From an optimization exercise on the open Yosys and OpenROAD flow, aimed at small area, a short achievable clock period and few clock cycles; shortcuts taken in it are not production practice. Function was checked by simulation only, so behaviour that the tests miss may differ from the original. The series may have gaps, and a smaller design here may also do less where the tests do not look.

==> run_1/io_fan.png <==
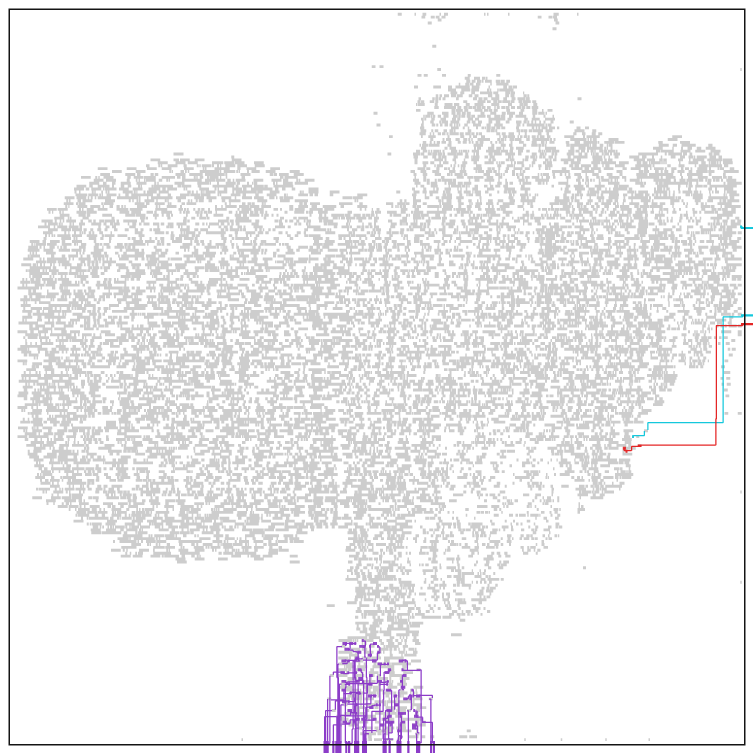
==> run_1/clocks.png <==
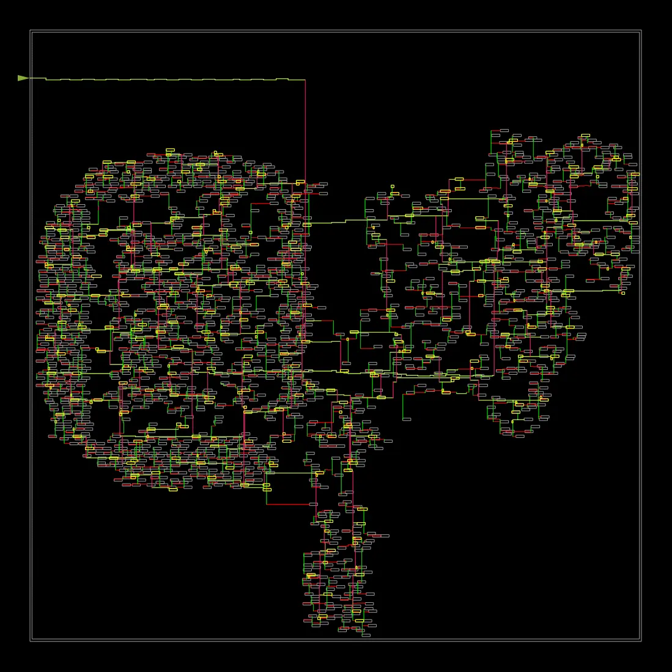
==> run_1/congestion.png <==
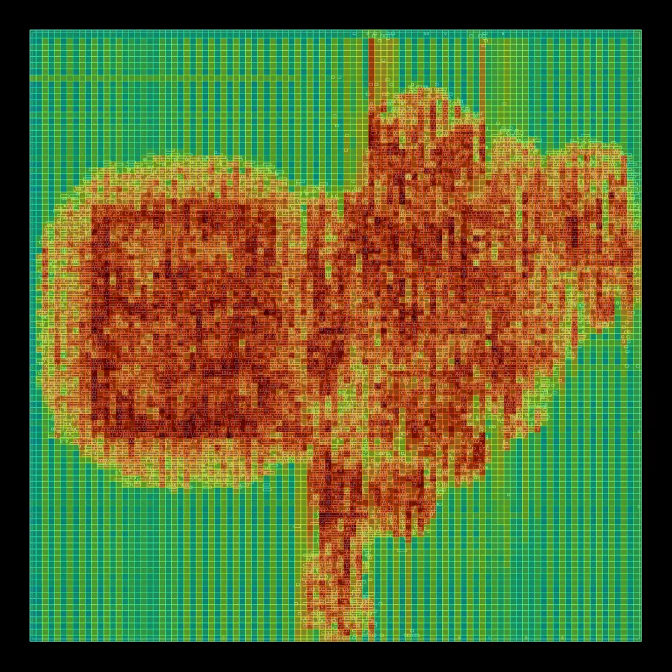
## flow/design.v in outline (module list and top-level ports)
// module frigate_cpu: 99 lines
// module hazard3_alu: 332 lines
// module hazard3_branchcmp: 154 lines
// module hazard3_core: 1410 lines
// module hazard3_cpu_2port: 299 lines
// module hazard3_csr: 1288 lines
// module hazard3_decode: 521 lines
// module hazard3_frontend: 432 lines
// module hazard3_instr_decompress: 422 lines
// module hazard3_irq_ctrl: 494 lines
// module hazard3_mul_fast: 217 lines
// module hazard3_muldiv_seq: 274 lines
// module hazard3_onehot_encode: 15 lines
// module hazard3_onehot_priority: 16 lines
// module hazard3_onehot_priority_dynamic: 46 lines
// module hazard3_pmp: 381 lines
// module hazard3_power_ctrl: 128 lines
// module hazard3_priority_encode: 23 lines
// module hazard3_regfile_1w2r: 47 lines
// module hazard3_shift_barrel: 85 lines
// module hazard3_triggers: 322 lines
module frigate_cpu (
	input  wire        clk,
	input  wire        rst_n,
	output wire [31:0] i_haddr,
	output wire [1:0]  i_htrans,
	output wire [2:0]  i_hsize,
	output wire [3:0]  i_hprot,
	input  wire        i_hready,
	input  wire [31:0] i_hrdata,
	output wire [31:0] d_haddr,
	output wire        d_hwrite,
	output wire [1:0]  d_htrans,
	output wire [2:0]  d_hsize,
	output wire [3:0]  d_hprot,
	output wire        d_hexcl,
	input  wire        d_hready,
	input  wire        d_hexokay,
	output wire [31:0] d_hwdata,
	input  wire [31:0] d_hrdata
);
  // ...
==> flow/run.sh <==
#!/bin/bash
# synth_recipe.tcl (not shown) runs the flow's synth.tcl, then flattens the netlist and writes it again
# the make line also repeats each setting of config.mk as NAME=value (left out here)
make -C /OpenROAD-flow-scripts/flow DESIGN_CONFIG=/design/flow/config.mk WORK_HOME=/design/flow/orfs CLKGATE_MAP_FILE= SYNTH_SCRIPT=/design/flow/synth_recipe.tcl finish
==> flow/config.mk <==
export PLATFORM = sky130hd
export DESIGN_NAME = frigate_cpu
export DESIGN_NICKNAME = frigate_cpu
export VERILOG_FILES = /design/flow/design.v
export SDC_FILE = /design/flow/constraint.sdc
export NUM_CORES = 8
export LEC_CHECK = 0
export CAP_MARGIN = 20
export CORE_MARGIN = 2
export CORE_UTILIZATION = 25
export SLEW_MARGIN = 20
==> flow/constraint.sdc <==
create_clock -name core_clock -period 20.0 [get_ports {clk}]
set_input_delay 4.0000 -clock core_clock [delete_from_list [all_inputs] [get_ports {clk}]]
set_output_delay 4.0000 -clock core_clock [all_outputs]
set_load 0.01 [all_outputs]
==> flow_summary.json, run 1 <==
{
  "synth_top_cell_area_share_pct": 37.11,
  "grt_pass1_wl_um": 897800,
  "initial_core_util_pct": 25.07,
  "synth_seq_area_share_pct": 37.43,
  "criticalPathCategory": "reg2out",
  "synthArstFlopShare_pct": 100.0,
  "critical_path_required_ns": 16.00,
  "post_synth_num_cell_types": 128,
  "row_count": 250,
  "holdWs_ns": 0.4007,
  "globalplace.congestion": 1.070,
  "clockBufferDepth": 4,
  "mostFrequentLayoutCells": "nand2_1, dfrtp_1, o21ai_0, nor2_1, a21oi_1",
  "htree_levels": 4,
  "rsz0062_at_grt": "no",
  "drive_above_1_share_pct": 10.03,
  "root_buffer": "clkbuf_16",
  "min_period_ns": 16.32,
  "cts_tree": "yes",
  "fin_util_pct": 28.55,
  "grt_max_degree": 173,
  "path_common_cell": "a21oi_1",
  "worst_setup_path_end_kind": "output pin",
  "syn_area_per_cell_um2": 8.146,
  "status": "complete, no violations",
  "r2r_cells": 44,
  "critPathArrivalTime_ns": 12.32,
  "instances_no_fill": 20190,
  "crit_path_start_kind": "register",
  "antenna_found_initial": 68,
  "nNetsFinal": 14086,
  "path_max_fanout": 50,
  "synth_top_area_cell": "dfrtp_1",
  "final_common_cell": "nand2_1",
  "drv_cap": 0,
  "post-cts-setup-buffer-count": 0,
  "syn_inst": 14245,
  "ys.warnings.count": 24,
  "avgViaCountPerCell": 6.129,
  "hold_viol": 0,
  "skew_ns": 0.1810,
  "largest_reg_flops": 1024,
  "die-area_um2": 469600,
  "slowest_delay_ns": 0.65,
  "yosysMostFrequentCell": "nand2_1",
  "globalRoute.totalOverflow": 0
}
Testbench counts for the RTL of run 1, summed over its fixed seeds: cycles 1,066,456.
About io_fan.png:
Red marks `i_hready`, direction input, edge east, end cells 3, wire 235 um. Cyan marks `i_htrans`, direction output, edge east, end cells 2, wire 214 um. Purple marks `i_hrdata`, direction input, edge south, end cells 96, wire 2330 um.

About clocks.png:
FF+latch count: 1735
number of buffers created by CTS: 194
Num Clock Sinks: 1735
clock buffers: 260

About congestion.png:
average wire per standard cell: 32.06 um
Most Used Layer, Global Route: met2
Tot GR Track Use: 26.33%

-- run 1: cell type report --
type | instances | area (um2) | area share [%]
antenna | 44 | 110.1 | 0.08330
tap | 6174 | 7725 | 5.845
timing repair buffer | 660 | 5562 | 4.208
sequential | 1735 | 43440 | 32.86
clock buffer | 260 | 5465 | 4.135
clock inverter | 86 | 1199 | 0.9069
multi-input combinational | 10977 | 67720 | 51.24
inverter | 254 | 953.4 | 0.7213
-- run 1: kinds of logic after synthesis --
| group | after synthesis | share of synthesized area, % |
|---|---|---|
| AO/OA/AOI/OAI | 4476 | 25.04 |
| multiplexers | 730 | 6.620 |
| adder cells (fa/ha/maj) | 197 | 2.159 |
| flip-flops | 1735 | 37.43 |
| buffers and inverters | 1547 | 5.307 |
| other | 2 | 0.006472 |
| XOR/XNOR | 320 | 2.415 |
| AND/OR/NAND/NOR | 5238 | 21.02 |
-- run 1: stage by stage --
step | setup WS, ns | area (um2)
after global placement | 4.710 | 125200
after global routing | 3.145 | 132100
after CTS | 3.947 | 131900
after floorplan | 7.205 | 116100
final | 3.682 | 132200
after detailed placement | 4.553 | 125300
-- run 1: critical path: cells and delay by family, from the launching register on --
kind	cells	cell delay, ns
AO/OA/AOI/OAI	25	5.42
XOR/XNOR	1	0.18
adder cells (fa/ha/maj)	1	0.31
buffers and inverters	4	1.66
flip-flops	1	0.32
multiplexers	1	0.19
AND/OR/NAND/NOR	8	3.29
-- run 1: per-layer routing --
metal  share of wire (%)  GRT usage, %  up-vias
met5               0.072        0.2959        -
met4                  10         20.58       38
met3                  13         8.769     2833
met2                  41         38.08     9773
met1                  37         32.06    59806
li1                    -             -    51301
==> run_1/layer_met2.png <==
Bar = 200 um. Cells faint in the background.
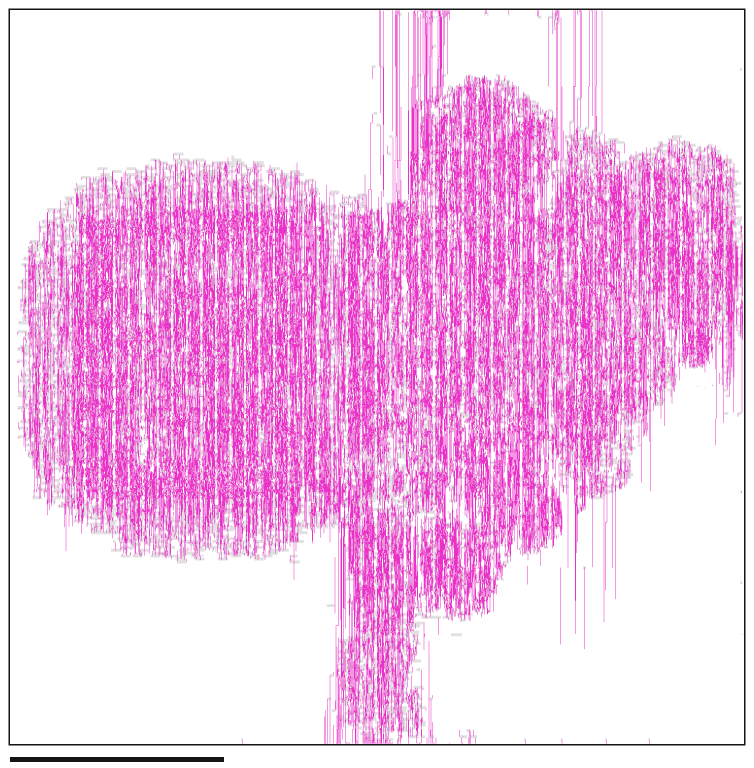

--- run 2: outline of the changes from run 1 ---
flow/design.v: 7047 -> 8521 lines; modules unchanged: 18
  frigate_cpu: edited, 99 -> 102 lines
  hazard3_csr: edited, 1288 -> 1288 lines
  hazard3_mul_fast: edited, 217 -> 221 lines
  hazard3_mul_lo_dadda: new, 1467 lines
==> module hazard3_mul_fast as of run 2 <==
module hazard3_mul_fast #(
parameter RESET_VECTOR        = 32'h00000040,
parameter MTVEC_INIT          = 32'h00000000,
parameter EXTENSION_A         = 1,
parameter EXTENSION_C         = 1,
parameter EXTENSION_M         = 1,
parameter EXTENSION_ZBA       = 0,
parameter EXTENSION_ZBB       = 0,
parameter EXTENSION_ZBC       = 0,
parameter EXTENSION_ZBS       = 0,
parameter EXTENSION_ZBKB      = 0,
parameter EXTENSION_ZCB       = 0,
parameter EXTENSION_ZCMP      = 0,
parameter EXTENSION_ZIFENCEI  = 0,
parameter EXTENSION_XH3BEXTM  = 0,
parameter EXTENSION_XH3IRQ    = 1,
parameter EXTENSION_XH3PMPM   = 0,
parameter EXTENSION_XH3POWER  = 1,
parameter CSR_M_MANDATORY     = 1,
parameter CSR_M_TRAP          = 1,
parameter CSR_COUNTER         = 0,
parameter U_MODE              = 0,
parameter PMP_REGIONS         = 0,
parameter PMP_REGIONS_TEMP    = PMP_REGIONS ? PMP_REGIONS:1, 
parameter PMP_GRAIN           = 0,
parameter PMP_HARDWIRED       = PMP_REGIONS > 0 ? {PMP_REGIONS_TEMP{1'b0}} : 1'b0,
parameter PMP_HARDWIRED_ADDR  = PMP_REGIONS > 0 ? {PMP_REGIONS_TEMP{32'h0}} : 1'b0,
parameter PMP_HARDWIRED_CFG   = PMP_REGIONS > 0 ? {PMP_REGIONS_TEMP{8'h00}} : 1'b0,
parameter DEBUG_SUPPORT       = 1,
parameter BREAKPOINT_TRIGGERS = 0,
parameter NUM_IRQS            = 64,
parameter IRQ_PRIORITY_BITS   = 0,
parameter IRQ_INPUT_BYPASS    = {NUM_IRQS{1'b0}},
parameter MVENDORID_VAL       = 32'h0,
parameter MIMPID_VAL          = 32'h0,
parameter MHARTID_VAL         = 32'h0,
parameter MCONFIGPTR_VAL      = 32'h0,
parameter REDUCED_BYPASS      = 0,
parameter MULDIV_UNROLL       = 1,
parameter MUL_FAST            = 0,
parameter MUL_FASTER          = 0,
parameter MULH_FAST           = 0,
parameter FAST_BRANCHCMP      = 1,
parameter RESET_REGFILE       = 1,
parameter BRANCH_PREDICTOR    = 0,
parameter MTVEC_WMASK         = 32'hfffffffd,
parameter W_ADDR              = 32,    
parameter W_DATA              = 32     
,
parameter W_REGADDR = 5,
parameter W_ALUOP   = 6,
parameter W_ALUSRC  = 1,
parameter W_MEMOP   = 5,
parameter W_BCOND   = 2,
parameter W_SHAMT   = 5,
parameter W_EXCEPT  = 4,
parameter W_MULOP   = 3
) (
	input  wire               clk,
	input  wire               rst_n,
	input  wire [W_MULOP-1:0] op,
	input  wire               op_vld,
	input  wire [W_DATA-1:0]  op_a,
	input  wire [W_DATA-1:0]  op_b,
	output wire [W_DATA-1:0] result,
	output reg               result_vld
);
localparam ALUOP_ADD     = 6'h00; 
localparam ALUOP_SUB     = 6'h01; 
localparam ALUOP_LT      = 6'h02;
localparam ALUOP_LTU     = 6'h04;
localparam ALUOP_AND     = 6'h06;
localparam ALUOP_OR      = 6'h07;
localparam ALUOP_XOR     = 6'h08;
localparam ALUOP_SRL     = 6'h09;
localparam ALUOP_SRA     = 6'h0a;
localparam ALUOP_SLL     = 6'h0b;
localparam ALUOP_MULDIV  = 6'h0c;
localparam ALUOP_RS2     = 6'h0d;  
localparam ALUOP_SHXADD  = 6'h20;
localparam ALUOP_CLZ     = 6'h23;
localparam ALUOP_CPOP    = 6'h24;
localparam ALUOP_CTZ     = 6'h25;
localparam ALUOP_ANDN    = 6'h26;  
localparam ALUOP_ORN     = 6'h27;  
localparam ALUOP_XNOR    = 6'h28;  
localparam ALUOP_MAX     = 6'h29;
localparam ALUOP_MAXU    = 6'h2a;
localparam ALUOP_MIN     = 6'h2b;
localparam ALUOP_MINU    = 6'h2c;
localparam ALUOP_ORC_B   = 6'h2d;
localparam ALUOP_REV8    = 6'h2e;
localparam ALUOP_ROL     = 6'h2f;
localparam ALUOP_ROR     = 6'h30;
localparam ALUOP_SEXT_B  = 6'h31;
localparam ALUOP_SEXT_H  = 6'h32;
localparam ALUOP_ZEXT_H  = 6'h33;
localparam ALUOP_CLMUL   = 6'h34;
localparam ALUOP_BCLR    = 6'h35;
localparam ALUOP_BEXT    = 6'h36;
localparam ALUOP_BINV    = 6'h37;
localparam ALUOP_BSET    = 6'h38;
localparam ALUOP_PACK    = 6'h39;
localparam ALUOP_PACKH   = 6'h3a;
localparam ALUOP_BREV8   = 6'h3b;
localparam ALUOP_ZIP     = 6'h3c;
localparam ALUOP_UNZIP   = 6'h3d;
localparam ALUOP_BEXTM   = 6'h3e;
localparam ALUSRCA_RS1 = 1'h0;
localparam ALUSRCA_PC  = 1'h1;
localparam ALUSRCB_RS2 = 1'h0;
localparam ALUSRCB_IMM = 1'h1;
localparam MEMOP_LW   = 5'h00;
localparam MEMOP_LH   = 5'h01;
localparam MEMOP_LB   = 5'h02;
localparam MEMOP_LHU  = 5'h03;
localparam MEMOP_LBU  = 5'h04;
localparam MEMOP_SW   = 5'h05;
localparam MEMOP_SH   = 5'h06;
localparam MEMOP_SB   = 5'h07;
localparam MEMOP_LR_W = 5'h08;
localparam MEMOP_SC_W = 5'h09;
localparam MEMOP_AMO  = 5'h0a;
localparam MEMOP_NONE = 5'h10;
localparam BCOND_NEVER  = 2'h0;
localparam BCOND_ALWAYS = 2'h1;
localparam BCOND_ZERO   = 2'h2;
localparam BCOND_NZERO  = 2'h3;
localparam CSR_WTYPE_W    = 2'h0;
localparam CSR_WTYPE_S    = 2'h1;
localparam CSR_WTYPE_C    = 2'h2;
localparam EXCEPT_NONE           = 4'hf;
localparam EXCEPT_INSTR_MISALIGN = 4'h0;
localparam EXCEPT_INSTR_FAULT    = 4'h1;
localparam EXCEPT_INSTR_ILLEGAL  = 4'h2;
localparam EXCEPT_EBREAK         = 4'h3;
localparam EXCEPT_LOAD_ALIGN     = 4'h4;
localparam EXCEPT_LOAD_FAULT     = 4'h5;
localparam EXCEPT_STORE_ALIGN    = 4'h6;
localparam EXCEPT_STORE_FAULT    = 4'h7;
localparam EXCEPT_ECALL_U        = 4'h8;
localparam EXCEPT_MRET           = 4'ha;  
localparam EXCEPT_ECALL_M        = 4'hb;
localparam M_OP_MUL    = 3'h0;
localparam M_OP_MULH   = 3'h1;
localparam M_OP_MULHSU = 3'h2;
localparam M_OP_MULHU  = 3'h3;
localparam M_OP_DIV    = 3'h4;
localparam M_OP_DIVU   = 3'h5;
localparam M_OP_REM    = 3'h6;
localparam M_OP_REMU   = 3'h7;
localparam XLEN = W_DATA;
generate if (MULH_FAST && !MUL_FAST)
	initial $fatal("%m: MULH_FAST requires that MUL_FAST is also set.");
endgenerate
generate if (MUL_FASTER && !MUL_FAST)
	initial $fatal("%m: MUL_FASTER requires that MUL_FAST is also set.");
endgenerate
always @ (posedge clk or negedge rst_n) begin
	if (!rst_n) begin
		result_vld <= 1'b0;
	end else begin
		result_vld <= op_vld;
	end
end
generate
if (!MULH_FAST) begin: mul_only
reg [XLEN-1:0] op_a_r;
reg [XLEN-1:0] op_b_r;
if (MUL_FASTER) begin: op_passthrough
	always @ (*) begin
		op_a_r = op_a;
		op_b_r = op_b;
	end
end else begin: op_register
	always @ (posedge clk) begin
		if (op_vld) begin
			op_a_r <= op_a;
			op_b_r <= op_b;
		end
	end
end
hazard3_mul_lo_dadda mul_lo_u (
	.a (op_a_r),
	.b (op_b_r),
	.p (result)
);
end else begin: mul_and_mulh
reg [XLEN-1:0]    op_a_r;
reg [XLEN-1:0]    op_b_r;
reg [W_MULOP-1:0] op_r;
if (MUL_FASTER) begin: op_passthrough
	always @ (*) begin
		op_a_r = op_a;
		op_b_r = op_b;
		op_r = op;
	end
end else begin: op_register
	always @ (posedge clk) begin
		if (op_vld) begin
			op_a_r <= op_a;
			op_b_r <= op_b;
			op_r <= op;
		end
	end
end
wire op_a_signed = op_r == M_OP_MULH || op_r == M_OP_MULHSU;
wire op_b_signed = op_r == M_OP_MULH;
wire [2*XLEN-1:0] op_a_sext = {
	{XLEN{op_a_r[XLEN - 1] && op_a_signed}},
	op_a_r
};
wire [2*XLEN-1:0] op_b_sext = {
	{XLEN{op_b_r[XLEN - 1] && op_b_signed}},
	op_b_r
};
wire [2*XLEN-1:0] result_full = op_a_sext * op_b_sext;
assign result = op_r == M_OP_MUL ? result_full[0 +: XLEN] : result_full[XLEN +: XLEN];
end
endgenerate
endmodule
==> module frigate_cpu as of run 2 <==
module frigate_cpu (
	input  wire        clk,
	input  wire        rst_n,
	output wire [31:0] i_haddr,
	output wire [1:0]  i_htrans,
	output wire [2:0]  i_hsize,
	output wire [3:0]  i_hprot,
	input  wire        i_hready,
	input  wire [31:0] i_hrdata,
	output wire [31:0] d_haddr,
	output wire        d_hwrite,
	output wire [1:0]  d_htrans,
	output wire [2:0]  d_hsize,
	output wire [3:0]  d_hprot,
	output wire        d_hexcl,
	input  wire        d_hready,
	input  wire        d_hexokay,
	output wire [31:0] d_hwdata,
	input  wire [31:0] d_hrdata
);
wire pwrup_req;
wire unblock_out;
wire [2:0]  i_hburst_unused;
wire        i_hmastlock_unused;
wire [7:0]  i_hmaster_unused;
wire        i_hwrite_unused;
wire [31:0] i_hwdata_unused;
wire [2:0]  d_hburst_unused;
wire        d_hmastlock_unused;
wire [7:0]  d_hmaster_unused;
hazard3_cpu_2port #(
	.RESET_VECTOR    (32'h0000_0040),
	.MTVEC_INIT      (32'h0000_0000),
	.CSR_M_MANDATORY (1),
	.CSR_M_TRAP      (1),
	.DEBUG_SUPPORT   (0),
	.NUM_IRQS        (64),
	.RESET_REGFILE   (1),
	.MUL_FAST        (1),
	.BRANCH_PREDICTOR (1),
	.MULDIV_UNROLL   (2)
) cpu (
	.clk                        (clk),
	.clk_always_on              (clk),
	.rst_n                      (rst_n),
	.pwrup_req                  (pwrup_req),
	.pwrup_ack                  (pwrup_req),
	.clk_en                     (),
	.unblock_out                (unblock_out),
	.unblock_in                 (unblock_out),
	.i_haddr                    (i_haddr),
	.i_hwrite                   (i_hwrite_unused),
	.i_htrans                   (i_htrans),
	.i_hsize                    (i_hsize),
	.i_hburst                   (i_hburst_unused),
	.i_hprot                    (i_hprot),
	.i_hmastlock                (i_hmastlock_unused),
	.i_hmaster                  (i_hmaster_unused),
	.i_hready                   (i_hready),
	.i_hresp                    (1'b0),
	.i_hwdata                   (i_hwdata_unused),
	.i_hrdata                   (i_hrdata),
	.d_haddr                    (d_haddr),
	.d_hwrite                   (d_hwrite),
	.d_htrans                   (d_htrans),
	.d_hsize                    (d_hsize),
	.d_hburst                   (d_hburst_unused),
	.d_hprot                    (d_hprot),
	.d_hmastlock                (d_hmastlock_unused),
	.d_hmaster                  (d_hmaster_unused),
	.d_hexcl                    (d_hexcl),
	.d_hready                   (d_hready),
	.d_hresp                    (1'b0),
	.d_hexokay                  (d_hexokay),
	.d_hwdata                   (d_hwdata),
	.d_hrdata                   (d_hrdata),
	.dbg_req_halt               (1'b0),
	.dbg_req_halt_on_reset      (1'b0),
	.dbg_req_resume             (1'b0),
	.dbg_halted                 (),
	.dbg_running                (),
	.dbg_data0_rdata            (32'h0),
	.dbg_data0_wdata            (),
	.dbg_data0_wen              (),
	.dbg_instr_data             (32'h0),
	.dbg_instr_data_vld         (1'b0),
	.dbg_instr_data_rdy         (),
	.dbg_instr_caught_exception (),
	.dbg_instr_caught_ebreak    (),
	.dbg_sbus_addr              (32'h0),
	.dbg_sbus_write             (1'b0),
	.dbg_sbus_size              (2'h0),
	.dbg_sbus_vld               (1'b0),
	.dbg_sbus_rdy               (),
	.dbg_sbus_err               (),
	.dbg_sbus_wdata             (32'h0),
	.dbg_sbus_rdata             (),
	.irq                        (64'h0),
	.soft_irq                   (1'b0),
	.timer_irq                  (1'b0)
);
endmodule
==> run_2/layer_met2.png <==
Bar = 200 um. Cells faint in the background.
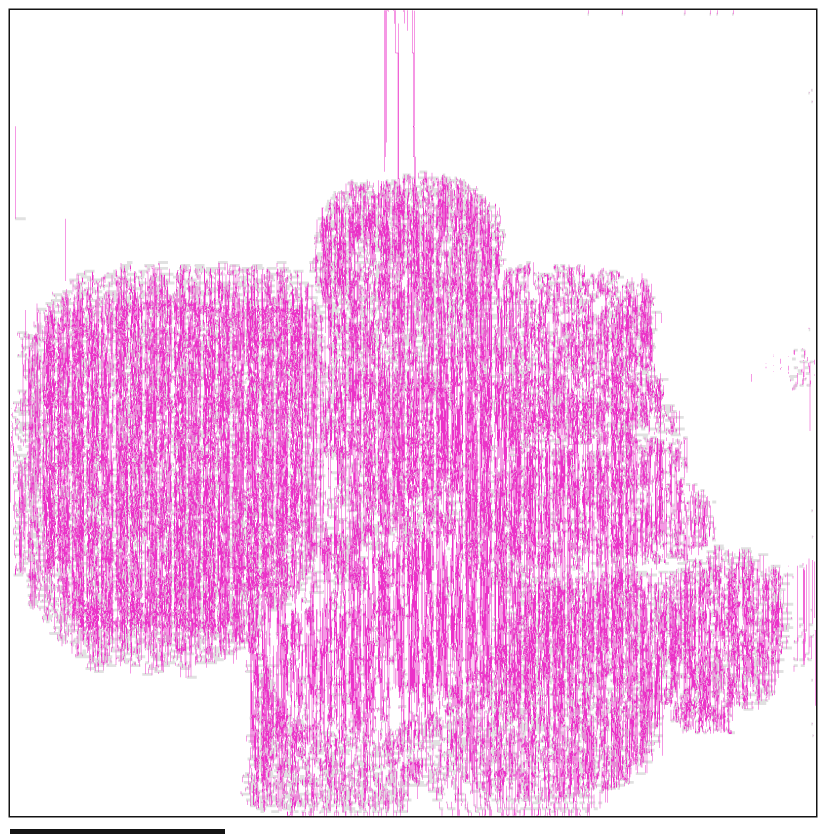
The longest straight run is 165 um. The layer holds 41% of the routed length.

==> run 2 against run 1 <==
Still clean on timing, DRC and antenna. Clock skew shrank 0.0066 ns. First-iteration DRC count up 6.7%.
==> flow_summary.json, run 2 <==
{
  "clockBufferDepth": 4,
  "avgViaCountPerCell": 5.968,
  "min_period_ns": 17.11,
  "synth_top_cell_area_share_pct": 32.10,
  "grt_pass1_wl_um": 1046000,
  "grt_max_degree": 164,
  "synth_seq_area_share_pct": 33.77,
  "critical_path_required_ns": 16.00,
  "globalplace.congestion": 1.034,
  "final_common_cell": "nor2_1",
  "drtIter0Drc": 22289,
  "cp.depth": 35,
  "seq_area_um2": 47060,
  "path_buf_inv": 2,
  "ys.warnings.count": 25,
  "syn_area_per_cell_um2": 8.206,
  "worst_setup_path_end_kind": "output pin",
  "criticalPathCategory": "reg2out",
  "crit_path_start_kind": "register",
  "cts.sinks": 1867,
  "synth_top_area_cell": "dfrtp_1",
  "r2r_cells": 40,
  "place_hpwl_um": 520200,
  "status": "complete, no violations",
  "row_count": 274,
  "post-cts-setup-buffer-count": 0,
  "yosysMostFrequentCell": "nor2_1",
  "post_synth_num_cell_types": 131,
  "initial_core_util_pct": 25.06,
  "htree_levels": 4,
  "largest_reg_flops": 1024,
  "multi_input_area_um2": 85290,
  "path_common_cell": "o21ai_0",
  "syn_inst": 16984,
  "drive_above_1_share_pct": 9.041,
  "wl_per_cell_um": 31.08,
  "antenna_found_initial": 84,
  "die-area_um2": 563500,
  "numCtsBuffers": 203,
  "nNetsFinal": 17237,
  "hold_viol": 0,
  "critPathArrivalTime_ns": 13.11,
  "drv_cap": 0,
  "rsz0062_at_grt": "no",
  "synthArstFlopShare_pct": 96.57,
  "skew_ns": 0.1745,
  "globalRoute.totalOverflow": 0,
  "path_delay_family": "compound AO/OA/AOI/OAI gates"
}
Testbench counts for the RTL of run 2, summed over its fixed seeds: cycles 652,322.
==> run_2/congestion.png <==
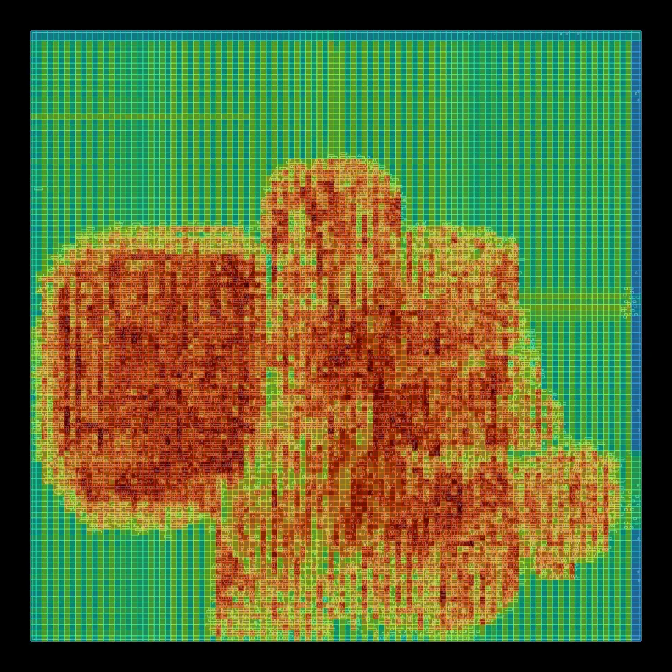
met3 Use GR: 10.06%
Tot GR Track Use: 25.46%
met2 Use GR: 36.48%

## run 2: changes by cell type in the layout (fill, tap and decap cells not counted), moves of 346 or more
cell and change:
nor2_1 +993, o21ai_0 -736, nand4_1 +346, nand2_1 -618, a21oi_1 +1022, fa_1 +408
and2_1 +350, inv_1 +426
## run 2: area by class of cell
type,count,share of cell area [%]
timing repair buffer,742,3.916
clock buffer,279,3.667
sequential,1867,29.83
tap,7452,5.909
antenna,41,0.06502
inverter,679,1.615
clock inverter,91,0.9484
multi-input combinational,12977,54.05
## run 2: worst reg2reg max path: cells and delay by family, from the launching register on
kind,cells,cell delay (ns)
simple gates,15,6.73
flops,1,0.90
mux,3,1.07
compound gates,10,3.25
buf+inv,8,2.58
xor+xnor,1,0.17
fa+ha+maj,3,1.15
## run 2: metrics by stage
step | cell area [um2] | worst slack [ns] | std cells | util, % | hold slack [ns]
global route | 157700 | 2.287 | 24096 | 28.36 | 0.4166
global placement | 150200 | 4.290 | 23709 | 27.01 | 0.3909
CTS | 157600 | 3.257 | 24083 | 28.34 | 0.4077
detailed placement | 150300 | 4.320 | 23713 | 27.03 | 0.3933
finish | 157800 | 2.888 | 24128 | 28.38 | 0.4072
floorplan | 139400 | 7.680 | 16998 | - | 0.4044
## run 2: cell families after synthesis
group / Yosys count / synth area share [%]
other: 2 / 0.005389
AND/OR/NAND/NOR: 6297 / 21.58
multiplexers: 693 / 5.223
adder cells (fa/ha/maj): 699 / 8.504
buffers and inverters: 2154 / 6.073
XOR/XNOR: 454 / 2.853
AO/OA/AOI/OAI: 4818 / 21.99
flip-flops: 1867 / 33.77
## run 2: layer usage
| metal | vias up | global-route usage, % | wire length (um) |
|---|---|---|---|
| li1 | 59860 | - | - |
| met1 | 70759 | 32.05 | 284000 |
| met2 | 10396 | 36.48 | 304000 |
| met3 | 2909 | 10.06 | 103400 |
| met4 | 64 | 15.19 | 57690 |
| met5 | - | 0.9598 | 899 |
==> run_2/io_fan.png <==
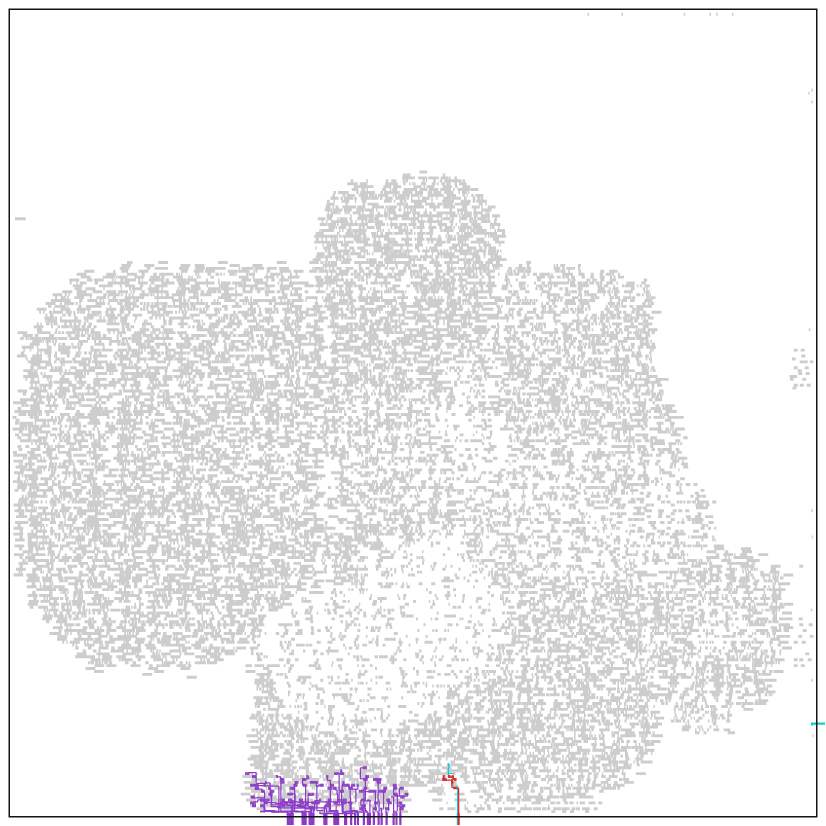

==> run 3: too many edits to list; what changed since run 2 <==
flow/design.v: 8521 -> 8722 lines; modules unchanged: 17
  hazard3_core: edited, 1410 -> 1461 lines
  hazard3_decode: edited, 521 -> 649 lines
  hazard3_frontend: edited, 432 -> 448 lines
  hazard3_muldiv_seq: edited, 274 -> 278 lines
  hazard3_regfile_1w2r: edited, 47 -> 49 lines
==> module hazard3_muldiv_seq as of run 3 <==
module hazard3_muldiv_seq #(
parameter RESET_VECTOR        = 32'h00000040,
parameter MTVEC_INIT          = 32'h00000000,
parameter EXTENSION_A         = 1,
parameter EXTENSION_C         = 1,
parameter EXTENSION_M         = 1,
parameter EXTENSION_ZBA       = 0,
parameter EXTENSION_ZBB       = 0,
parameter EXTENSION_ZBC       = 0,
parameter EXTENSION_ZBS       = 0,
parameter EXTENSION_ZBKB      = 0,
parameter EXTENSION_ZCB       = 0,
parameter EXTENSION_ZCMP      = 0,
parameter EXTENSION_ZIFENCEI  = 0,
parameter EXTENSION_XH3BEXTM  = 0,
parameter EXTENSION_XH3IRQ    = 1,
parameter EXTENSION_XH3PMPM   = 0,
parameter EXTENSION_XH3POWER  = 1,
parameter CSR_M_MANDATORY     = 1,
parameter CSR_M_TRAP          = 1,
parameter CSR_COUNTER         = 0,
parameter U_MODE              = 0,
parameter PMP_REGIONS         = 0,
parameter PMP_REGIONS_TEMP    = PMP_REGIONS ? PMP_REGIONS:1, 
parameter PMP_GRAIN           = 0,
parameter PMP_HARDWIRED       = PMP_REGIONS > 0 ? {PMP_REGIONS_TEMP{1'b0}} : 1'b0,
parameter PMP_HARDWIRED_ADDR  = PMP_REGIONS > 0 ? {PMP_REGIONS_TEMP{32'h0}} : 1'b0,
parameter PMP_HARDWIRED_CFG   = PMP_REGIONS > 0 ? {PMP_REGIONS_TEMP{8'h00}} : 1'b0,
parameter DEBUG_SUPPORT       = 1,
parameter BREAKPOINT_TRIGGERS = 0,
parameter NUM_IRQS            = 64,
parameter IRQ_PRIORITY_BITS   = 0,
parameter IRQ_INPUT_BYPASS    = {NUM_IRQS{1'b0}},
parameter MVENDORID_VAL       = 32'h0,
parameter MIMPID_VAL          = 32'h0,
parameter MHARTID_VAL         = 32'h0,
parameter MCONFIGPTR_VAL      = 32'h0,
parameter REDUCED_BYPASS      = 0,
parameter MULDIV_UNROLL       = 1,
parameter MUL_FAST            = 0,
parameter MUL_FASTER          = 0,
parameter MULH_FAST           = 0,
parameter FAST_BRANCHCMP      = 1,
parameter RESET_REGFILE       = 1,
parameter BRANCH_PREDICTOR    = 0,
parameter MTVEC_WMASK         = 32'hfffffffd,
parameter W_ADDR              = 32,    
parameter W_DATA              = 32     
,
parameter W_REGADDR = 5,
parameter W_ALUOP   = 6,
parameter W_ALUSRC  = 1,
parameter W_MEMOP   = 5,
parameter W_BCOND   = 2,
parameter W_SHAMT   = 5,
parameter W_EXCEPT  = 4,
parameter W_MULOP   = 3
) (
	input  wire               clk,
	input  wire               rst_n,
	input  wire [W_MULOP-1:0] op,
	input  wire               op_vld,
	output wire               op_rdy,
	input  wire               op_kill,
	input  wire [W_DATA-1:0]  op_a,
	input  wire [W_DATA-1:0]  op_b,
	output wire [W_DATA-1:0]  result_h,  
	output wire [W_DATA-1:0]  result_l,  
	output wire               result_vld
);
localparam ALUOP_ADD     = 6'h00; 
localparam ALUOP_SUB     = 6'h01; 
localparam ALUOP_LT      = 6'h02;
localparam ALUOP_LTU     = 6'h04;
localparam ALUOP_AND     = 6'h06;
localparam ALUOP_OR      = 6'h07;
localparam ALUOP_XOR     = 6'h08;
localparam ALUOP_SRL     = 6'h09;
localparam ALUOP_SRA     = 6'h0a;
localparam ALUOP_SLL     = 6'h0b;
localparam ALUOP_MULDIV  = 6'h0c;
localparam ALUOP_RS2     = 6'h0d;  
localparam ALUOP_SHXADD  = 6'h20;
localparam ALUOP_CLZ     = 6'h23;
localparam ALUOP_CPOP    = 6'h24;
localparam ALUOP_CTZ     = 6'h25;
localparam ALUOP_ANDN    = 6'h26;  
localparam ALUOP_ORN     = 6'h27;  
localparam ALUOP_XNOR    = 6'h28;  
localparam ALUOP_MAX     = 6'h29;
localparam ALUOP_MAXU    = 6'h2a;
localparam ALUOP_MIN     = 6'h2b;
localparam ALUOP_MINU    = 6'h2c;
localparam ALUOP_ORC_B   = 6'h2d;
localparam ALUOP_REV8    = 6'h2e;
localparam ALUOP_ROL     = 6'h2f;
localparam ALUOP_ROR     = 6'h30;
localparam ALUOP_SEXT_B  = 6'h31;
localparam ALUOP_SEXT_H  = 6'h32;
localparam ALUOP_ZEXT_H  = 6'h33;
localparam ALUOP_CLMUL   = 6'h34;
localparam ALUOP_BCLR    = 6'h35;
localparam ALUOP_BEXT    = 6'h36;
localparam ALUOP_BINV    = 6'h37;
localparam ALUOP_BSET    = 6'h38;
localparam ALUOP_PACK    = 6'h39;
localparam ALUOP_PACKH   = 6'h3a;
localparam ALUOP_BREV8   = 6'h3b;
localparam ALUOP_ZIP     = 6'h3c;
localparam ALUOP_UNZIP   = 6'h3d;
localparam ALUOP_BEXTM   = 6'h3e;
localparam ALUSRCA_RS1 = 1'h0;
localparam ALUSRCA_PC  = 1'h1;
localparam ALUSRCB_RS2 = 1'h0;
localparam ALUSRCB_IMM = 1'h1;
localparam MEMOP_LW   = 5'h00;
localparam MEMOP_LH   = 5'h01;
localparam MEMOP_LB   = 5'h02;
localparam MEMOP_LHU  = 5'h03;
localparam MEMOP_LBU  = 5'h04;
localparam MEMOP_SW   = 5'h05;
localparam MEMOP_SH   = 5'h06;
localparam MEMOP_SB   = 5'h07;
localparam MEMOP_LR_W = 5'h08;
localparam MEMOP_SC_W = 5'h09;
localparam MEMOP_AMO  = 5'h0a;
localparam MEMOP_NONE = 5'h10;
localparam BCOND_NEVER  = 2'h0;
localparam BCOND_ALWAYS = 2'h1;
localparam BCOND_ZERO   = 2'h2;
localparam BCOND_NZERO  = 2'h3;
localparam CSR_WTYPE_W    = 2'h0;
localparam CSR_WTYPE_S    = 2'h1;
localparam CSR_WTYPE_C    = 2'h2;
localparam EXCEPT_NONE           = 4'hf;
localparam EXCEPT_INSTR_MISALIGN = 4'h0;
localparam EXCEPT_INSTR_FAULT    = 4'h1;
localparam EXCEPT_INSTR_ILLEGAL  = 4'h2;
localparam EXCEPT_EBREAK         = 4'h3;
localparam EXCEPT_LOAD_ALIGN     = 4'h4;
localparam EXCEPT_LOAD_FAULT     = 4'h5;
localparam EXCEPT_STORE_ALIGN    = 4'h6;
localparam EXCEPT_STORE_FAULT    = 4'h7;
localparam EXCEPT_ECALL_U        = 4'h8;
localparam EXCEPT_MRET           = 4'ha;  
localparam EXCEPT_ECALL_M        = 4'hb;
localparam M_OP_MUL    = 3'h0;
localparam M_OP_MULH   = 3'h1;
localparam M_OP_MULHSU = 3'h2;
localparam M_OP_MULHU  = 3'h3;
localparam M_OP_DIV    = 3'h4;
localparam M_OP_DIVU   = 3'h5;
localparam M_OP_REM    = 3'h6;
localparam M_OP_REMU   = 3'h7;
generate if (MULDIV_UNROLL & (MULDIV_UNROLL - 1) || ~|MULDIV_UNROLL)
	initial $fatal("%m: MULDIV_UNROLL must be a positive power of 2");
endgenerate
localparam XLEN = W_DATA;
parameter W_CTR = $clog2(XLEN + 1);
reg [W_MULOP-1:0] op_r;
reg [2*XLEN-1:0]  accum;
reg               op_a_neg_r;
reg               op_b_neg_r;
reg               prenegate_op_b;
reg  [XLEN-1:0]   op_b_adj_r;
wire op_a_signed =
	op_r == M_OP_MULH ||
	op_r == M_OP_MULHSU ||
	op_r == M_OP_DIV ||
	op_r == M_OP_REM;
wire op_b_signed =
	op_r == M_OP_MULH ||
	op_r == M_OP_DIV ||
	op_r == M_OP_REM;
wire op_a_neg = op_a_signed && accum[XLEN-1];
wire op_b_neg = op_b_signed && op_b_adj_r[XLEN-1];
wire is_div = op_r[2] || (MUL_FAST && MULH_FAST);
wire [XLEN-1:0] op_b_sign_adj = op_b_adj_r;
wire accum_neg_l;
wire accum_inv_h;
wire accum_incr_h;
reg [2*XLEN-1:0] accum_next;
reg [2*XLEN-1:0] addend;
reg [2*XLEN-1:0] shift_tmp;
reg [2*XLEN-1:0] addsub_tmp;
reg              neg_l_borrow;
always @ (*) begin: alu
	integer i;
	accum_next = accum;
	addend = {2*XLEN{1'b0}};
	addsub_tmp = {2*XLEN{1'b0}};
	neg_l_borrow = 1'b0;
	for (i = 0; i < MULDIV_UNROLL; i = i + 1) begin
		addend = {is_div && |op_b_sign_adj, op_b_sign_adj, {XLEN-1{1'b0}}};
		shift_tmp = is_div ? accum_next : accum_next >> 1;
		addsub_tmp = shift_tmp + addend;
		accum_next = (is_div ? !addsub_tmp[2 * XLEN - 1] : accum_next[0]) ?
			addsub_tmp : shift_tmp;
		if (is_div)
			accum_next = {accum_next[2*XLEN-2:0], !addsub_tmp[2 * XLEN - 1]};
	end
	if (accum_neg_l)
		{neg_l_borrow, accum_next[XLEN-1:0]} = {~accum[XLEN-1:0]} + 1'b1;
	if (accum_incr_h || accum_inv_h)
		accum_next[XLEN +: XLEN] = (accum[XLEN +: XLEN] ^ {XLEN{accum_inv_h}})
			+ accum_incr_h;
end
reg sign_preadj_done;
reg [W_CTR-1:0] ctr;
reg sign_postadj_done;
reg sign_postadj_carry;
localparam CTR_TOP = XLEN[W_CTR-1:0];
always @ (posedge clk or negedge rst_n) begin
	if (!rst_n) begin
		ctr <= {W_CTR{1'b0}};
		sign_preadj_done <= 1'b1;
		sign_postadj_done <= 1'b1;
		sign_postadj_carry <= 1'b0;
		op_r <= {W_MULOP{1'b0}};
		op_a_neg_r <= 1'b0;
		op_b_neg_r <= 1'b0;
		prenegate_op_b <= 1'b0;
		op_b_adj_r <= {XLEN{1'b0}};
		accum <= {XLEN*2{1'b0}};
	end else if (op_kill || (op_vld && op_rdy)) begin
		ctr <= op_vld ? CTR_TOP : {W_CTR{1'b0}};
		sign_preadj_done <= !op_vld;
		sign_postadj_done <= !op_vld;
		sign_postadj_carry <= 1'b0;
		prenegate_op_b <= 1'b0;
		op_b_adj_r <= op_b;
		op_r <= op;
		accum <= {{XLEN{1'b0}}, op_a};
	end else if (!sign_preadj_done) begin
		op_a_neg_r <= op_a_neg;
		op_b_neg_r <= op_b_neg;
		sign_preadj_done <= 1'b1;
		if (accum_neg_l || (op_b_neg ^ is_div)) begin
			if (accum_neg_l)
				accum[0 +: XLEN] <= accum_next[0 +: XLEN];
			if (op_b_neg ^ is_div) begin
				prenegate_op_b <= 1'b1;
				op_b_adj_r <= -op_b_adj_r;
			end
		end else begin
			ctr <= ctr - MULDIV_UNROLL[W_CTR-1:0];
			accum <= accum_next;
		end
	end else if (|ctr) begin
		ctr <= ctr - MULDIV_UNROLL[W_CTR-1:0];
		accum <= accum_next;
	end else if (!sign_postadj_done || sign_postadj_carry) begin
		sign_postadj_done <= 1'b1;
		if (accum_inv_h || accum_incr_h)
			accum[XLEN +: XLEN] <= accum_next[XLEN +: XLEN];
		if (accum_neg_l) begin
			accum[0 +: XLEN] <= accum_next[0 +: XLEN];
			if (!is_div) begin
				sign_postadj_carry <= neg_l_borrow;
				sign_postadj_done <= !neg_l_borrow;
			end
		end
	end
end
wire do_postadj = ~|{ctr, sign_postadj_done};
wire op_signs_differ = op_a_neg_r ^ op_b_neg_r;
assign accum_neg_l =
	!sign_preadj_done && op_a_neg ||
	do_postadj && !sign_postadj_carry && op_signs_differ && !(is_div && ~|op_b_sign_adj);
assign {accum_incr_h, accum_inv_h} =
	do_postadj &&  is_div && op_a_neg_r                             ? 2'b11 :
	do_postadj && !is_div && op_signs_differ && !sign_postadj_carry ? 2'b01 :
	do_postadj && !is_div && op_signs_differ &&  sign_postadj_carry ? 2'b10 :
	                                                                  2'b00 ;
assign op_rdy = ~|{ctr, accum_neg_l, accum_incr_h, accum_inv_h};
assign result_vld = op_rdy;
assign {result_h, result_l} = accum;
endmodule
==> module hazard3_regfile_1w2r as of run 3 <==
module hazard3_regfile_1w2r #(
	parameter RESET_REGS = 0,	 
	parameter N_REGS = 16,
	parameter W_DATA = 32,
	parameter W_ADDR = $clog2(W_DATA)	 
) (
	input wire clk,
	input wire rst_n,
	input wire [W_ADDR-1:0] raddr1,
	output reg [W_DATA-1:0] rdata1,
	input wire [W_ADDR-1:0] raddr2,
	output reg [W_DATA-1:0] rdata2,
	input wire [W_ADDR-1:0] waddr,
	input wire [W_DATA-1:0] wdata,
	input wire              wen
);
generate
if (RESET_REGS) begin: real_dualport_reset
	reg [W_DATA-1:0] mem [1:N_REGS-1];
	integer i;
	always @ (posedge clk or negedge rst_n) begin
		if (!rst_n) begin
			for (i = 1; i < N_REGS; i = i + 1) begin
				mem[i] <= {W_DATA{1'b0}};
			end
			rdata1 <= {W_DATA{1'b0}};
			rdata2 <= {W_DATA{1'b0}};
		end else begin
			for (i = 1; i < N_REGS; i = i + 1) begin
				if (wen && waddr == i) begin
					mem[i] <= wdata;
				end
			end
			rdata1 <= ~|raddr1 ? {W_DATA{1'b0}} : mem[raddr1];
			rdata2 <= ~|raddr2 ? {W_DATA{1'b0}} : mem[raddr2];
		end
	end
end else begin: real_dualport_noreset
	reg [W_DATA-1:0] mem [0:N_REGS-1];
	always @ (posedge clk) begin
		if (wen) begin
			mem[waddr] <= wdata;
		end
		rdata1 <= mem[raddr1];
		rdata2 <= mem[raddr2];
	end
end
endgenerate
endmodule
==> flow/flow/run.sh (new file) <==
#!/bin/bash
set -euo pipefail
bash standard.sh synth > synth.log 2>&1
bash standard.sh SETUP_SLACK_MARGIN=12 finish > layout.log 2>&1
==> flow/standard.sh (new file) <==
#!/bin/bash
# synth_recipe.tcl (not shown) runs the flow's synth.tcl, then flattens the netlist and writes it again
# the make line also repeats each setting of config.mk as NAME=value (left out here)
make -C /OpenROAD-flow-scripts/flow DESIGN_CONFIG=/design/flow/config.mk WORK_HOME=/design/flow/orfs CLKGATE_MAP_FILE= SYNTH_SCRIPT=/design/flow/synth_recipe.tcl "${@:-finish}"
removed: flow/run.sh
==> run_3/io_fan.png <==
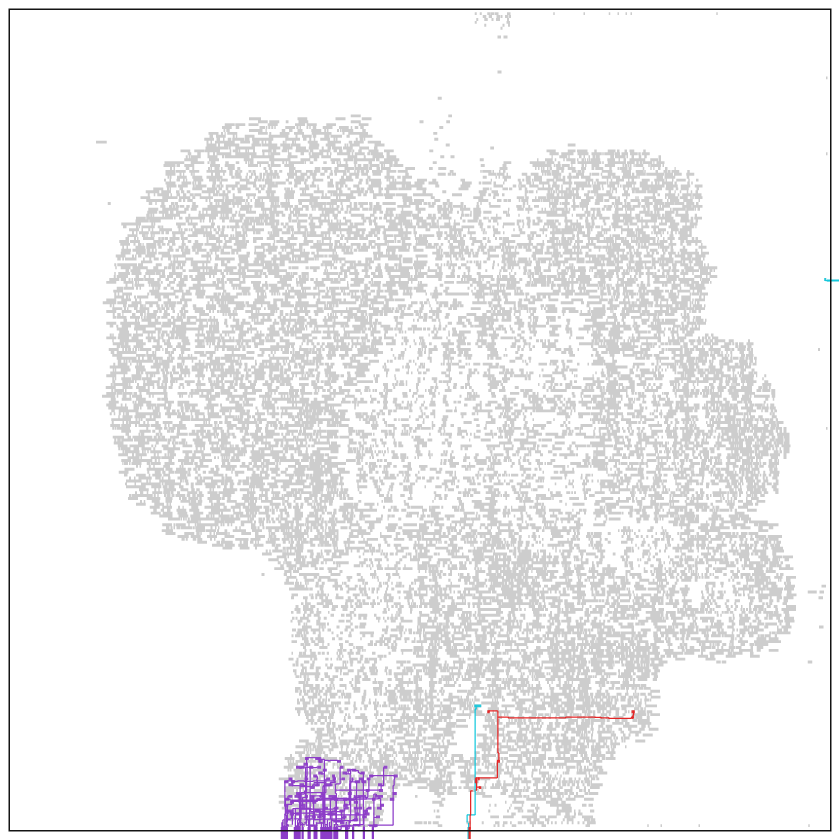
Purple marks `i_hrdata`, direction input, edge south, end cells 106, wire 2310 um. Red marks `i_hready`, direction input, edge south, end cells 8, wire 286 um. Cyan marks `i_htrans`, direction output, edge 1 east, 1 south, end cells 2, wire 128 um.

==> run_3/layer_met2.png <==
Bar = 200 um. Cells faint in the background.
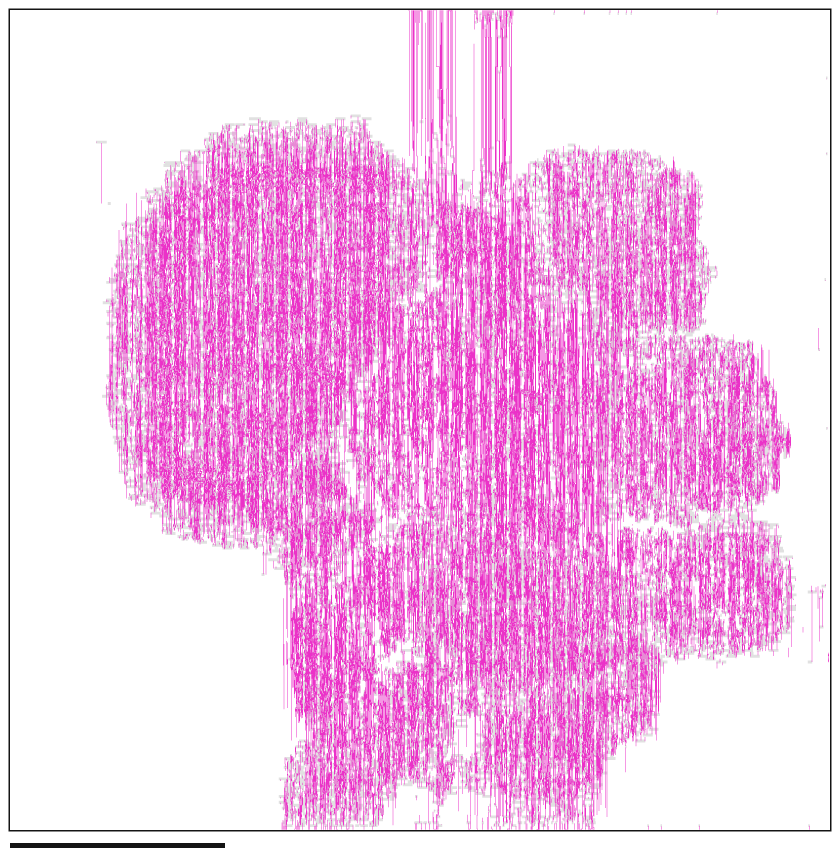
The longest straight run is 204 um. The wires run mostly vertical. 14493 nets have wire on it. The layer carries 328 mm of wire. The layer holds 42% of the routed length.

==> run 3 against run 2 <==
Area after synthesis is 3.5% higher. Global-route usage is 0.12 points higher. Non-clock buffer count is 440 higher. Still clean on timing, DRC and antenna. Register-to-register slack better by 7.7 ns. Via count is 4.2% higher.
==> flow_summary.json, run 3 <==
{
  "status": "complete, no violations",
  "ys.warnings.count": 57,
  "min_period_ns": 9.994,
  "synth_seq_area_share_pct": 34.44,
  "grt_pass1_wl_um": 1086000,
  "multi_input_area_um2": 92060,
  "drv_cap": 0,
  "final_common_cell": "nand2_1",
  "critical_path_required_ns": 16.00,
  "critPathArrivalTime_ns": 5.99,
  "synthArstFlopShare_pct": 96.75,
  "yosysMostFrequentCell": "nand2_1",
  "rsz0062_at_grt": "yes",
  "antenna_found_initial": 86,
  "row_count": 279,
  "drive_above_1_share_pct": 15.97,
  "worst_setup_path_end_kind": "output pin",
  "criticalPathCategory": "reg2out",
  "synth_top_area_cell": "dfrtp_1",
  "grt_max_degree": 166,
  "htree_levels": 4,
  "seq_area_um2": 49720,
  "gr-usage-all-layers_pct": 25.59,
  "initial_core_util_pct": 25.04,
  "crit_path_start_kind": "register",
  "hold_viol": 0,
  "nNetsFinal": 17872,
  "cts.sinks": 1971,
  "synth_top_cell_area_share_pct": 32.63,
  "path_common_cell": "buf_12",
  "die-area_um2": 583100,
  "numCtsBuffers": 231,
  "syn_area_per_cell_um2": 8.464,
  "syn_inst": 17043,
  "wl_per_cell_um": 31.40,
  "post_synth_num_cell_types": 116,
  "r2r_cells": 38
}
Testbench counts for the RTL of run 3, summed over its fixed seeds: cycles 652,322.
run 3: repair_timing:
item,in CTS,in global routing
setup endpoints to repair,770,629
setup buffers,265,142
resized for setup,1067,440
cloned,25,4
pin swaps,173,158
run 3: final cells by class:
| type | count | area share [%] |
|---|---|---|
| Tap cell | 7587 | 5.469 |
| Inverter | 717 | 1.573 |
| Clock buffer | 329 | 3.856 |
| Sequential cell | 1971 | 28.64 |
| Clock inverter | 90 | 0.7676 |
| Antenna cell | 52 | 0.07496 |
| Timing Repair Buffer | 1182 | 6.586 |
| Multi-Input combinational cell | 12999 | 53.03 |
run 3: worst max-delay path, delay by kind of cell (launching register included):
kind                       cells  cell delay (ns)
muxes                          1             0.30
DFF                            1             0.69
buffers and inverters          6             0.92
adders and majority gates      1             0.20
AOI/OAI and AO/OA              4             1.00
and+or+nand+nor                8             1.85
run 3: logic make-up after synthesis:
logic type                 share of synthesized area, %
adders and majority gates                         8.235
buffers and inverters                             5.651
DFF                                               34.44
xor gates and xnor gates                          2.908
muxes                                             5.611
AOI/OAI and AO/OA                                 24.90
other                                          0.005206
and+or+nand+nor                                   18.26
run 3: per-layer routing:
layer	up-vias	routed length [um]	global-route usage (%)	share of wire (%)
met2	11137	328100	38.01	42
met5	-	517	0.2375	0.066
met1	73492	284600	31.19	36
li1	61893	-	-	-
met4	34	76490	19.11	9.8
met3	3479	92930	7.665	12
run 3: through the flow:
step	hold WS (ns)	cells	setup WS (ns)	area, um2
2_1_floorplan	0.4044	17057	11.29	145300
4_1_cts	0.4283	24729	9.871	170500
6_report	0.4268	24927	10.01	173600
5_1_grt	0.4366	24883	9.945	173500
3_3_place_gp	0.4248	24018	9.059	156300
3_5_place_dp	0.4144	24020	9.024	156300
==> run_3/congestion.png <==
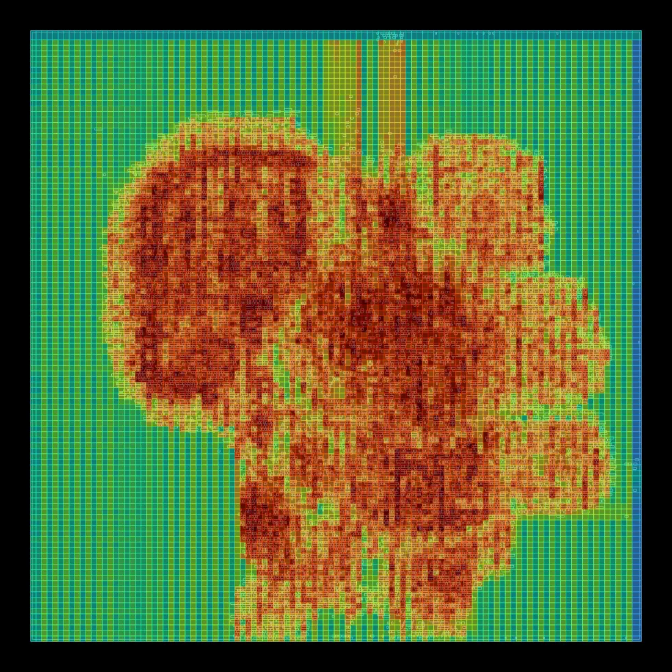

==> run 4: too many edits to list; what changed since run 3 <==
flow/design.v: 8722 -> 8226 lines; modules unchanged: 14
  frigate_cpu: edited, 102 -> 103 lines
  hazard3_branchcmp: edited, 154 -> 173 lines
  hazard3_core: edited, 1461 -> 1488 lines
  hazard3_add_fast: new, 28 lines
  hazard3_decode: edited, 649 -> 663 lines
  hazard3_frontend: edited, 448 -> 503 lines
  hazard3_mul_fast: edited, 221 -> 221 lines
  hazard3_mul_lo_booth: new, 809 lines
  hazard3_regfile_1w2r: edited, 49 -> 67 lines
  removed: hazard3_mul_lo_dadda
==> module hazard3_mul_fast as of run 4 <==
module hazard3_mul_fast #(
parameter RESET_VECTOR        = 32'h00000040,
parameter MTVEC_INIT          = 32'h00000000,
parameter EXTENSION_A         = 1,
parameter EXTENSION_C         = 1,
parameter EXTENSION_M         = 1,
parameter EXTENSION_ZBA       = 0,
parameter EXTENSION_ZBB       = 0,
parameter EXTENSION_ZBC       = 0,
parameter EXTENSION_ZBS       = 0,
parameter EXTENSION_ZBKB      = 0,
parameter EXTENSION_ZCB       = 0,
parameter EXTENSION_ZCMP      = 0,
parameter EXTENSION_ZIFENCEI  = 0,
parameter EXTENSION_XH3BEXTM  = 0,
parameter EXTENSION_XH3IRQ    = 1,
parameter EXTENSION_XH3PMPM   = 0,
parameter EXTENSION_XH3POWER  = 1,
parameter CSR_M_MANDATORY     = 1,
parameter CSR_M_TRAP          = 1,
parameter CSR_COUNTER         = 0,
parameter U_MODE              = 0,
parameter PMP_REGIONS         = 0,
parameter PMP_REGIONS_TEMP    = PMP_REGIONS ? PMP_REGIONS:1, 
parameter PMP_GRAIN           = 0,
parameter PMP_HARDWIRED       = PMP_REGIONS > 0 ? {PMP_REGIONS_TEMP{1'b0}} : 1'b0,
parameter PMP_HARDWIRED_ADDR  = PMP_REGIONS > 0 ? {PMP_REGIONS_TEMP{32'h0}} : 1'b0,
parameter PMP_HARDWIRED_CFG   = PMP_REGIONS > 0 ? {PMP_REGIONS_TEMP{8'h00}} : 1'b0,
parameter DEBUG_SUPPORT       = 1,
parameter BREAKPOINT_TRIGGERS = 0,
parameter NUM_IRQS            = 64,
parameter IRQ_PRIORITY_BITS   = 0,
parameter IRQ_INPUT_BYPASS    = {NUM_IRQS{1'b0}},
parameter MVENDORID_VAL       = 32'h0,
parameter MIMPID_VAL          = 32'h0,
parameter MHARTID_VAL         = 32'h0,
parameter MCONFIGPTR_VAL      = 32'h0,
parameter REDUCED_BYPASS      = 0,
parameter MULDIV_UNROLL       = 1,
parameter MUL_FAST            = 0,
parameter MUL_FASTER          = 0,
parameter MULH_FAST           = 0,
parameter FAST_BRANCHCMP      = 1,
parameter RESET_REGFILE       = 1,
parameter BRANCH_PREDICTOR    = 0,
parameter MTVEC_WMASK         = 32'hfffffffd,
parameter W_ADDR              = 32,    
parameter W_DATA              = 32     
,
parameter W_REGADDR = 5,
parameter W_ALUOP   = 6,
parameter W_ALUSRC  = 1,
parameter W_MEMOP   = 5,
parameter W_BCOND   = 2,
parameter W_SHAMT   = 5,
parameter W_EXCEPT  = 4,
parameter W_MULOP   = 3
) (
	input  wire               clk,
	input  wire               rst_n,
	input  wire [W_MULOP-1:0] op,
	input  wire               op_vld,
	input  wire [W_DATA-1:0]  op_a,
	input  wire [W_DATA-1:0]  op_b,
	output wire [W_DATA-1:0] result,
	output reg               result_vld
);
localparam ALUOP_ADD     = 6'h00; 
localparam ALUOP_SUB     = 6'h01; 
localparam ALUOP_LT      = 6'h02;
localparam ALUOP_LTU     = 6'h04;
localparam ALUOP_AND     = 6'h06;
localparam ALUOP_OR      = 6'h07;
localparam ALUOP_XOR     = 6'h08;
localparam ALUOP_SRL     = 6'h09;
localparam ALUOP_SRA     = 6'h0a;
localparam ALUOP_SLL     = 6'h0b;
localparam ALUOP_MULDIV  = 6'h0c;
localparam ALUOP_RS2     = 6'h0d;  
localparam ALUOP_SHXADD  = 6'h20;
localparam ALUOP_CLZ     = 6'h23;
localparam ALUOP_CPOP    = 6'h24;
localparam ALUOP_CTZ     = 6'h25;
localparam ALUOP_ANDN    = 6'h26;  
localparam ALUOP_ORN     = 6'h27;  
localparam ALUOP_XNOR    = 6'h28;  
localparam ALUOP_MAX     = 6'h29;
localparam ALUOP_MAXU    = 6'h2a;
localparam ALUOP_MIN     = 6'h2b;
localparam ALUOP_MINU    = 6'h2c;
localparam ALUOP_ORC_B   = 6'h2d;
localparam ALUOP_REV8    = 6'h2e;
localparam ALUOP_ROL     = 6'h2f;
localparam ALUOP_ROR     = 6'h30;
localparam ALUOP_SEXT_B  = 6'h31;
localparam ALUOP_SEXT_H  = 6'h32;
localparam ALUOP_ZEXT_H  = 6'h33;
localparam ALUOP_CLMUL   = 6'h34;
localparam ALUOP_BCLR    = 6'h35;
localparam ALUOP_BEXT    = 6'h36;
localparam ALUOP_BINV    = 6'h37;
localparam ALUOP_BSET    = 6'h38;
localparam ALUOP_PACK    = 6'h39;
localparam ALUOP_PACKH   = 6'h3a;
localparam ALUOP_BREV8   = 6'h3b;
localparam ALUOP_ZIP     = 6'h3c;
localparam ALUOP_UNZIP   = 6'h3d;
localparam ALUOP_BEXTM   = 6'h3e;
localparam ALUSRCA_RS1 = 1'h0;
localparam ALUSRCA_PC  = 1'h1;
localparam ALUSRCB_RS2 = 1'h0;
localparam ALUSRCB_IMM = 1'h1;
localparam MEMOP_LW   = 5'h00;
localparam MEMOP_LH   = 5'h01;
localparam MEMOP_LB   = 5'h02;
localparam MEMOP_LHU  = 5'h03;
localparam MEMOP_LBU  = 5'h04;
localparam MEMOP_SW   = 5'h05;
localparam MEMOP_SH   = 5'h06;
localparam MEMOP_SB   = 5'h07;
localparam MEMOP_LR_W = 5'h08;
localparam MEMOP_SC_W = 5'h09;
localparam MEMOP_AMO  = 5'h0a;
localparam MEMOP_NONE = 5'h10;
localparam BCOND_NEVER  = 2'h0;
localparam BCOND_ALWAYS = 2'h1;
localparam BCOND_ZERO   = 2'h2;
localparam BCOND_NZERO  = 2'h3;
localparam CSR_WTYPE_W    = 2'h0;
localparam CSR_WTYPE_S    = 2'h1;
localparam CSR_WTYPE_C    = 2'h2;
localparam EXCEPT_NONE           = 4'hf;
localparam EXCEPT_INSTR_MISALIGN = 4'h0;
localparam EXCEPT_INSTR_FAULT    = 4'h1;
localparam EXCEPT_INSTR_ILLEGAL  = 4'h2;
localparam EXCEPT_EBREAK         = 4'h3;
localparam EXCEPT_LOAD_ALIGN     = 4'h4;
localparam EXCEPT_LOAD_FAULT     = 4'h5;
localparam EXCEPT_STORE_ALIGN    = 4'h6;
localparam EXCEPT_STORE_FAULT    = 4'h7;
localparam EXCEPT_ECALL_U        = 4'h8;
localparam EXCEPT_MRET           = 4'ha;  
localparam EXCEPT_ECALL_M        = 4'hb;
localparam M_OP_MUL    = 3'h0;
localparam M_OP_MULH   = 3'h1;
localparam M_OP_MULHSU = 3'h2;
localparam M_OP_MULHU  = 3'h3;
localparam M_OP_DIV    = 3'h4;
localparam M_OP_DIVU   = 3'h5;
localparam M_OP_REM    = 3'h6;
localparam M_OP_REMU   = 3'h7;
localparam XLEN = W_DATA;
generate if (MULH_FAST && !MUL_FAST)
	initial $fatal("%m: MULH_FAST requires that MUL_FAST is also set.");
endgenerate
generate if (MUL_FASTER && !MUL_FAST)
	initial $fatal("%m: MUL_FASTER requires that MUL_FAST is also set.");
endgenerate
always @ (posedge clk or negedge rst_n) begin
	if (!rst_n) begin
		result_vld <= 1'b0;
	end else begin
		result_vld <= op_vld;
	end
end
generate
if (!MULH_FAST) begin: mul_only
reg [XLEN-1:0] op_a_r;
reg [XLEN-1:0] op_b_r;
if (MUL_FASTER) begin: op_passthrough
	always @ (*) begin
		op_a_r = op_a;
		op_b_r = op_b;
	end
end else begin: op_register
	always @ (posedge clk) begin
		if (op_vld) begin
			op_a_r <= op_a;
			op_b_r <= op_b;
		end
	end
end
hazard3_mul_lo_booth mul_lo_u (
	.a (op_a_r),
	.b (op_b_r),
	.p (result)
);
end else begin: mul_and_mulh
reg [XLEN-1:0]    op_a_r;
reg [XLEN-1:0]    op_b_r;
reg [W_MULOP-1:0] op_r;
if (MUL_FASTER) begin: op_passthrough
	always @ (*) begin
		op_a_r = op_a;
		op_b_r = op_b;
		op_r = op;
	end
end else begin: op_register
	always @ (posedge clk) begin
		if (op_vld) begin
			op_a_r <= op_a;
			op_b_r <= op_b;
			op_r <= op;
		end
	end
end
wire op_a_signed = op_r == M_OP_MULH || op_r == M_OP_MULHSU;
wire op_b_signed = op_r == M_OP_MULH;
wire [2*XLEN-1:0] op_a_sext = {
	{XLEN{op_a_r[XLEN - 1] && op_a_signed}},
	op_a_r
};
wire [2*XLEN-1:0] op_b_sext = {
	{XLEN{op_b_r[XLEN - 1] && op_b_signed}},
	op_b_r
};
wire [2*XLEN-1:0] result_full = op_a_sext * op_b_sext;
assign result = op_r == M_OP_MUL ? result_full[0 +: XLEN] : result_full[XLEN +: XLEN];
end
endgenerate
endmodule
==> module hazard3_regfile_1w2r as of run 4 <==
module hazard3_regfile_1w2r #(
	parameter RESET_REGS = 0,	 
	parameter N_REGS = 16,
	parameter W_DATA = 32,
	parameter W_ADDR = $clog2(W_DATA)	 
) (
	input wire clk,
	input wire rst_n,
	input wire [W_ADDR-1:0] raddr1,
	output reg [W_DATA-1:0] rdata1,
	input wire [W_ADDR-1:0] raddr2,
	output reg [W_DATA-1:0] rdata2,
	input wire [W_ADDR-1:0] waddr,
	input wire [W_DATA-1:0] wdata,
	input wire              wen
);
generate
if (RESET_REGS) begin: real_dualport_reset
	reg [W_DATA-1:0] mem [1:N_REGS-1];
	reg [N_REGS-1:1] mem_written;
	reg [W_DATA-1:0] rd1;
	reg [W_DATA-1:0] rd2;
	integer j;
	always @ (*) begin
		rd1 = {W_DATA{1'b0}};
		rd2 = {W_DATA{1'b0}};
		for (j = 1; j < N_REGS; j = j + 1) begin
			rd1 = rd1 | (mem[j] & {W_DATA{raddr1 == j && mem_written[j]}});
			rd2 = rd2 | (mem[j] & {W_DATA{raddr2 == j && mem_written[j]}});
		end
	end
	integer i;
	always @ (posedge clk) begin
		for (i = 1; i < N_REGS; i = i + 1) begin
			if (wen && waddr == i) begin
				mem[i] <= wdata;
			end
		end
	end
	integer k;
	always @ (posedge clk or negedge rst_n) begin
		if (!rst_n) begin
			mem_written <= {N_REGS-1{1'b0}};
			rdata1 <= {W_DATA{1'b0}};
			rdata2 <= {W_DATA{1'b0}};
		end else begin
			for (k = 1; k < N_REGS; k = k + 1) begin
				if (wen && waddr == k) begin
					mem_written[k] <= 1'b1;
				end
			end
			rdata1 <= rd1;
			rdata2 <= rd2;
		end
	end
end else begin: real_dualport_noreset
	reg [W_DATA-1:0] mem [0:N_REGS-1];
	always @ (posedge clk) begin
		if (wen) begin
			mem[waddr] <= wdata;
		end
		rdata1 <= mem[raddr1];
		rdata2 <= mem[raddr2];
	end
end
endgenerate
endmodule
==> module hazard3_add_fast as of run 4 <==
module hazard3_add_fast #(
	parameter W = 32
) (
	input  wire [W-1:0] a,
	input  wire [W-1:0] b,
	output wire [W-1:0] sum
);
localparam L = $clog2(W);
wire [(L+1)*W-1:0] g;
wire [(L+1)*W-1:0] p;
assign g[0 +: W] = a & b;
assign p[0 +: W] = a ^ b;
genvar lv, i;
generate
for (lv = 0; lv < L; lv = lv + 1) begin: level
	for (i = 0; i < W; i = i + 1) begin: bit_
		if (i >= (1 << lv)) begin: merge
			assign g[(lv + 1) * W + i] = g[lv * W + i] | (p[lv * W + i] & g[lv * W + i - (1 << lv)]);
			assign p[(lv + 1) * W + i] = p[lv * W + i] & p[lv * W + i - (1 << lv)];
		end else begin: pass
			assign g[(lv + 1) * W + i] = g[lv * W + i];
			assign p[(lv + 1) * W + i] = p[lv * W + i];
		end
	end
end
endgenerate
assign sum = p[0 +: W] ^ {g[L * W +: W-1], 1'b0};
endmodule
==> module frigate_cpu as of run 4 <==
module frigate_cpu (
	input  wire        clk,
	input  wire        rst_n,
	output wire [31:0] i_haddr,
	output wire [1:0]  i_htrans,
	output wire [2:0]  i_hsize,
	output wire [3:0]  i_hprot,
	input  wire        i_hready,
	input  wire [31:0] i_hrdata,
	output wire [31:0] d_haddr,
	output wire        d_hwrite,
	output wire [1:0]  d_htrans,
	output wire [2:0]  d_hsize,
	output wire [3:0]  d_hprot,
	output wire        d_hexcl,
	input  wire        d_hready,
	input  wire        d_hexokay,
	output wire [31:0] d_hwdata,
	input  wire [31:0] d_hrdata
);
wire pwrup_req;
wire unblock_out;
wire [2:0]  i_hburst_unused;
wire        i_hmastlock_unused;
wire [7:0]  i_hmaster_unused;
wire        i_hwrite_unused;
wire [31:0] i_hwdata_unused;
wire [2:0]  d_hburst_unused;
wire        d_hmastlock_unused;
wire [7:0]  d_hmaster_unused;
hazard3_cpu_2port #(
	.RESET_VECTOR    (32'h0000_0040),
	.MTVEC_INIT      (32'h0000_0000),
	.CSR_M_MANDATORY (1),
	.CSR_M_TRAP      (1),
	.DEBUG_SUPPORT   (0),
	.NUM_IRQS        (64),
	.RESET_REGFILE   (1),
	.MUL_FAST        (1),
	.MUL_FASTER      (1),
	.BRANCH_PREDICTOR (1),
	.MULDIV_UNROLL   (2)
) cpu (
	.clk                        (clk),
	.clk_always_on              (clk),
	.rst_n                      (rst_n),
	.pwrup_req                  (pwrup_req),
	.pwrup_ack                  (pwrup_req),
	.clk_en                     (),
	.unblock_out                (unblock_out),
	.unblock_in                 (unblock_out),
	.i_haddr                    (i_haddr),
	.i_hwrite                   (i_hwrite_unused),
	.i_htrans                   (i_htrans),
	.i_hsize                    (i_hsize),
	.i_hburst                   (i_hburst_unused),
	.i_hprot                    (i_hprot),
	.i_hmastlock                (i_hmastlock_unused),
	.i_hmaster                  (i_hmaster_unused),
	.i_hready                   (i_hready),
	.i_hresp                    (1'b0),
	.i_hwdata                   (i_hwdata_unused),
	.i_hrdata                   (i_hrdata),
	.d_haddr                    (d_haddr),
	.d_hwrite                   (d_hwrite),
	.d_htrans                   (d_htrans),
	.d_hsize                    (d_hsize),
	.d_hburst                   (d_hburst_unused),
	.d_hprot                    (d_hprot),
	.d_hmastlock                (d_hmastlock_unused),
	.d_hmaster                  (d_hmaster_unused),
	.d_hexcl                    (d_hexcl),
	.d_hready                   (d_hready),
	.d_hresp                    (1'b0),
	.d_hexokay                  (d_hexokay),
	.d_hwdata                   (d_hwdata),
	.d_hrdata                   (d_hrdata),
	.dbg_req_halt               (1'b0),
	.dbg_req_halt_on_reset      (1'b0),
	.dbg_req_resume             (1'b0),
	.dbg_halted                 (),
	.dbg_running                (),
	.dbg_data0_rdata            (32'h0),
	.dbg_data0_wdata            (),
	.dbg_data0_wen              (),
	.dbg_instr_data             (32'h0),
	.dbg_instr_data_vld         (1'b0),
	.dbg_instr_data_rdy         (),
	.dbg_instr_caught_exception (),
	.dbg_instr_caught_ebreak    (),
	.dbg_sbus_addr              (32'h0),
	.dbg_sbus_write             (1'b0),
	.dbg_sbus_size              (2'h0),
	.dbg_sbus_vld               (1'b0),
	.dbg_sbus_rdy               (),
	.dbg_sbus_err               (),
	.dbg_sbus_wdata             (32'h0),
	.dbg_sbus_rdata             (),
	.irq                        (64'h0),
	.soft_irq                   (1'b0),
	.timer_irq                  (1'b0)
);
endmodule
==> flow/flow/run.sh (replaced) <==
#!/bin/bash
set -euo pipefail
bash standard.sh synth > synth.log 2>&1
bash standard.sh SETUP_SLACK_MARGIN=11 finish > layout.log 2>&1
--- a/flow/config.mk
+++ b/flow/config.mk
@@ -8,4 +8,4 @@
 export CAP_MARGIN = 20
 export CORE_MARGIN = 2
-export CORE_UTILIZATION = 25
+export CORE_UTILIZATION = 50
 export SLEW_MARGIN = 20
==> run_4/congestion.png <==
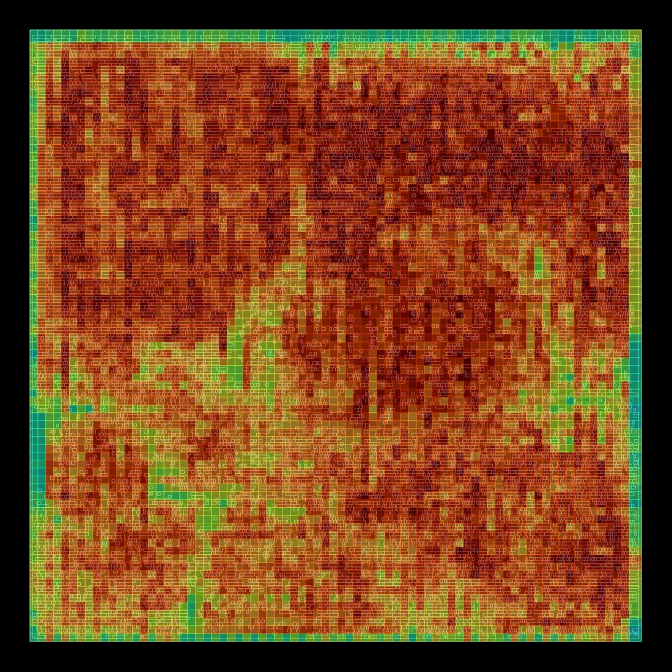
M1 GR Usage: 63.16%
average wire per standard cell: 40.32 um
met3 Use GR: 23.20%
met2 Use GR: 71.56%
fin util: 57.86%

==> run_4/layer_met2.png <==
Bar = 200 um. Cells faint in the background.
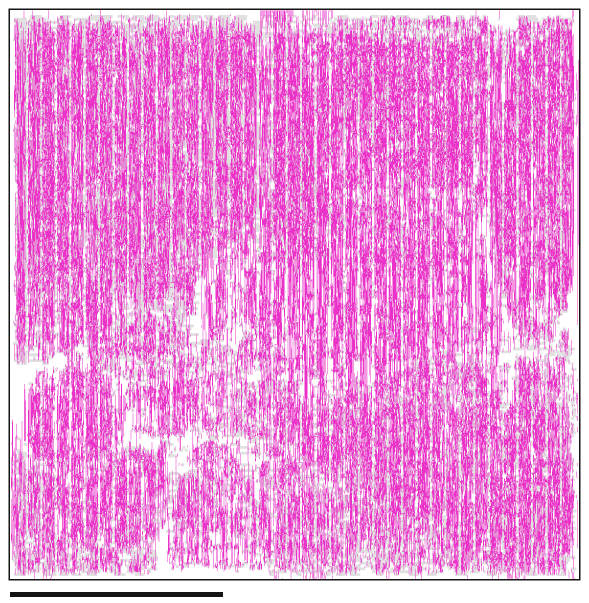
13416 nets have wire on it. The layer holds 39% of the routed length. The layer carries 304 mm of wire. The wires run mostly vertical.

==> run 4 against run 3 <==
Still clean on timing, DRC and antenna. Sequential cell count is 43 higher. Synthesized cell count down 9.5%. Via count about the same. First-iteration DRC count increased by 30%. Die area shrank 51%. Area after synthesis down 2.3%. Utilization increased by 28 points. Critical endpoint is now i_haddr[7].
==> flow_summary.json, run 4 <==
{
  "status": "complete, no violations",
  "criticalPathCategory": "reg2out",
  "syn_inst": 15417,
  "final_common_cell": "nand2_1",
  "crit_path_start_kind": "register",
  "gr-usage-all-layers_pct": 52.19,
  "initial_core_util_pct": 50.38,
  "antenna_found_initial": 74,
  "drive_above_1_share_pct": 15.53,
  "seq_area_um2": 55440,
  "die-area_um2": 286200,
  "numCtsBuffers": 222,
  "critical_path_required_ns": 16.00,
  "cp.depth": 23,
  "nNetsFinal": 15933,
  "path_buf_inv": 9,
  "r2r_setup_slack_ns": 11.09,
  "core_area_um2": 279900,
  "worst_setup_path_end_kind": "output pin",
  "r2r_cells": 37,
  "path_delay_family": "buffers and inverters",
  "synthArstFlopShare_pct": 50.74,
  "min_period_ns": 10.30,
  "synth_top_area_cell": "edfxtp_1",
  "clockBufferDepth": 4,
  "yosysMostFrequentCell": "nand2_1",
  "hold_viol": 0,
  "drtIter0Drc": 29428,
  "grt_busiest_layer": "met2",
  "cts.sinks": 2014,
  "ys.warnings.count": 29,
  "post_synth_num_cell_types": 113,
  "setup_tns_ns": 0,
  "critPathArrivalTime_ns": 6.30,
  "place_hpwl_um": 509600,
  "htree_levels": 4,
  "multi_input_area_um2": 82140,
  "worstPathCellList": "bufbuf_16 -> a222oi_1 -> bufbuf_16 -> xor2_2 -> ha_1 -> nand4_1 -> nor2_2 -> and3_4 -> nand4_1 -> xor2_1 -> nor2_1 -> a211o_1 -> buf_6 -> a21oi_4 -> buf_6 -> a21o_4 -> buf_12 -> buf_8 -> buf_16 -> buf_12 -> nand2_2 -> o21ai_1 -> buf_2",
  "rsz0062_at_grt": "yes",
  "grt_max_degree": 175,
  "synth_top_cell_area_share_pct": 21.13,
  "grt_pass1_wl_um": 1068000,
  "syn_area_per_cell_um2": 9.145,
  "drv_cap": 0,
  "row_count": 194,
  "synth_seq_area_share_pct": 39.29
}
Testbench counts for the RTL of run 4, summed over its fixed seeds: cycles 621,876.
## run 4: cells by family after synthesis
| group | synth area share (%) |
|---|---|
| adder cells (fa/ha/maj) | 5.287 |
| other | 0.005327 |
| AND/OR/NAND/NOR | 14.48 |
| flip-flops | 39.29 |
| XOR/XNOR | 3.578 |
| buffers and inverters | 4.989 |
| multiplexers | 7.041 |
| AO/OA/AOI/OAI | 25.33 |
## run 4: through the flow
stage	worst slack (ns)	utilization (%)	cells	hold WS, ns	cell area (um2)
after global placement	9.332	52.99	18595	0.4394	148300
after CTS	10.25	56.95	19181	0.4780	159400
after global routing	9.725	57.82	19308	0.4875	161800
final	9.699	57.86	19355	0.4751	161900
after detailed placement	9.116	53.01	18598	0.4650	148400
after floorplan	11.01	-	15431	0.4044	141100
## run 4: metal layers
metal,vias to the layer above,wire length (um)
met4,44,83750
met5,-,592
met1,71546,260500
li1,58481,-
met2,15169,304200
met3,4737,131400
## run 4: worst register-to-register path, delay by kind of cell, from the launching register on
family | cells | cell delay (ns)
buffers and inverters | 3 | 0.47
AOI/OAI and AO/OA | 21 | 4.57
and+or+nand+nor | 6 | 1.41
DFF | 1 | 0.56
xor gates and xnor gates | 2 | 0.27
muxes | 2 | 0.62
adders and majority gates | 3 | 0.82
## run 4: cell type report
type | count | share of cell area (%)
Antenna cell | 58 | 0.08963
Multi-Input combinational cell | 11628 | 50.72
Clock inverter | 116 | 0.8924
Tap cell | 3724 | 2.877
Inverter | 480 | 1.211
Clock buffer | 297 | 3.784
Timing Repair inverter | 4 | 0.01236
Sequential cell | 2014 | 34.23
Timing Repair Buffer | 1034 | 6.176
## run 4: what timing repair did
item                                    in CTS  in global routing
buffers inserted                           139                 93
endpoints found under the setup margin     300                302
resized for setup                          628                289
gates cloned                                31                 15
pin swaps                                  109                 96
==> run_4/io_fan.png <==
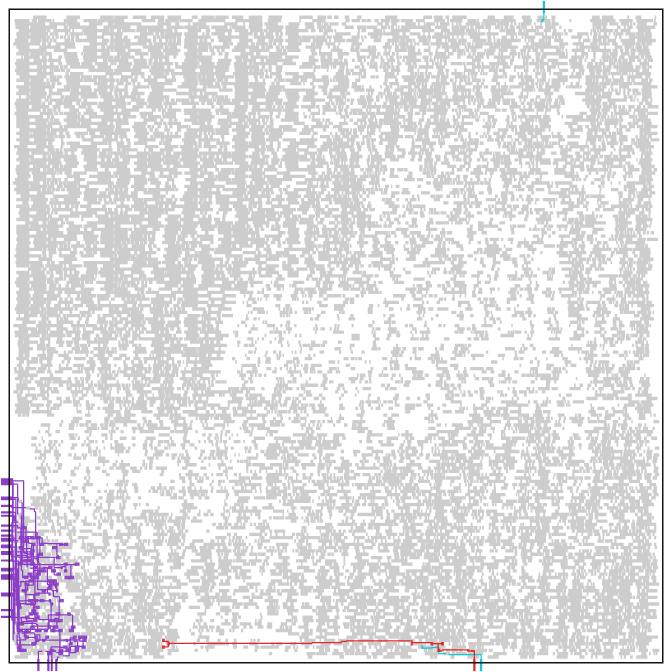

--- run 5 (diff from run 4) ---
--- a/flow/design.v
+++ b/flow/design.v
@@ -1467,6 +1467,8 @@
 	assign x_stall_muldiv = x_muldiv_op_vld || !x_muldiv_result_vld;
 	if (MUL_FAST) begin: has_fast_mul
 		wire x_issue_fast_mul = x_use_fast_mul && |d_rd && !x_stall && !MUL_FASTER;
+		wire [W_DATA-1:0] x_mul_op_a = x_rs1_bypass & {W_DATA{x_use_fast_mul || !MUL_FASTER}};
+		wire [W_DATA-1:0] x_mul_op_b = x_rs2_bypass & {W_DATA{x_use_fast_mul || !MUL_FASTER}};
 		hazard3_mul_fast #(
 .RESET_VECTOR        (RESET_VECTOR),
 .MTVEC_INIT          (MTVEC_INIT),
@@ -1519,8 +1521,8 @@
 			.rst_n      (rst_n),
 			.op_vld     (x_issue_fast_mul),
 			.op         (d_mulop),
-			.op_a       (x_rs1_bypass),
-			.op_b       (x_rs2_bypass),
+			.op_a       (x_mul_op_a),
+			.op_b       (x_mul_op_b),
 			.result     (m_fast_mul_result),
 			.result_vld (m_fast_mul_result_vld)
 		);
@@ -1962,11 +1964,8 @@
 		end
 	end
 end
-always @ (posedge clk or negedge rst_n) begin
-	if (!rst_n) begin
-		xm_result <= {W_DATA{1'b0}};
-		xm_addr_align <= 2'b00;
-	end else if (!m_stall && !(|EXTENSION_A && x_amo_phase == 3'h3 && !bus_dph_ready_d)) begin
+always @ (posedge clk) begin
+	if (!m_stall && !(|EXTENSION_A && x_amo_phase == 3'h3 && !bus_dph_ready_d)) begin
 		xm_result <=
 			d_csr_ren                               ? x_csr_rdata       :
 			|EXTENSION_A && x_amo_phase == 3'h3     ? mw_result         :
@@ -2070,10 +2069,8 @@
 end
 assign m_reg_wen_if_nonzero = !m_bus_stall && xm_except == EXCEPT_NONE;
 wire m_reg_wen = |xm_rd && m_reg_wen_if_nonzero;
-always @ (posedge clk or negedge rst_n) begin
-	if (!rst_n) begin
-		mw_result <= {W_DATA{1'b0}};
-	end else if (m_reg_wen_if_nonzero && !(|EXTENSION_A && x_amo_phase[1])) begin
+always @ (posedge clk) begin
+	if (m_reg_wen_if_nonzero && !(|EXTENSION_A && x_amo_phase[1])) begin
 		mw_result <= m_result;
 	end
 end
@@ -4284,30 +4281,13 @@
 wire d_decode_hold = x_stall && !d_starved;
 always @ (posedge clk or negedge rst_n) begin
 	if (!rst_n) begin
-		r_rs1 <= 0;
-		r_rs2 <= 0;
-		r_rd <= 0;
-		r_imm <= 0;
-		r_alusrc_a <= ALUSRCA_RS1;
-		r_alusrc_b <= ALUSRCB_RS2;
-		r_aluop <= ALUOP_ADD;
-		r_memop <= MEMOP_NONE;
-		r_mulop <= M_OP_MUL;
-		r_csr_ren <= 0;
-		r_csr_wen <= 0;
-		r_csr_wtype <= CSR_WTYPE_W;
-		r_csr_w_imm <= 0;
-		r_branchcond <= BCOND_NEVER;
-		r_addr_is_regoffs <= 0;
-		r_except <= EXCEPT_NONE;
-		r_sleep_wfi <= 0;
-		r_sleep_block <= 0;
-		r_sleep_unblock <= 0;
-		r_fence_i <= 0;
 		r_invalid <= 1'b1;
-		r_addr_offs <= {W_ADDR{1'b0}};
-		r_opc_branch <= 1'b0;
 	end else if (!d_decode_hold) begin
+		r_invalid <= p_invalid;
+	end
+end
+always @ (posedge clk) begin
+	if (!d_decode_hold) begin
 		r_rs1 <= p_rs1;
 		r_rs2 <= p_rs2;
 		r_rd <= p_rd;
@@ -4328,7 +4308,6 @@
 		r_sleep_block <= p_sleep_block;
 		r_sleep_unblock <= p_sleep_unblock;
 		r_fence_i <= p_fence_i;
-		r_invalid <= p_invalid;
 		r_addr_offs <= p_addr_offs;
 		r_opc_branch <= p_opc_branch;
 	end
@@ -4512,19 +4491,9 @@
 	if (!rst_n) begin
 		for (i = 0; i < FIFO_DEPTH; i = i + 1) begin
 			fifo_valid_hw[i] <= 2'b00;
-			fifo_mem[i] <= 32'h0;
-			fifo_err[i] <= 1'b0;
-			fifo_predbranch[i] <= 2'b00;
-			fifo_pred_id[i] <= 1'b0;
 		end
 	end else begin
 		for (i = 0; i < FIFO_DEPTH; i = i + 1) begin
-			if (fifo_pop || (fifo_push && !fifo_valid[i])) begin
-				fifo_mem[i]        <= fifo_valid[i + 1] ? fifo_mem[(i + 1) % FIFO_DEPTH]        : mem_data;
-				fifo_err[i]        <= fifo_valid[i + 1] ? fifo_err[(i + 1) % FIFO_DEPTH]        : mem_data_err;
-				fifo_predbranch[i] <= fifo_valid[i + 1] ? fifo_predbranch[(i + 1) % FIFO_DEPTH] : mem_data_predbranch;
-				fifo_pred_id[i]    <= fifo_valid[i + 1] ? fifo_pred_id[(i + 1) % FIFO_DEPTH]    : mem_data_pred_id;
-			end
 			fifo_valid_hw[i] <=
 				jump_now                                                 ? 2'h0                            :
 				fifo_valid[i + 1] && fifo_pop                            ? fifo_valid_hw[(i + 1) % FIFO_DEPTH]            :
@@ -4533,13 +4502,26 @@
 				fifo_push && !fifo_pop && (i == 0 || fifo_valid[i - |i]) ? mem_data_hwvld                  : 2'h0;
 		end
 		if (fifo_dbg_inject) begin
-			fifo_mem[0] <= dbg_instr_data;
-			fifo_err[0] <= 1'b0;
-			fifo_predbranch[0] <= 2'b00;
 			fifo_valid_hw[0] <= jump_now ? 2'b00 : 2'b11;
 		end
 	end
 end
+always @ (posedge clk) begin: fifo_data_update
+	integer i;
+	for (i = 0; i < FIFO_DEPTH; i = i + 1) begin
+		if (fifo_pop || (fifo_push && !fifo_valid[i])) begin
+			fifo_mem[i]        <= fifo_valid[i + 1] ? fifo_mem[(i + 1) % FIFO_DEPTH]        : mem_data;
+			fifo_err[i]        <= fifo_valid[i + 1] ? fifo_err[(i + 1) % FIFO_DEPTH]        : mem_data_err;
+			fifo_predbranch[i] <= fifo_valid[i + 1] ? fifo_predbranch[(i + 1) % FIFO_DEPTH] : mem_data_predbranch;
+			fifo_pred_id[i]    <= fifo_valid[i + 1] ? fifo_pred_id[(i + 1) % FIFO_DEPTH]    : mem_data_pred_id;
+		end
+	end
+	if (fifo_dbg_inject) begin
+		fifo_mem[0] <= dbg_instr_data;
+		fifo_err[0] <= 1'b0;
+		fifo_predbranch[0] <= 2'b00;
+	end
+end
 assign pwrdown_ok = fifo_full && !jump_target_vld;
 reg [W_ADDR-1:0] btb_src_addr    [0:1];
 reg              btb_src_size    [0:1];
@@ -4556,25 +4538,24 @@
 	always @ (posedge clk or negedge rst_n) begin: btb_update
 		integer e;
 		if (!rst_n) begin
-			for (e = 0; e < 2; e = e + 1) begin
-				btb_src_addr[e] <= {W_ADDR{1'b0}};
-				btb_src_size[e] <= 1'b0;
-				btb_target_addr[e] <= {W_ADDR{1'b0}};
-			end
 			btb_valid <= 2'b00;
 			btb_lru <= 1'b0;
 		end else if (btb_clear) begin
 			btb_valid <= 2'b00;
 		end else if (btb_set) begin
-			btb_src_addr[btb_set_idx] <= btb_set_src_addr;
-			btb_src_size[btb_set_idx] <= btb_set_src_size;
-			btb_target_addr[btb_set_idx] <= btb_set_target_addr;
 			btb_valid[btb_set_idx] <= 1'b1;
 			btb_lru <= !btb_set_idx;
 		end else if (btb_use_vld) begin
 			btb_lru <= !btb_use_idx;
 		end
 	end
+	always @ (posedge clk) begin
+		if (btb_set && !btb_clear) begin
+			btb_src_addr[btb_set_idx] <= btb_set_src_addr;
+			btb_src_size[btb_set_idx] <= btb_set_src_size;
+			btb_target_addr[btb_set_idx] <= btb_set_target_addr;
+		end
+	end
 end else begin: no_btb
 	always_comb begin: btb_none
 		integer e;
@@ -4798,6 +4779,9 @@
 wire [1:0] fetch_fill_amount = cir_room_for_fetch && fetch_data_vld ? (
 	&fetch_data_hwvld ? 2'h2 : 2'h1
 ) : 2'h0;
+always @ (posedge clk) begin
+	{hwbuf, cir} <= instr_data_plus_fetch;
+end
 wire [1:0] buf_level_next =
 	jump_now && cir_flush_behind   ? (cir[1:0] == 2'b11 || ~|EXTENSION_C ? 2'h2 : 2'h1) :
 	jump_now                       ? 2'h0 : level_next_no_fetch + fetch_fill_amount;
@@ -4805,8 +4789,6 @@
 	if (!rst_n) begin
 		buf_level <= 2'h0;
 		cir_vld <= 2'h0;
-		hwbuf <= 16'h0;
-		cir <= 16'h0;
 		cir_bus_err <= 3'h0;
 		cir_predbranch_reg <= 3'h0;
 		cir_pred_id_reg <= 3'h0;
@@ -4816,7 +4798,6 @@
 		cir_bus_err <= cir_bus_err_plus_fetch;
 		cir_predbranch_reg <= cir_predbranch_plus_fetch;
 		cir_pred_id_reg <= cir_pred_id_plus_fetch;
-		{hwbuf, cir} <= instr_data_plus_fetch;
 	end
 end
 assign cir_err = cir_bus_err[1:0];
@@ -7056,6 +7037,9 @@
 reg sign_postadj_done;
 reg sign_postadj_carry;
 localparam CTR_TOP = XLEN[W_CTR-1:0];
+wire [XLEN+1:0] div_skip_trial = {1'b0, accum[2*XLEN-8:XLEN-8]} + {2'b11, op_b_sign_adj};
+wire            div_skip8 = is_div && |op_b_sign_adj && ~|accum[2*XLEN-1:2*XLEN-7] &&
+	div_skip_trial[XLEN+1] && ctr >= 6'd8;
 always @ (posedge clk or negedge rst_n) begin
 	if (!rst_n) begin
 		ctr <= {W_CTR{1'b0}};
@@ -7066,41 +7050,29 @@
 		op_a_neg_r <= 1'b0;
 		op_b_neg_r <= 1'b0;
 		prenegate_op_b <= 1'b0;
-		op_b_adj_r <= {XLEN{1'b0}};
-		accum <= {XLEN*2{1'b0}};
 	end else if (op_kill || (op_vld && op_rdy)) begin
 		ctr <= op_vld ? CTR_TOP : {W_CTR{1'b0}};
 		sign_preadj_done <= !op_vld;
 		sign_postadj_done <= !op_vld;
 		sign_postadj_carry <= 1'b0;
 		prenegate_op_b <= 1'b0;
-		op_b_adj_r <= op_b;
 		op_r <= op;
-		accum <= {{XLEN{1'b0}}, op_a};
 	end else if (!sign_preadj_done) begin
 		op_a_neg_r <= op_a_neg;
 		op_b_neg_r <= op_b_neg;
 		sign_preadj_done <= 1'b1;
 		if (accum_neg_l || (op_b_neg ^ is_div)) begin
-			if (accum_neg_l)
-				accum[0 +: XLEN] <= accum_next[0 +: XLEN];
 			if (op_b_neg ^ is_div) begin
 				prenegate_op_b <= 1'b1;
-				op_b_adj_r <= -op_b_adj_r;
 			end
 		end else begin
 			ctr <= ctr - MULDIV_UNROLL[W_CTR-1:0];
-			accum <= accum_next;
 		end
 	end else if (|ctr) begin
-		ctr <= ctr - MULDIV_UNROLL[W_CTR-1:0];
-		accum <= accum_next;
+		ctr <= ctr - (div_skip8 ? 6'd8 : MULDIV_UNROLL[W_CTR-1:0]);
 	end else if (!sign_postadj_done || sign_postadj_carry) begin
 		sign_postadj_done <= 1'b1;
-		if (accum_inv_h || accum_incr_h)
-			accum[XLEN +: XLEN] <= accum_next[XLEN +: XLEN];
 		if (accum_neg_l) begin
-			accum[0 +: XLEN] <= accum_next[0 +: XLEN];
 			if (!is_div) begin
 				sign_postadj_carry <= neg_l_borrow;
 				sign_postadj_done <= !neg_l_borrow;
@@ -7108,6 +7080,28 @@
 		end
 	end
 end
+always @ (posedge clk) begin
+	if (op_kill || (op_vld && op_rdy)) begin
+		op_b_adj_r <= op_b;
+		accum <= {{XLEN{1'b0}}, op_a};
+	end else if (!sign_preadj_done) begin
+		if (accum_neg_l || (op_b_neg ^ is_div)) begin
+			if (accum_neg_l)
+				accum[0 +: XLEN] <= accum_next[0 +: XLEN];
+			if (op_b_neg ^ is_div)
+				op_b_adj_r <= -op_b_adj_r;
+		end else begin
+			accum <= accum_next;
+		end
+	end else if (|ctr) begin
+		accum <= div_skip8 ? {accum[2*XLEN-9:0], 8'h00} : accum_next;
+	end else if (!sign_postadj_done || sign_postadj_carry) begin
+		if (accum_inv_h || accum_incr_h)
+			accum[XLEN +: XLEN] <= accum_next[XLEN +: XLEN];
+		if (accum_neg_l)
+			accum[0 +: XLEN] <= accum_next[0 +: XLEN];
+	end
+end
 wire do_postadj = ~|{ctr, sign_postadj_done};
 wire op_signs_differ = op_a_neg_r ^ op_b_neg_r;
 assign accum_neg_l =
@@ -7788,18 +7782,18 @@
 	always @ (posedge clk or negedge rst_n) begin
 		if (!rst_n) begin
 			mem_written <= {N_REGS-1{1'b0}};
-			rdata1 <= {W_DATA{1'b0}};
-			rdata2 <= {W_DATA{1'b0}};
 		end else begin
 			for (k = 1; k < N_REGS; k = k + 1) begin
 				if (wen && waddr == k) begin
 					mem_written[k] <= 1'b1;
 				end
 			end
-			rdata1 <= rd1;
-			rdata2 <= rd2;
 		end
 	end
+	always @ (posedge clk) begin
+		rdata1 <= rd1;
+		rdata2 <= rd2;
+	end
 end else begin: real_dualport_noreset
 	reg [W_DATA-1:0] mem [0:N_REGS-1];
 	always @ (posedge clk) begin
==> run_5/io_fan.png <==
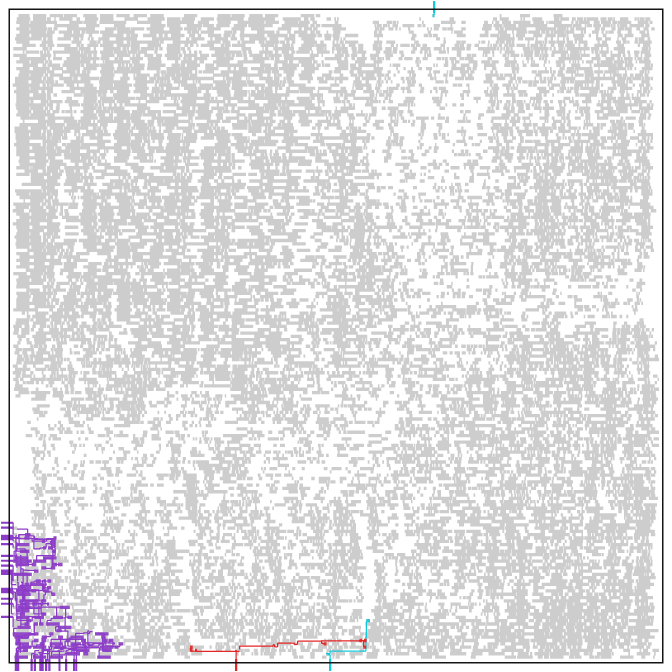
Cyan marks `i_htrans`, direction output, edge 1 north, 1 south, end cells 2, wire 71.2 um. Purple marks `i_hrdata`, direction input, edge 18 west, 14 south, end cells 109, wire 1870 um. Red marks `i_hready`, direction input, edge south, end cells 7, wire 181 um.

==> run_5/clocks.png <==
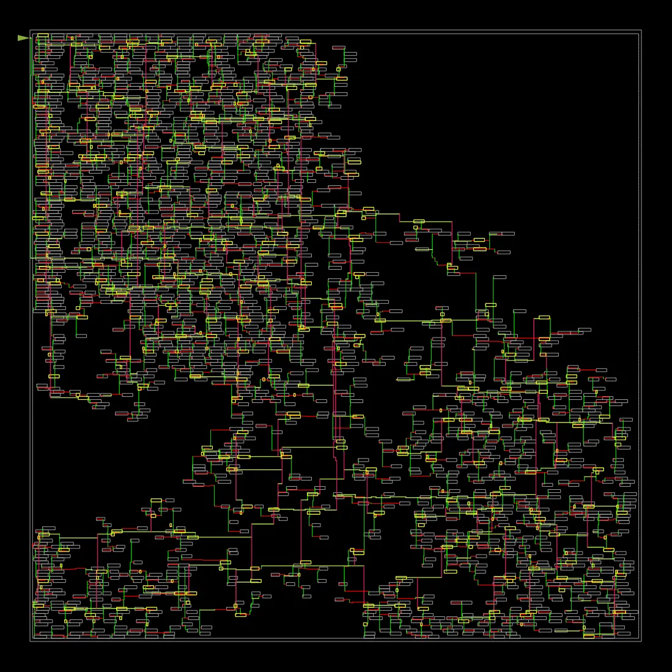
clock buffers: 281
clock skew: 0.1725 ns

==> run 5 against run 4 <==
Now fails the layout checks on max-capacitance violations, max-slew violations. Routed wire length up 4.2%. Synthesized cell count grew 0.15%. Non-clock buffer count grew 109. Sequential cell count unchanged. Die area rose by 0.53%. Via count increased by 1.3%. Worst hold slack worse by 0.034 ns. Count of clock-buffer cells in the layout down 16. Final area up 1.4%. Critical path depth up 1. Critical path type unchanged. Critical endpoint is now i_haddr[30]. Largest cell class unchanged.
==> flow_summary.json, run 5 <==
{
  "synth_simple_gate_area_share_pct": 15.03,
  "grt_pass1_wl_um": 1102000,
  "grt_max_degree": 84,
  "cts.sinks": 2014,
  "synth_xor_area_share_pct": 3.819,
  "worst_setup_path_end_kind": "output pin",
  "core_area_um2": 282000,
  "drv_cap": 1,
  "final_common_cell": "nand2_1",
  "setup_tns_ns": 0,
  "gr-usage-all-layers_pct": 54.40,
  "synth_seq_area_share_pct": 40.19,
  "so.violations": "max-capacitance violations, max-slew violations",
  "synth_mux_area_share_pct": 6.506,
  "place_hpwl_um": 526300,
  "post_synth_num_cell_types": 122,
  "hold_viol": 0,
  "htree_levels": 4,
  "crit_path_start_kind": "register",
  "synth_compound_area_share_pct": 23.99,
  "status": "complete, but fails checks",
  "ys.warnings.count": 26,
  "numCtsBuffers": 223,
  "critPathArrivalTime_ns": 5.81,
  "wl_per_cell_um": 41.59,
  "antenna_found_initial": 110,
  "slew_viol_final": 2,
  "synth_top_cell_area_share_pct": 30.42,
  "initial_core_util_pct": 50.26,
  "yosysMostFrequentCell": "nand2_1"
}
Testbench counts for the RTL of run 5, summed over its fixed seeds: cycles 609,054.
## run 5: cell types whose count changed after synthesis, sizes merged, moves of 107 or more
cell,delta
dfrtp,-568
mux2,-122
a22oi,-151
dfxtp,+128
nand2,+231
o21ai,-107
o22ai,+124
edfxtp,+444
## run 5: repair_timing
| action | CTS | global route |
|---|---|---|
| pin swaps | 111 | 129 |
| setup buffers | 218 | 97 |
| endpoints found under the setup margin | 346 | 331 |
| resized for setup | 666 | 325 |
| hold buffers | 0 | 0 |
| gates cloned | 41 | 9 |
## run 5: per-layer routing
metal | GRT usage, % | routed length (um) | up-vias
met4 | 47.96 | 96600 | 42
met2 | 74.05 | 315800 | 15743
li1 | - | - | 58779
met3 | 26.02 | 136200 | 4987
met5 | 1.349 | 542 | -
met1 | 63.26 | 264200 | 72366
## run 5: critical path, delay by kind of cell (launching register included)
| family | cells | cell delay (ns) |
|---|---|---|
| fa+ha+maj | 1 | 0.27 |
| flops | 1 | 0.49 |
| buf+inv | 13 | 2.16 |
| compound gates | 4 | 0.81 |
| simple gates | 6 | 1.02 |
## run 5: stage by stage
stage	hold slack (ns)	area, um2	std cells	util, %
after global routing	0.4581	164000	19474	58.14
after global placement	0.4279	149000	18672	52.84
after floorplan	0.4044	141800	15454	-
after detailed placement	0.4275	149100	18672	52.86
after CTS	0.4394	161500	19349	57.27
final	0.4409	164200	19553	58.21
## run 5: final cells by class
class	instances	area [um2]
tap	3743	4683
multi-input combinational	11675	81420
inverter	463	1908
clock inverter	137	1610
fill	24037	117900
sequential	2014	57000
timing repair buffer	1143	11280
timing repair inverter	2	17.52
antenna	95	237.7
clock buffer	281	6025
## run 5: kinds of logic (layout without fill, tap and decap cells)
family,Yosys count,count (layout)
compound gates,5104,5110
simple gates,4580,4580
flops,2014,2014
buf+inv,1771,2026
mux,837,837
xor+xnor,618,618
fa+ha+maj,514,514
other cells,2,111
==> run_5/congestion.png <==
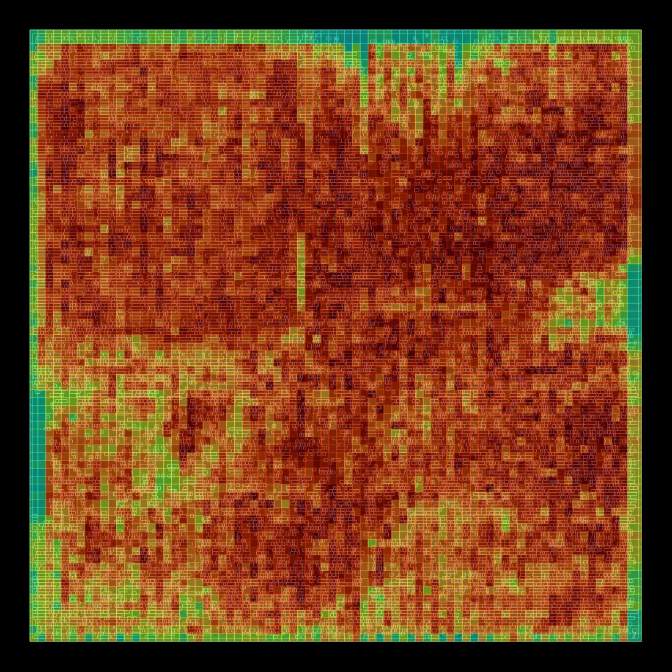

--- run 6 (diff from run 5) ---
==> flow/flow/run.sh (replaced) <==
#!/bin/bash
set -euo pipefail
MARGIN=11
bash standard.sh synth > synth.log 2>&1
bash standard.sh SETUP_SLACK_MARGIN=$MARGIN finish > layout.log 2>&1

drv_ok() {
	python3 - "$1" <<'PY'
import json, sys
r = json.load(open(sys.argv[1]))
bad = r.get("finish__timing__drv__max_slew", 0) or r.get("finish__timing__drv__max_cap", 0)
sys.exit(1 if bad else 0)
PY
}

REPORT=orfs/logs/sky130hd/frigate_cpu/base/6_report.json
n=1
for density in 0.64 0.56; do
	if drv_ok $REPORT; then
		break
	fi
	n=$((n + 1))
	bash standard.sh clean_floorplan clean_place clean_cts clean_route clean_finish > clean$n.log 2>&1
	bash standard.sh SETUP_SLACK_MARGIN=$MARGIN PLACE_DENSITY=$density finish > layout$n.log 2>&1
done
--- a/flow/config.mk
+++ b/flow/config.mk
@@ -7,5 +7,5 @@
 export LEC_CHECK = 0
 export CAP_MARGIN = 20
 export CORE_MARGIN = 2
-export CORE_UTILIZATION = 50
+export CORE_UTILIZATION = 40
 export SLEW_MARGIN = 20
==> run_6/congestion.png <==
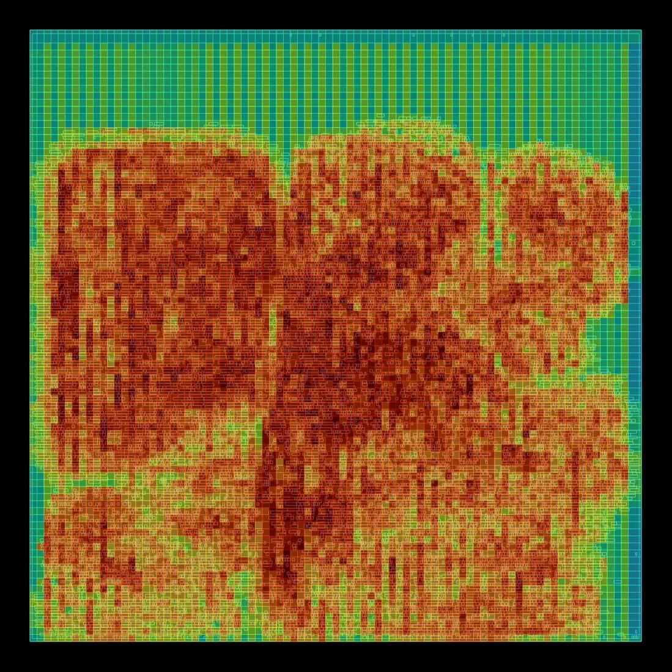
met2 Use GR: 54.86%
Tot GR Track Use: 39.43%
met3 Use GR: 14.97%
M1 GR Usage: 50.00%
average wire per standard cell: 36.55 um

==> run_6/io_fan.png <==
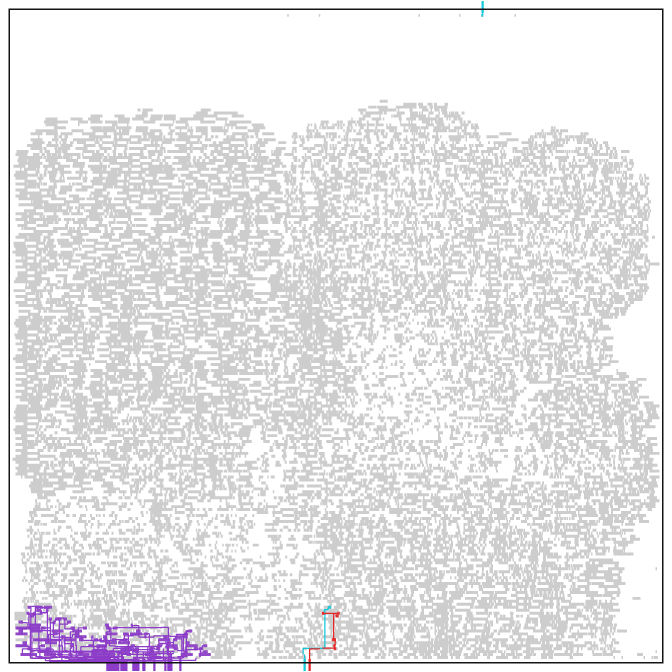
Red marks `i_hready`, direction input, edge south, end cells 7, wire 85.8 um. Purple marks `i_hrdata`, direction input, edge south, end cells 109, wire 3040 um. Cyan marks `i_htrans`, direction output, edge 1 north, 1 south, end cells 2, wire 78.4 um.

==> run 6 against run 5 <==
The run now finishes clean. Sequential cell count is the same. Worst hold slack gained 0.016 ns. Utilization shrank 12 points. Global-route usage shrank 15 points. Non-clock buffer count shrank 244. Largest cell class unchanged. Highest routed layer unchanged. Routed wire length shrank 9.1%. Final cell count grew 3.5%.
==> flow_summary.json, run 6 <==
{
  "grt_pass1_wl_um": 1011000,
  "path_buf_inv": 4,
  "drv_cap": 0,
  "slew_viol_final": 0,
  "skew_ns": 0.2035,
  "path_delay_family": "compound AO/OA/AOI/OAI gates",
  "vias": 142607,
  "dp_cells": 19578,
  "cp.depth": 21,
  "core_area_um2": 352700,
  "synth_seq_area_share_pct": 40.19,
  "netlist_area_um2": 141700,
  "worst_setup_path_end_kind": "output pin",
  "hold_viol": 0,
  "hold_class": "reg2reg",
  "holdWs_ns": 0.4572,
  "htree_levels": 4,
  "final_common_cell": "nand2_1",
  "crit_path_start_kind": "register",
  "clockBufferDepth": 4,
  "setup_tns_ns": 0,
  "postLayoutCellArea_um2": 161400,
  "yosysMostFrequentCell": "nand2_1",
  "cts.sinks": 2014,
  "ctsHoldBuffers": 0,
  "setup_ws_ns": 10.15,
  "ys.warnings.count": 26,
  "status": "complete, no violations",
  "numCtsBuffers": 223,
  "place_hpwl_um": 485300,
  "finalCritPeriodShare_pct": 49.27,
  "grt_max_degree": 165,
  "post_synth_num_cell_types": 122,
  "largest_reg_flops": 992,
  "fin_util_pct": 45.76,
  "dpl_cell_area_um2": 149700,
  "initial_core_util_pct": 40.19,
  "antenna_found_initial": 61
}
==> run 6: cell counts after synthesis <==
Identical to the previous run, type by type.
==> run 6: repair_timing <==
action | CTS | global route
resized for setup | 481 | 190
setup endpoints to repair | 286 | 276
cloned | 22 | 9
pin swaps | 69 | 74
setup buffers | 105 | 62
==> run 6: final cells by class <==
cell class / count / area (um2) / share of cell area, %
multi-input combinational: 11674 / 80580 / 49.93
inverter: 463 / 1810 / 1.122
clock inverter: 108 / 1308 / 0.8102
timing repair buffer: 899 / 8454 / 5.239
clock buffer: 303 / 6217 / 3.852
tap: 4730 / 5918 / 3.667
sequential: 2014 / 56990 / 35.31
antenna: 46 / 115.1 / 0.07133
==> run 6: metal layers <==
layer	share of wire [%]	up-vias	track usage, %	routed length, um
met5	0.067	-	0.5481	497
met4	8.8	38	27.64	65300
met3	15	3209	14.97	112100
met2	40	12362	54.86	294700
met1	36	68827	50.00	267100
li1	-	58171	-	-
==> run 6: kinds of logic (layout without fill, tap and decap cells) <==
family / count (synthesis) / after routing / synth area share, %
AOI/OAI and AO/OA: 5104 / 5104 / 23.99
xor gates and xnor gates: 618 / 618 / 3.819
adders and majority gates: 514 / 514 / 5.554
buffers and inverters: 1771 / 1773 / 4.915
DFF: 2014 / 2014 / 40.19
muxes: 837 / 838 / 6.506
other: 2 / 62 / 0.005298
and+or+nand+nor: 4580 / 4584 / 15.03
==> run 6: worst register-to-register path, cell delays in order (launching register included) <==
cell       delay, ns
dfrtp_4         0.57
nand4b_4        0.23
buf_4           0.23
o2111ai_4       0.31
buf_4           0.35
buf_4           0.54
a21oi_4         0.09
buf_4           0.35
xnor2_1         0.50
inv_1           0.09
ha_1            0.31
nor2b_1         0.14
o21a_1          0.18
o21ai_0         0.49
a211o_1         0.28
a31oi_1         0.25
a21o_1          0.31
o311ai_2        0.57
a32oi_1         0.39
xnor2_1         0.53
a21oi_1         0.15
mux2_2          0.30
buf_4           0.28
o21ai_0         0.26
a21oi_1         0.11
a211oi_1        0.92
==> run_6/clocks.png <==
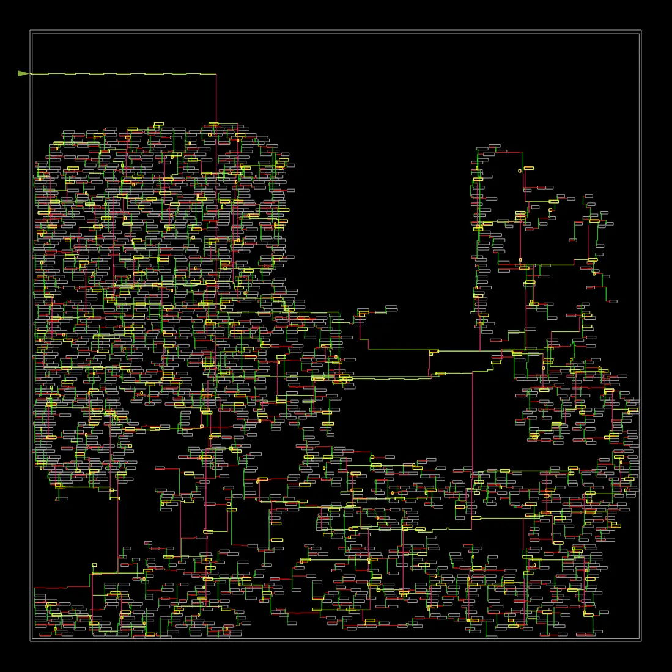

--- run 7 (diff from run 6) ---
--- a/flow/flow/run.sh
+++ b/flow/flow/run.sh
@@ -1,6 +1,6 @@
 #!/bin/bash
 set -euo pipefail
-MARGIN=11
+MARGIN=10.5
 bash standard.sh synth > synth.log 2>&1
 bash standard.sh SETUP_SLACK_MARGIN=$MARGIN finish > layout.log 2>&1
 
==> run_7/clocks.png <==
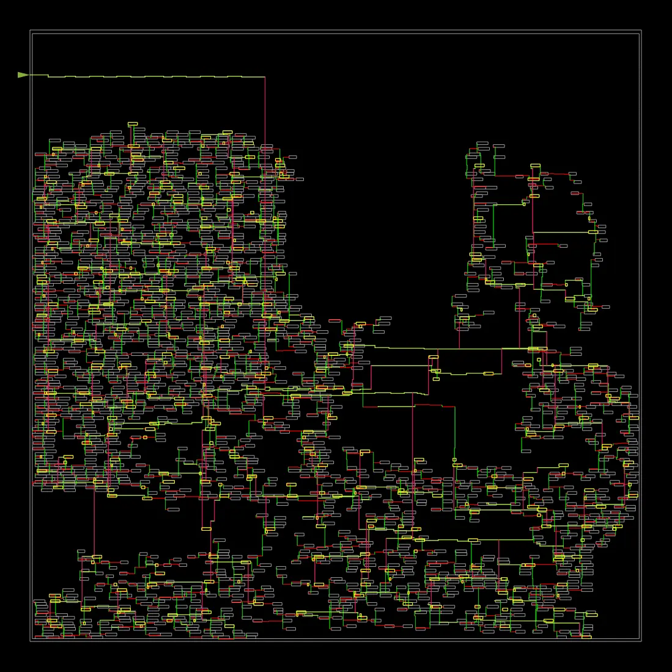
FF+latch count: 2014
worst skew pair latency: 1.02 ns

==> run_7/congestion.png <==
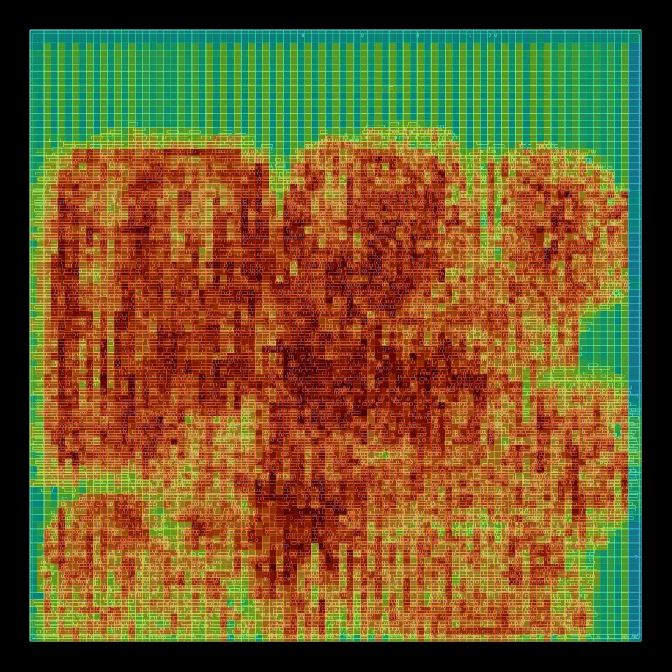
Tot GR Track Use: 38.86%
average wire per standard cell: 36.04 um
met2 Use GR: 53.76%

==> run 7 against run 6 <==
Utilization down 0.26 points. Worst hold slack worse by 0.0094 ns. Via count up 0.22%.
==> flow_summary.json, run 7 <==
{
  "antenna_found_initial": 67,
  "cp.depth": 18,
  "postLayoutCellArea_um2": 160500,
  "core_area_um2": 352700,
  "synth_mux_area_share_pct": 6.506,
  "setup_tns_ns": 0,
  "slew_viol_final": 0,
  "synth_simple_gate_area_share_pct": 15.03,
  "place_hpwl_um": 483300,
  "path_buf_inv": 4,
  "netlist_area_um2": 141700,
  "hold_class": "reg2reg",
  "initial_core_util_pct": 40.19,
  "final_common_cell": "nand2_1",
  "synth_top_family_by_area": "compound AO/OA/AOI/OAI gates",
  "cts.sinks": 2014,
  "drv_cap": 0,
  "grt_pass1_wl_um": 1002000,
  "hold_viol": 0,
  "fin_util_pct": 45.50,
  "vias": 142924,
  "synth_xor_area_share_pct": 3.819,
  "status": "complete, no violations",
  "yosysMostFrequentCell": "nand2_1",
  "clockBufferDepth": 4,
  "ys.warnings.count": 26,
  "grt_max_degree": 164,
  "synth_compound_area_share_pct": 23.99,
  "worst_setup_path_end_kind": "register",
  "htree_levels": 4,
  "largest_reg_flops": 992,
  "synth_seq_area_share_pct": 40.19,
  "dpl_cell_area_um2": 149600
}
## run 7: cell types whose count changed in the layout (fill, tap and decap cells not counted), sizes merged, moves of 2 or more
cell,before,now
and2,117,115
buf,745,701
bufbuf,13,10
bufinv,29,23
clkbuf,313,316
clkdlybuf4s15,0,9
clkdlybuf4s50,121,136
clkinv,73,84
clkinvlp,9,34
diode,46,58
dlymetal6s2s,8,0
inv,460,448
## run 7: layer usage
layer / track usage (%) / routed length [um] / vias up
met1: 50.00 / 263300 / 68654
met2: 53.76 / 288600 / 12645
met5: 0.6417 / 504 / -
li1: - / - / 58135
met4: 27.90 / 67030 / 50
met3: 13.63 / 109700 / 3440
## run 7: final cells by class
class | instances | area [um2] | share of cell area [%]
antenna | 58 | 145.1 | 0.09044
multi-input combinational | 11669 | 79920 | 49.80
inverter | 463 | 1841 | 1.147
clock inverter | 125 | 1326 | 0.8264
timing repair buffer | 895 | 8250 | 5.141
timing repair inverter | 1 | 5.005 | 0.003119
sequential | 2014 | 56990 | 35.51
tap | 4730 | 5918 | 3.688
clock buffer | 279 | 6076 | 3.786
## run 7: logic make-up after synthesis
kind of cell / after synthesis
xor gates and xnor gates: 618
and+or+nand+nor: 4580
adders and majority gates: 514
muxes: 837
buffers and inverters: 1771
other: 2
AOI/OAI and AO/OA: 5104
DFF: 2014
## run 7: worst register-to-register path: cells and delay by family, from the launching register on
family                     cells  cell delay (ns)
and+or+nand+nor                4             0.80
adders and majority gates      6             3.00
xor gates and xnor gates       2             0.81
buffers and inverters          8             1.41
AOI/OAI and AO/OA             10             2.61
DFF                            1             0.48
## run 7: timing repair
item	CTS	global route
gates resized for setup	229	204
hold endpoints to repair	0	0
pin swaps	42	55
buffers inserted	85	79
endpoints found under the setup margin	196	229
cloned	14	16
## run 7: through the flow
stage               hold slack, ns  cells  setup WS [ns]
finish                      0.4478  20234          10.45
global route                0.4674  20187          10.35
CTS                         0.4589  20076          10.35
detailed placement          0.4477  19573          8.921
global placement            0.4384  19571          9.009
floorplan                   0.4044  15454          10.07

## Gallery

Signal wires on met2.
Bar = 200 um. Cells faint in the background.
(a)
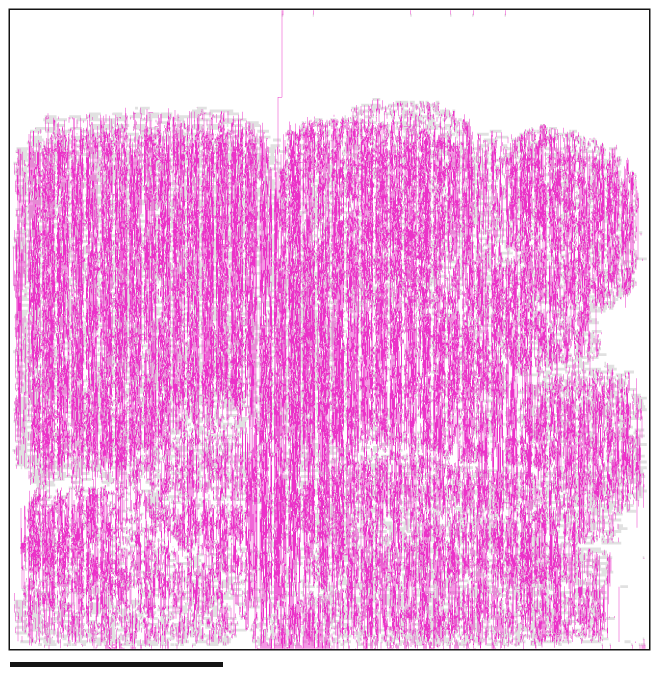
(b)
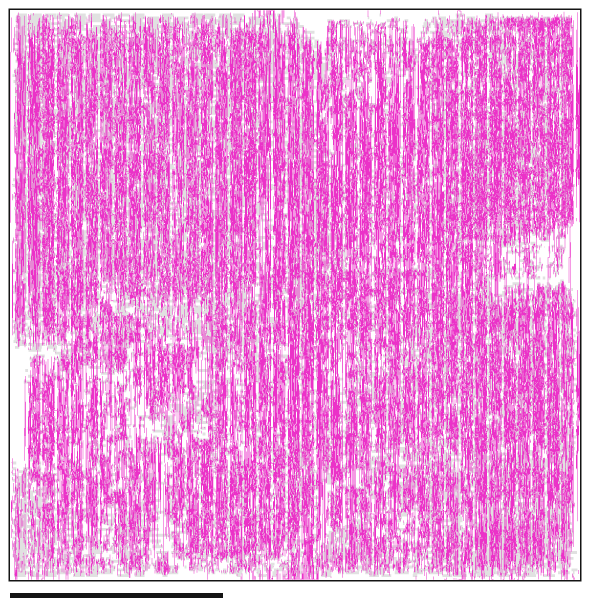
(a): run 6
(b): run 5

Key to (b):
The longest straight run is 171 um. 13610 nets have wire on it. The layer holds 39% of the routed length. The layer carries 316 mm of wire. The wires run mostly vertical.


==> layout pictures side by side <==
Clock nets.
shot_01.png
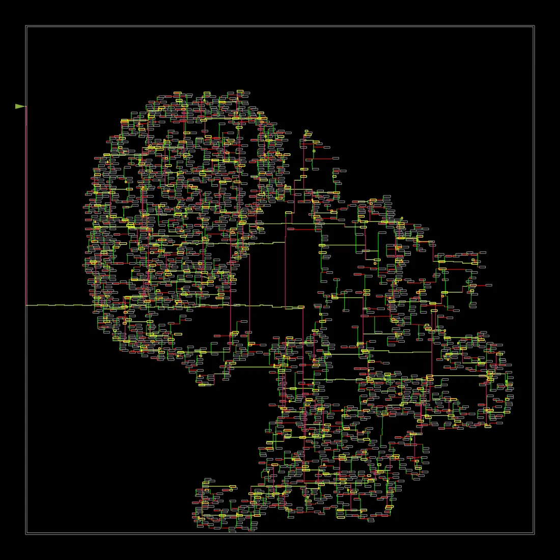
shot_02.png
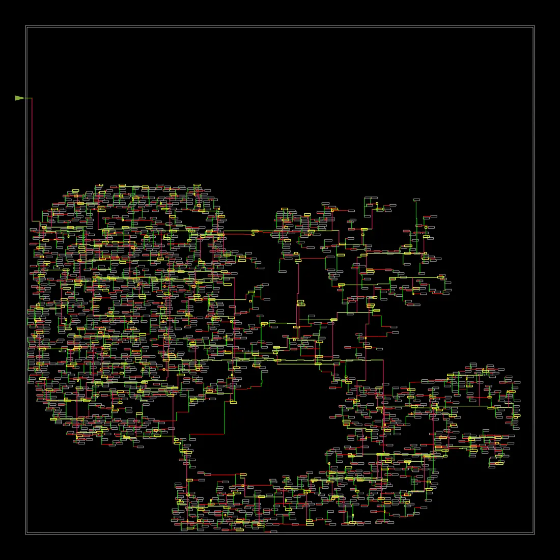
shot_03.png
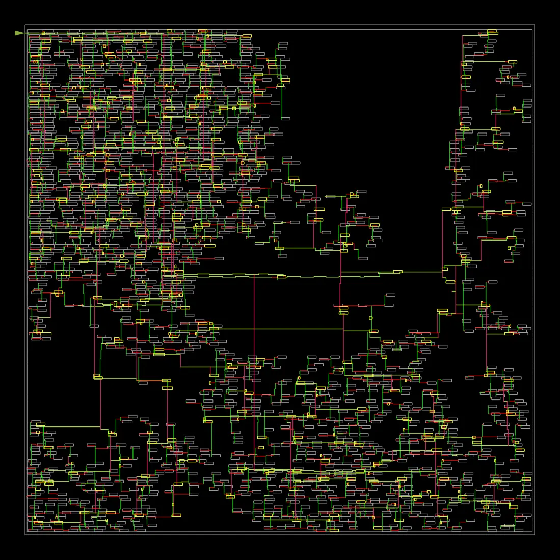
| picture | from |
|---|---|
| shot_03.png | run 4 |
| shot_02.png | run 2 |
| shot_01.png | run 3 |

separate check: timing with driven ports:
How much do the figures lean on ideal ports? The routed layouts below were timed once more, with nothing changed but the port constraints.
Step 1, drivers: a clkbuf_16 drives clk and a buf_2 each remaining input, both assumed.
Step 2 adds t to the input delays and takes it off the output delays; t is the mean of the earliest and latest rising clock arrival at the registers after step 1. Input paths then give back, and output paths get back, about the clock's delay inside the block.
Slacks: ideal ports / drivers / drivers and shift; pairs: ideal ports / drivers.
| run | t, ns | setup WS [ns] | worst register clock-pin slew, ns | worst data-port slew with drivers (ns) |
|---|---|---|---|---|
| run 1 | 1.052 | 3.682 / 3.562 / 3.832 | 0.08 / 0.08 | 0.26 |
| run 2 | 1.106 | 2.888 / 2.739 / 3.845 | 0.08 / 0.08 | 0.44 |
| run 3 | 1.111 | 10.006 / 9.877 / 10.877 | 0.07 / 0.07 | 0.22 |
| run 4 | 1.050 | 9.699 / 9.583 / 9.809 | 0.07 / 0.07 | 0.14 |
| run 5 | 1.041 | 10.187 / 10.093 / 10.046 | 0.07 / 0.07 | 0.23 |
| run 6 | 1.046 | 10.147 / 10.028 / 9.916 | 0.07 / 0.07 | 0.20 |
| run 7 | 1.048 | 10.447 / 10.343 / 9.486 | 0.09 / 0.09 | 0.24 |
The setup slack of run 7, which loses most, moves by -0.104 ns with the drivers and by -0.961 ns with both steps.
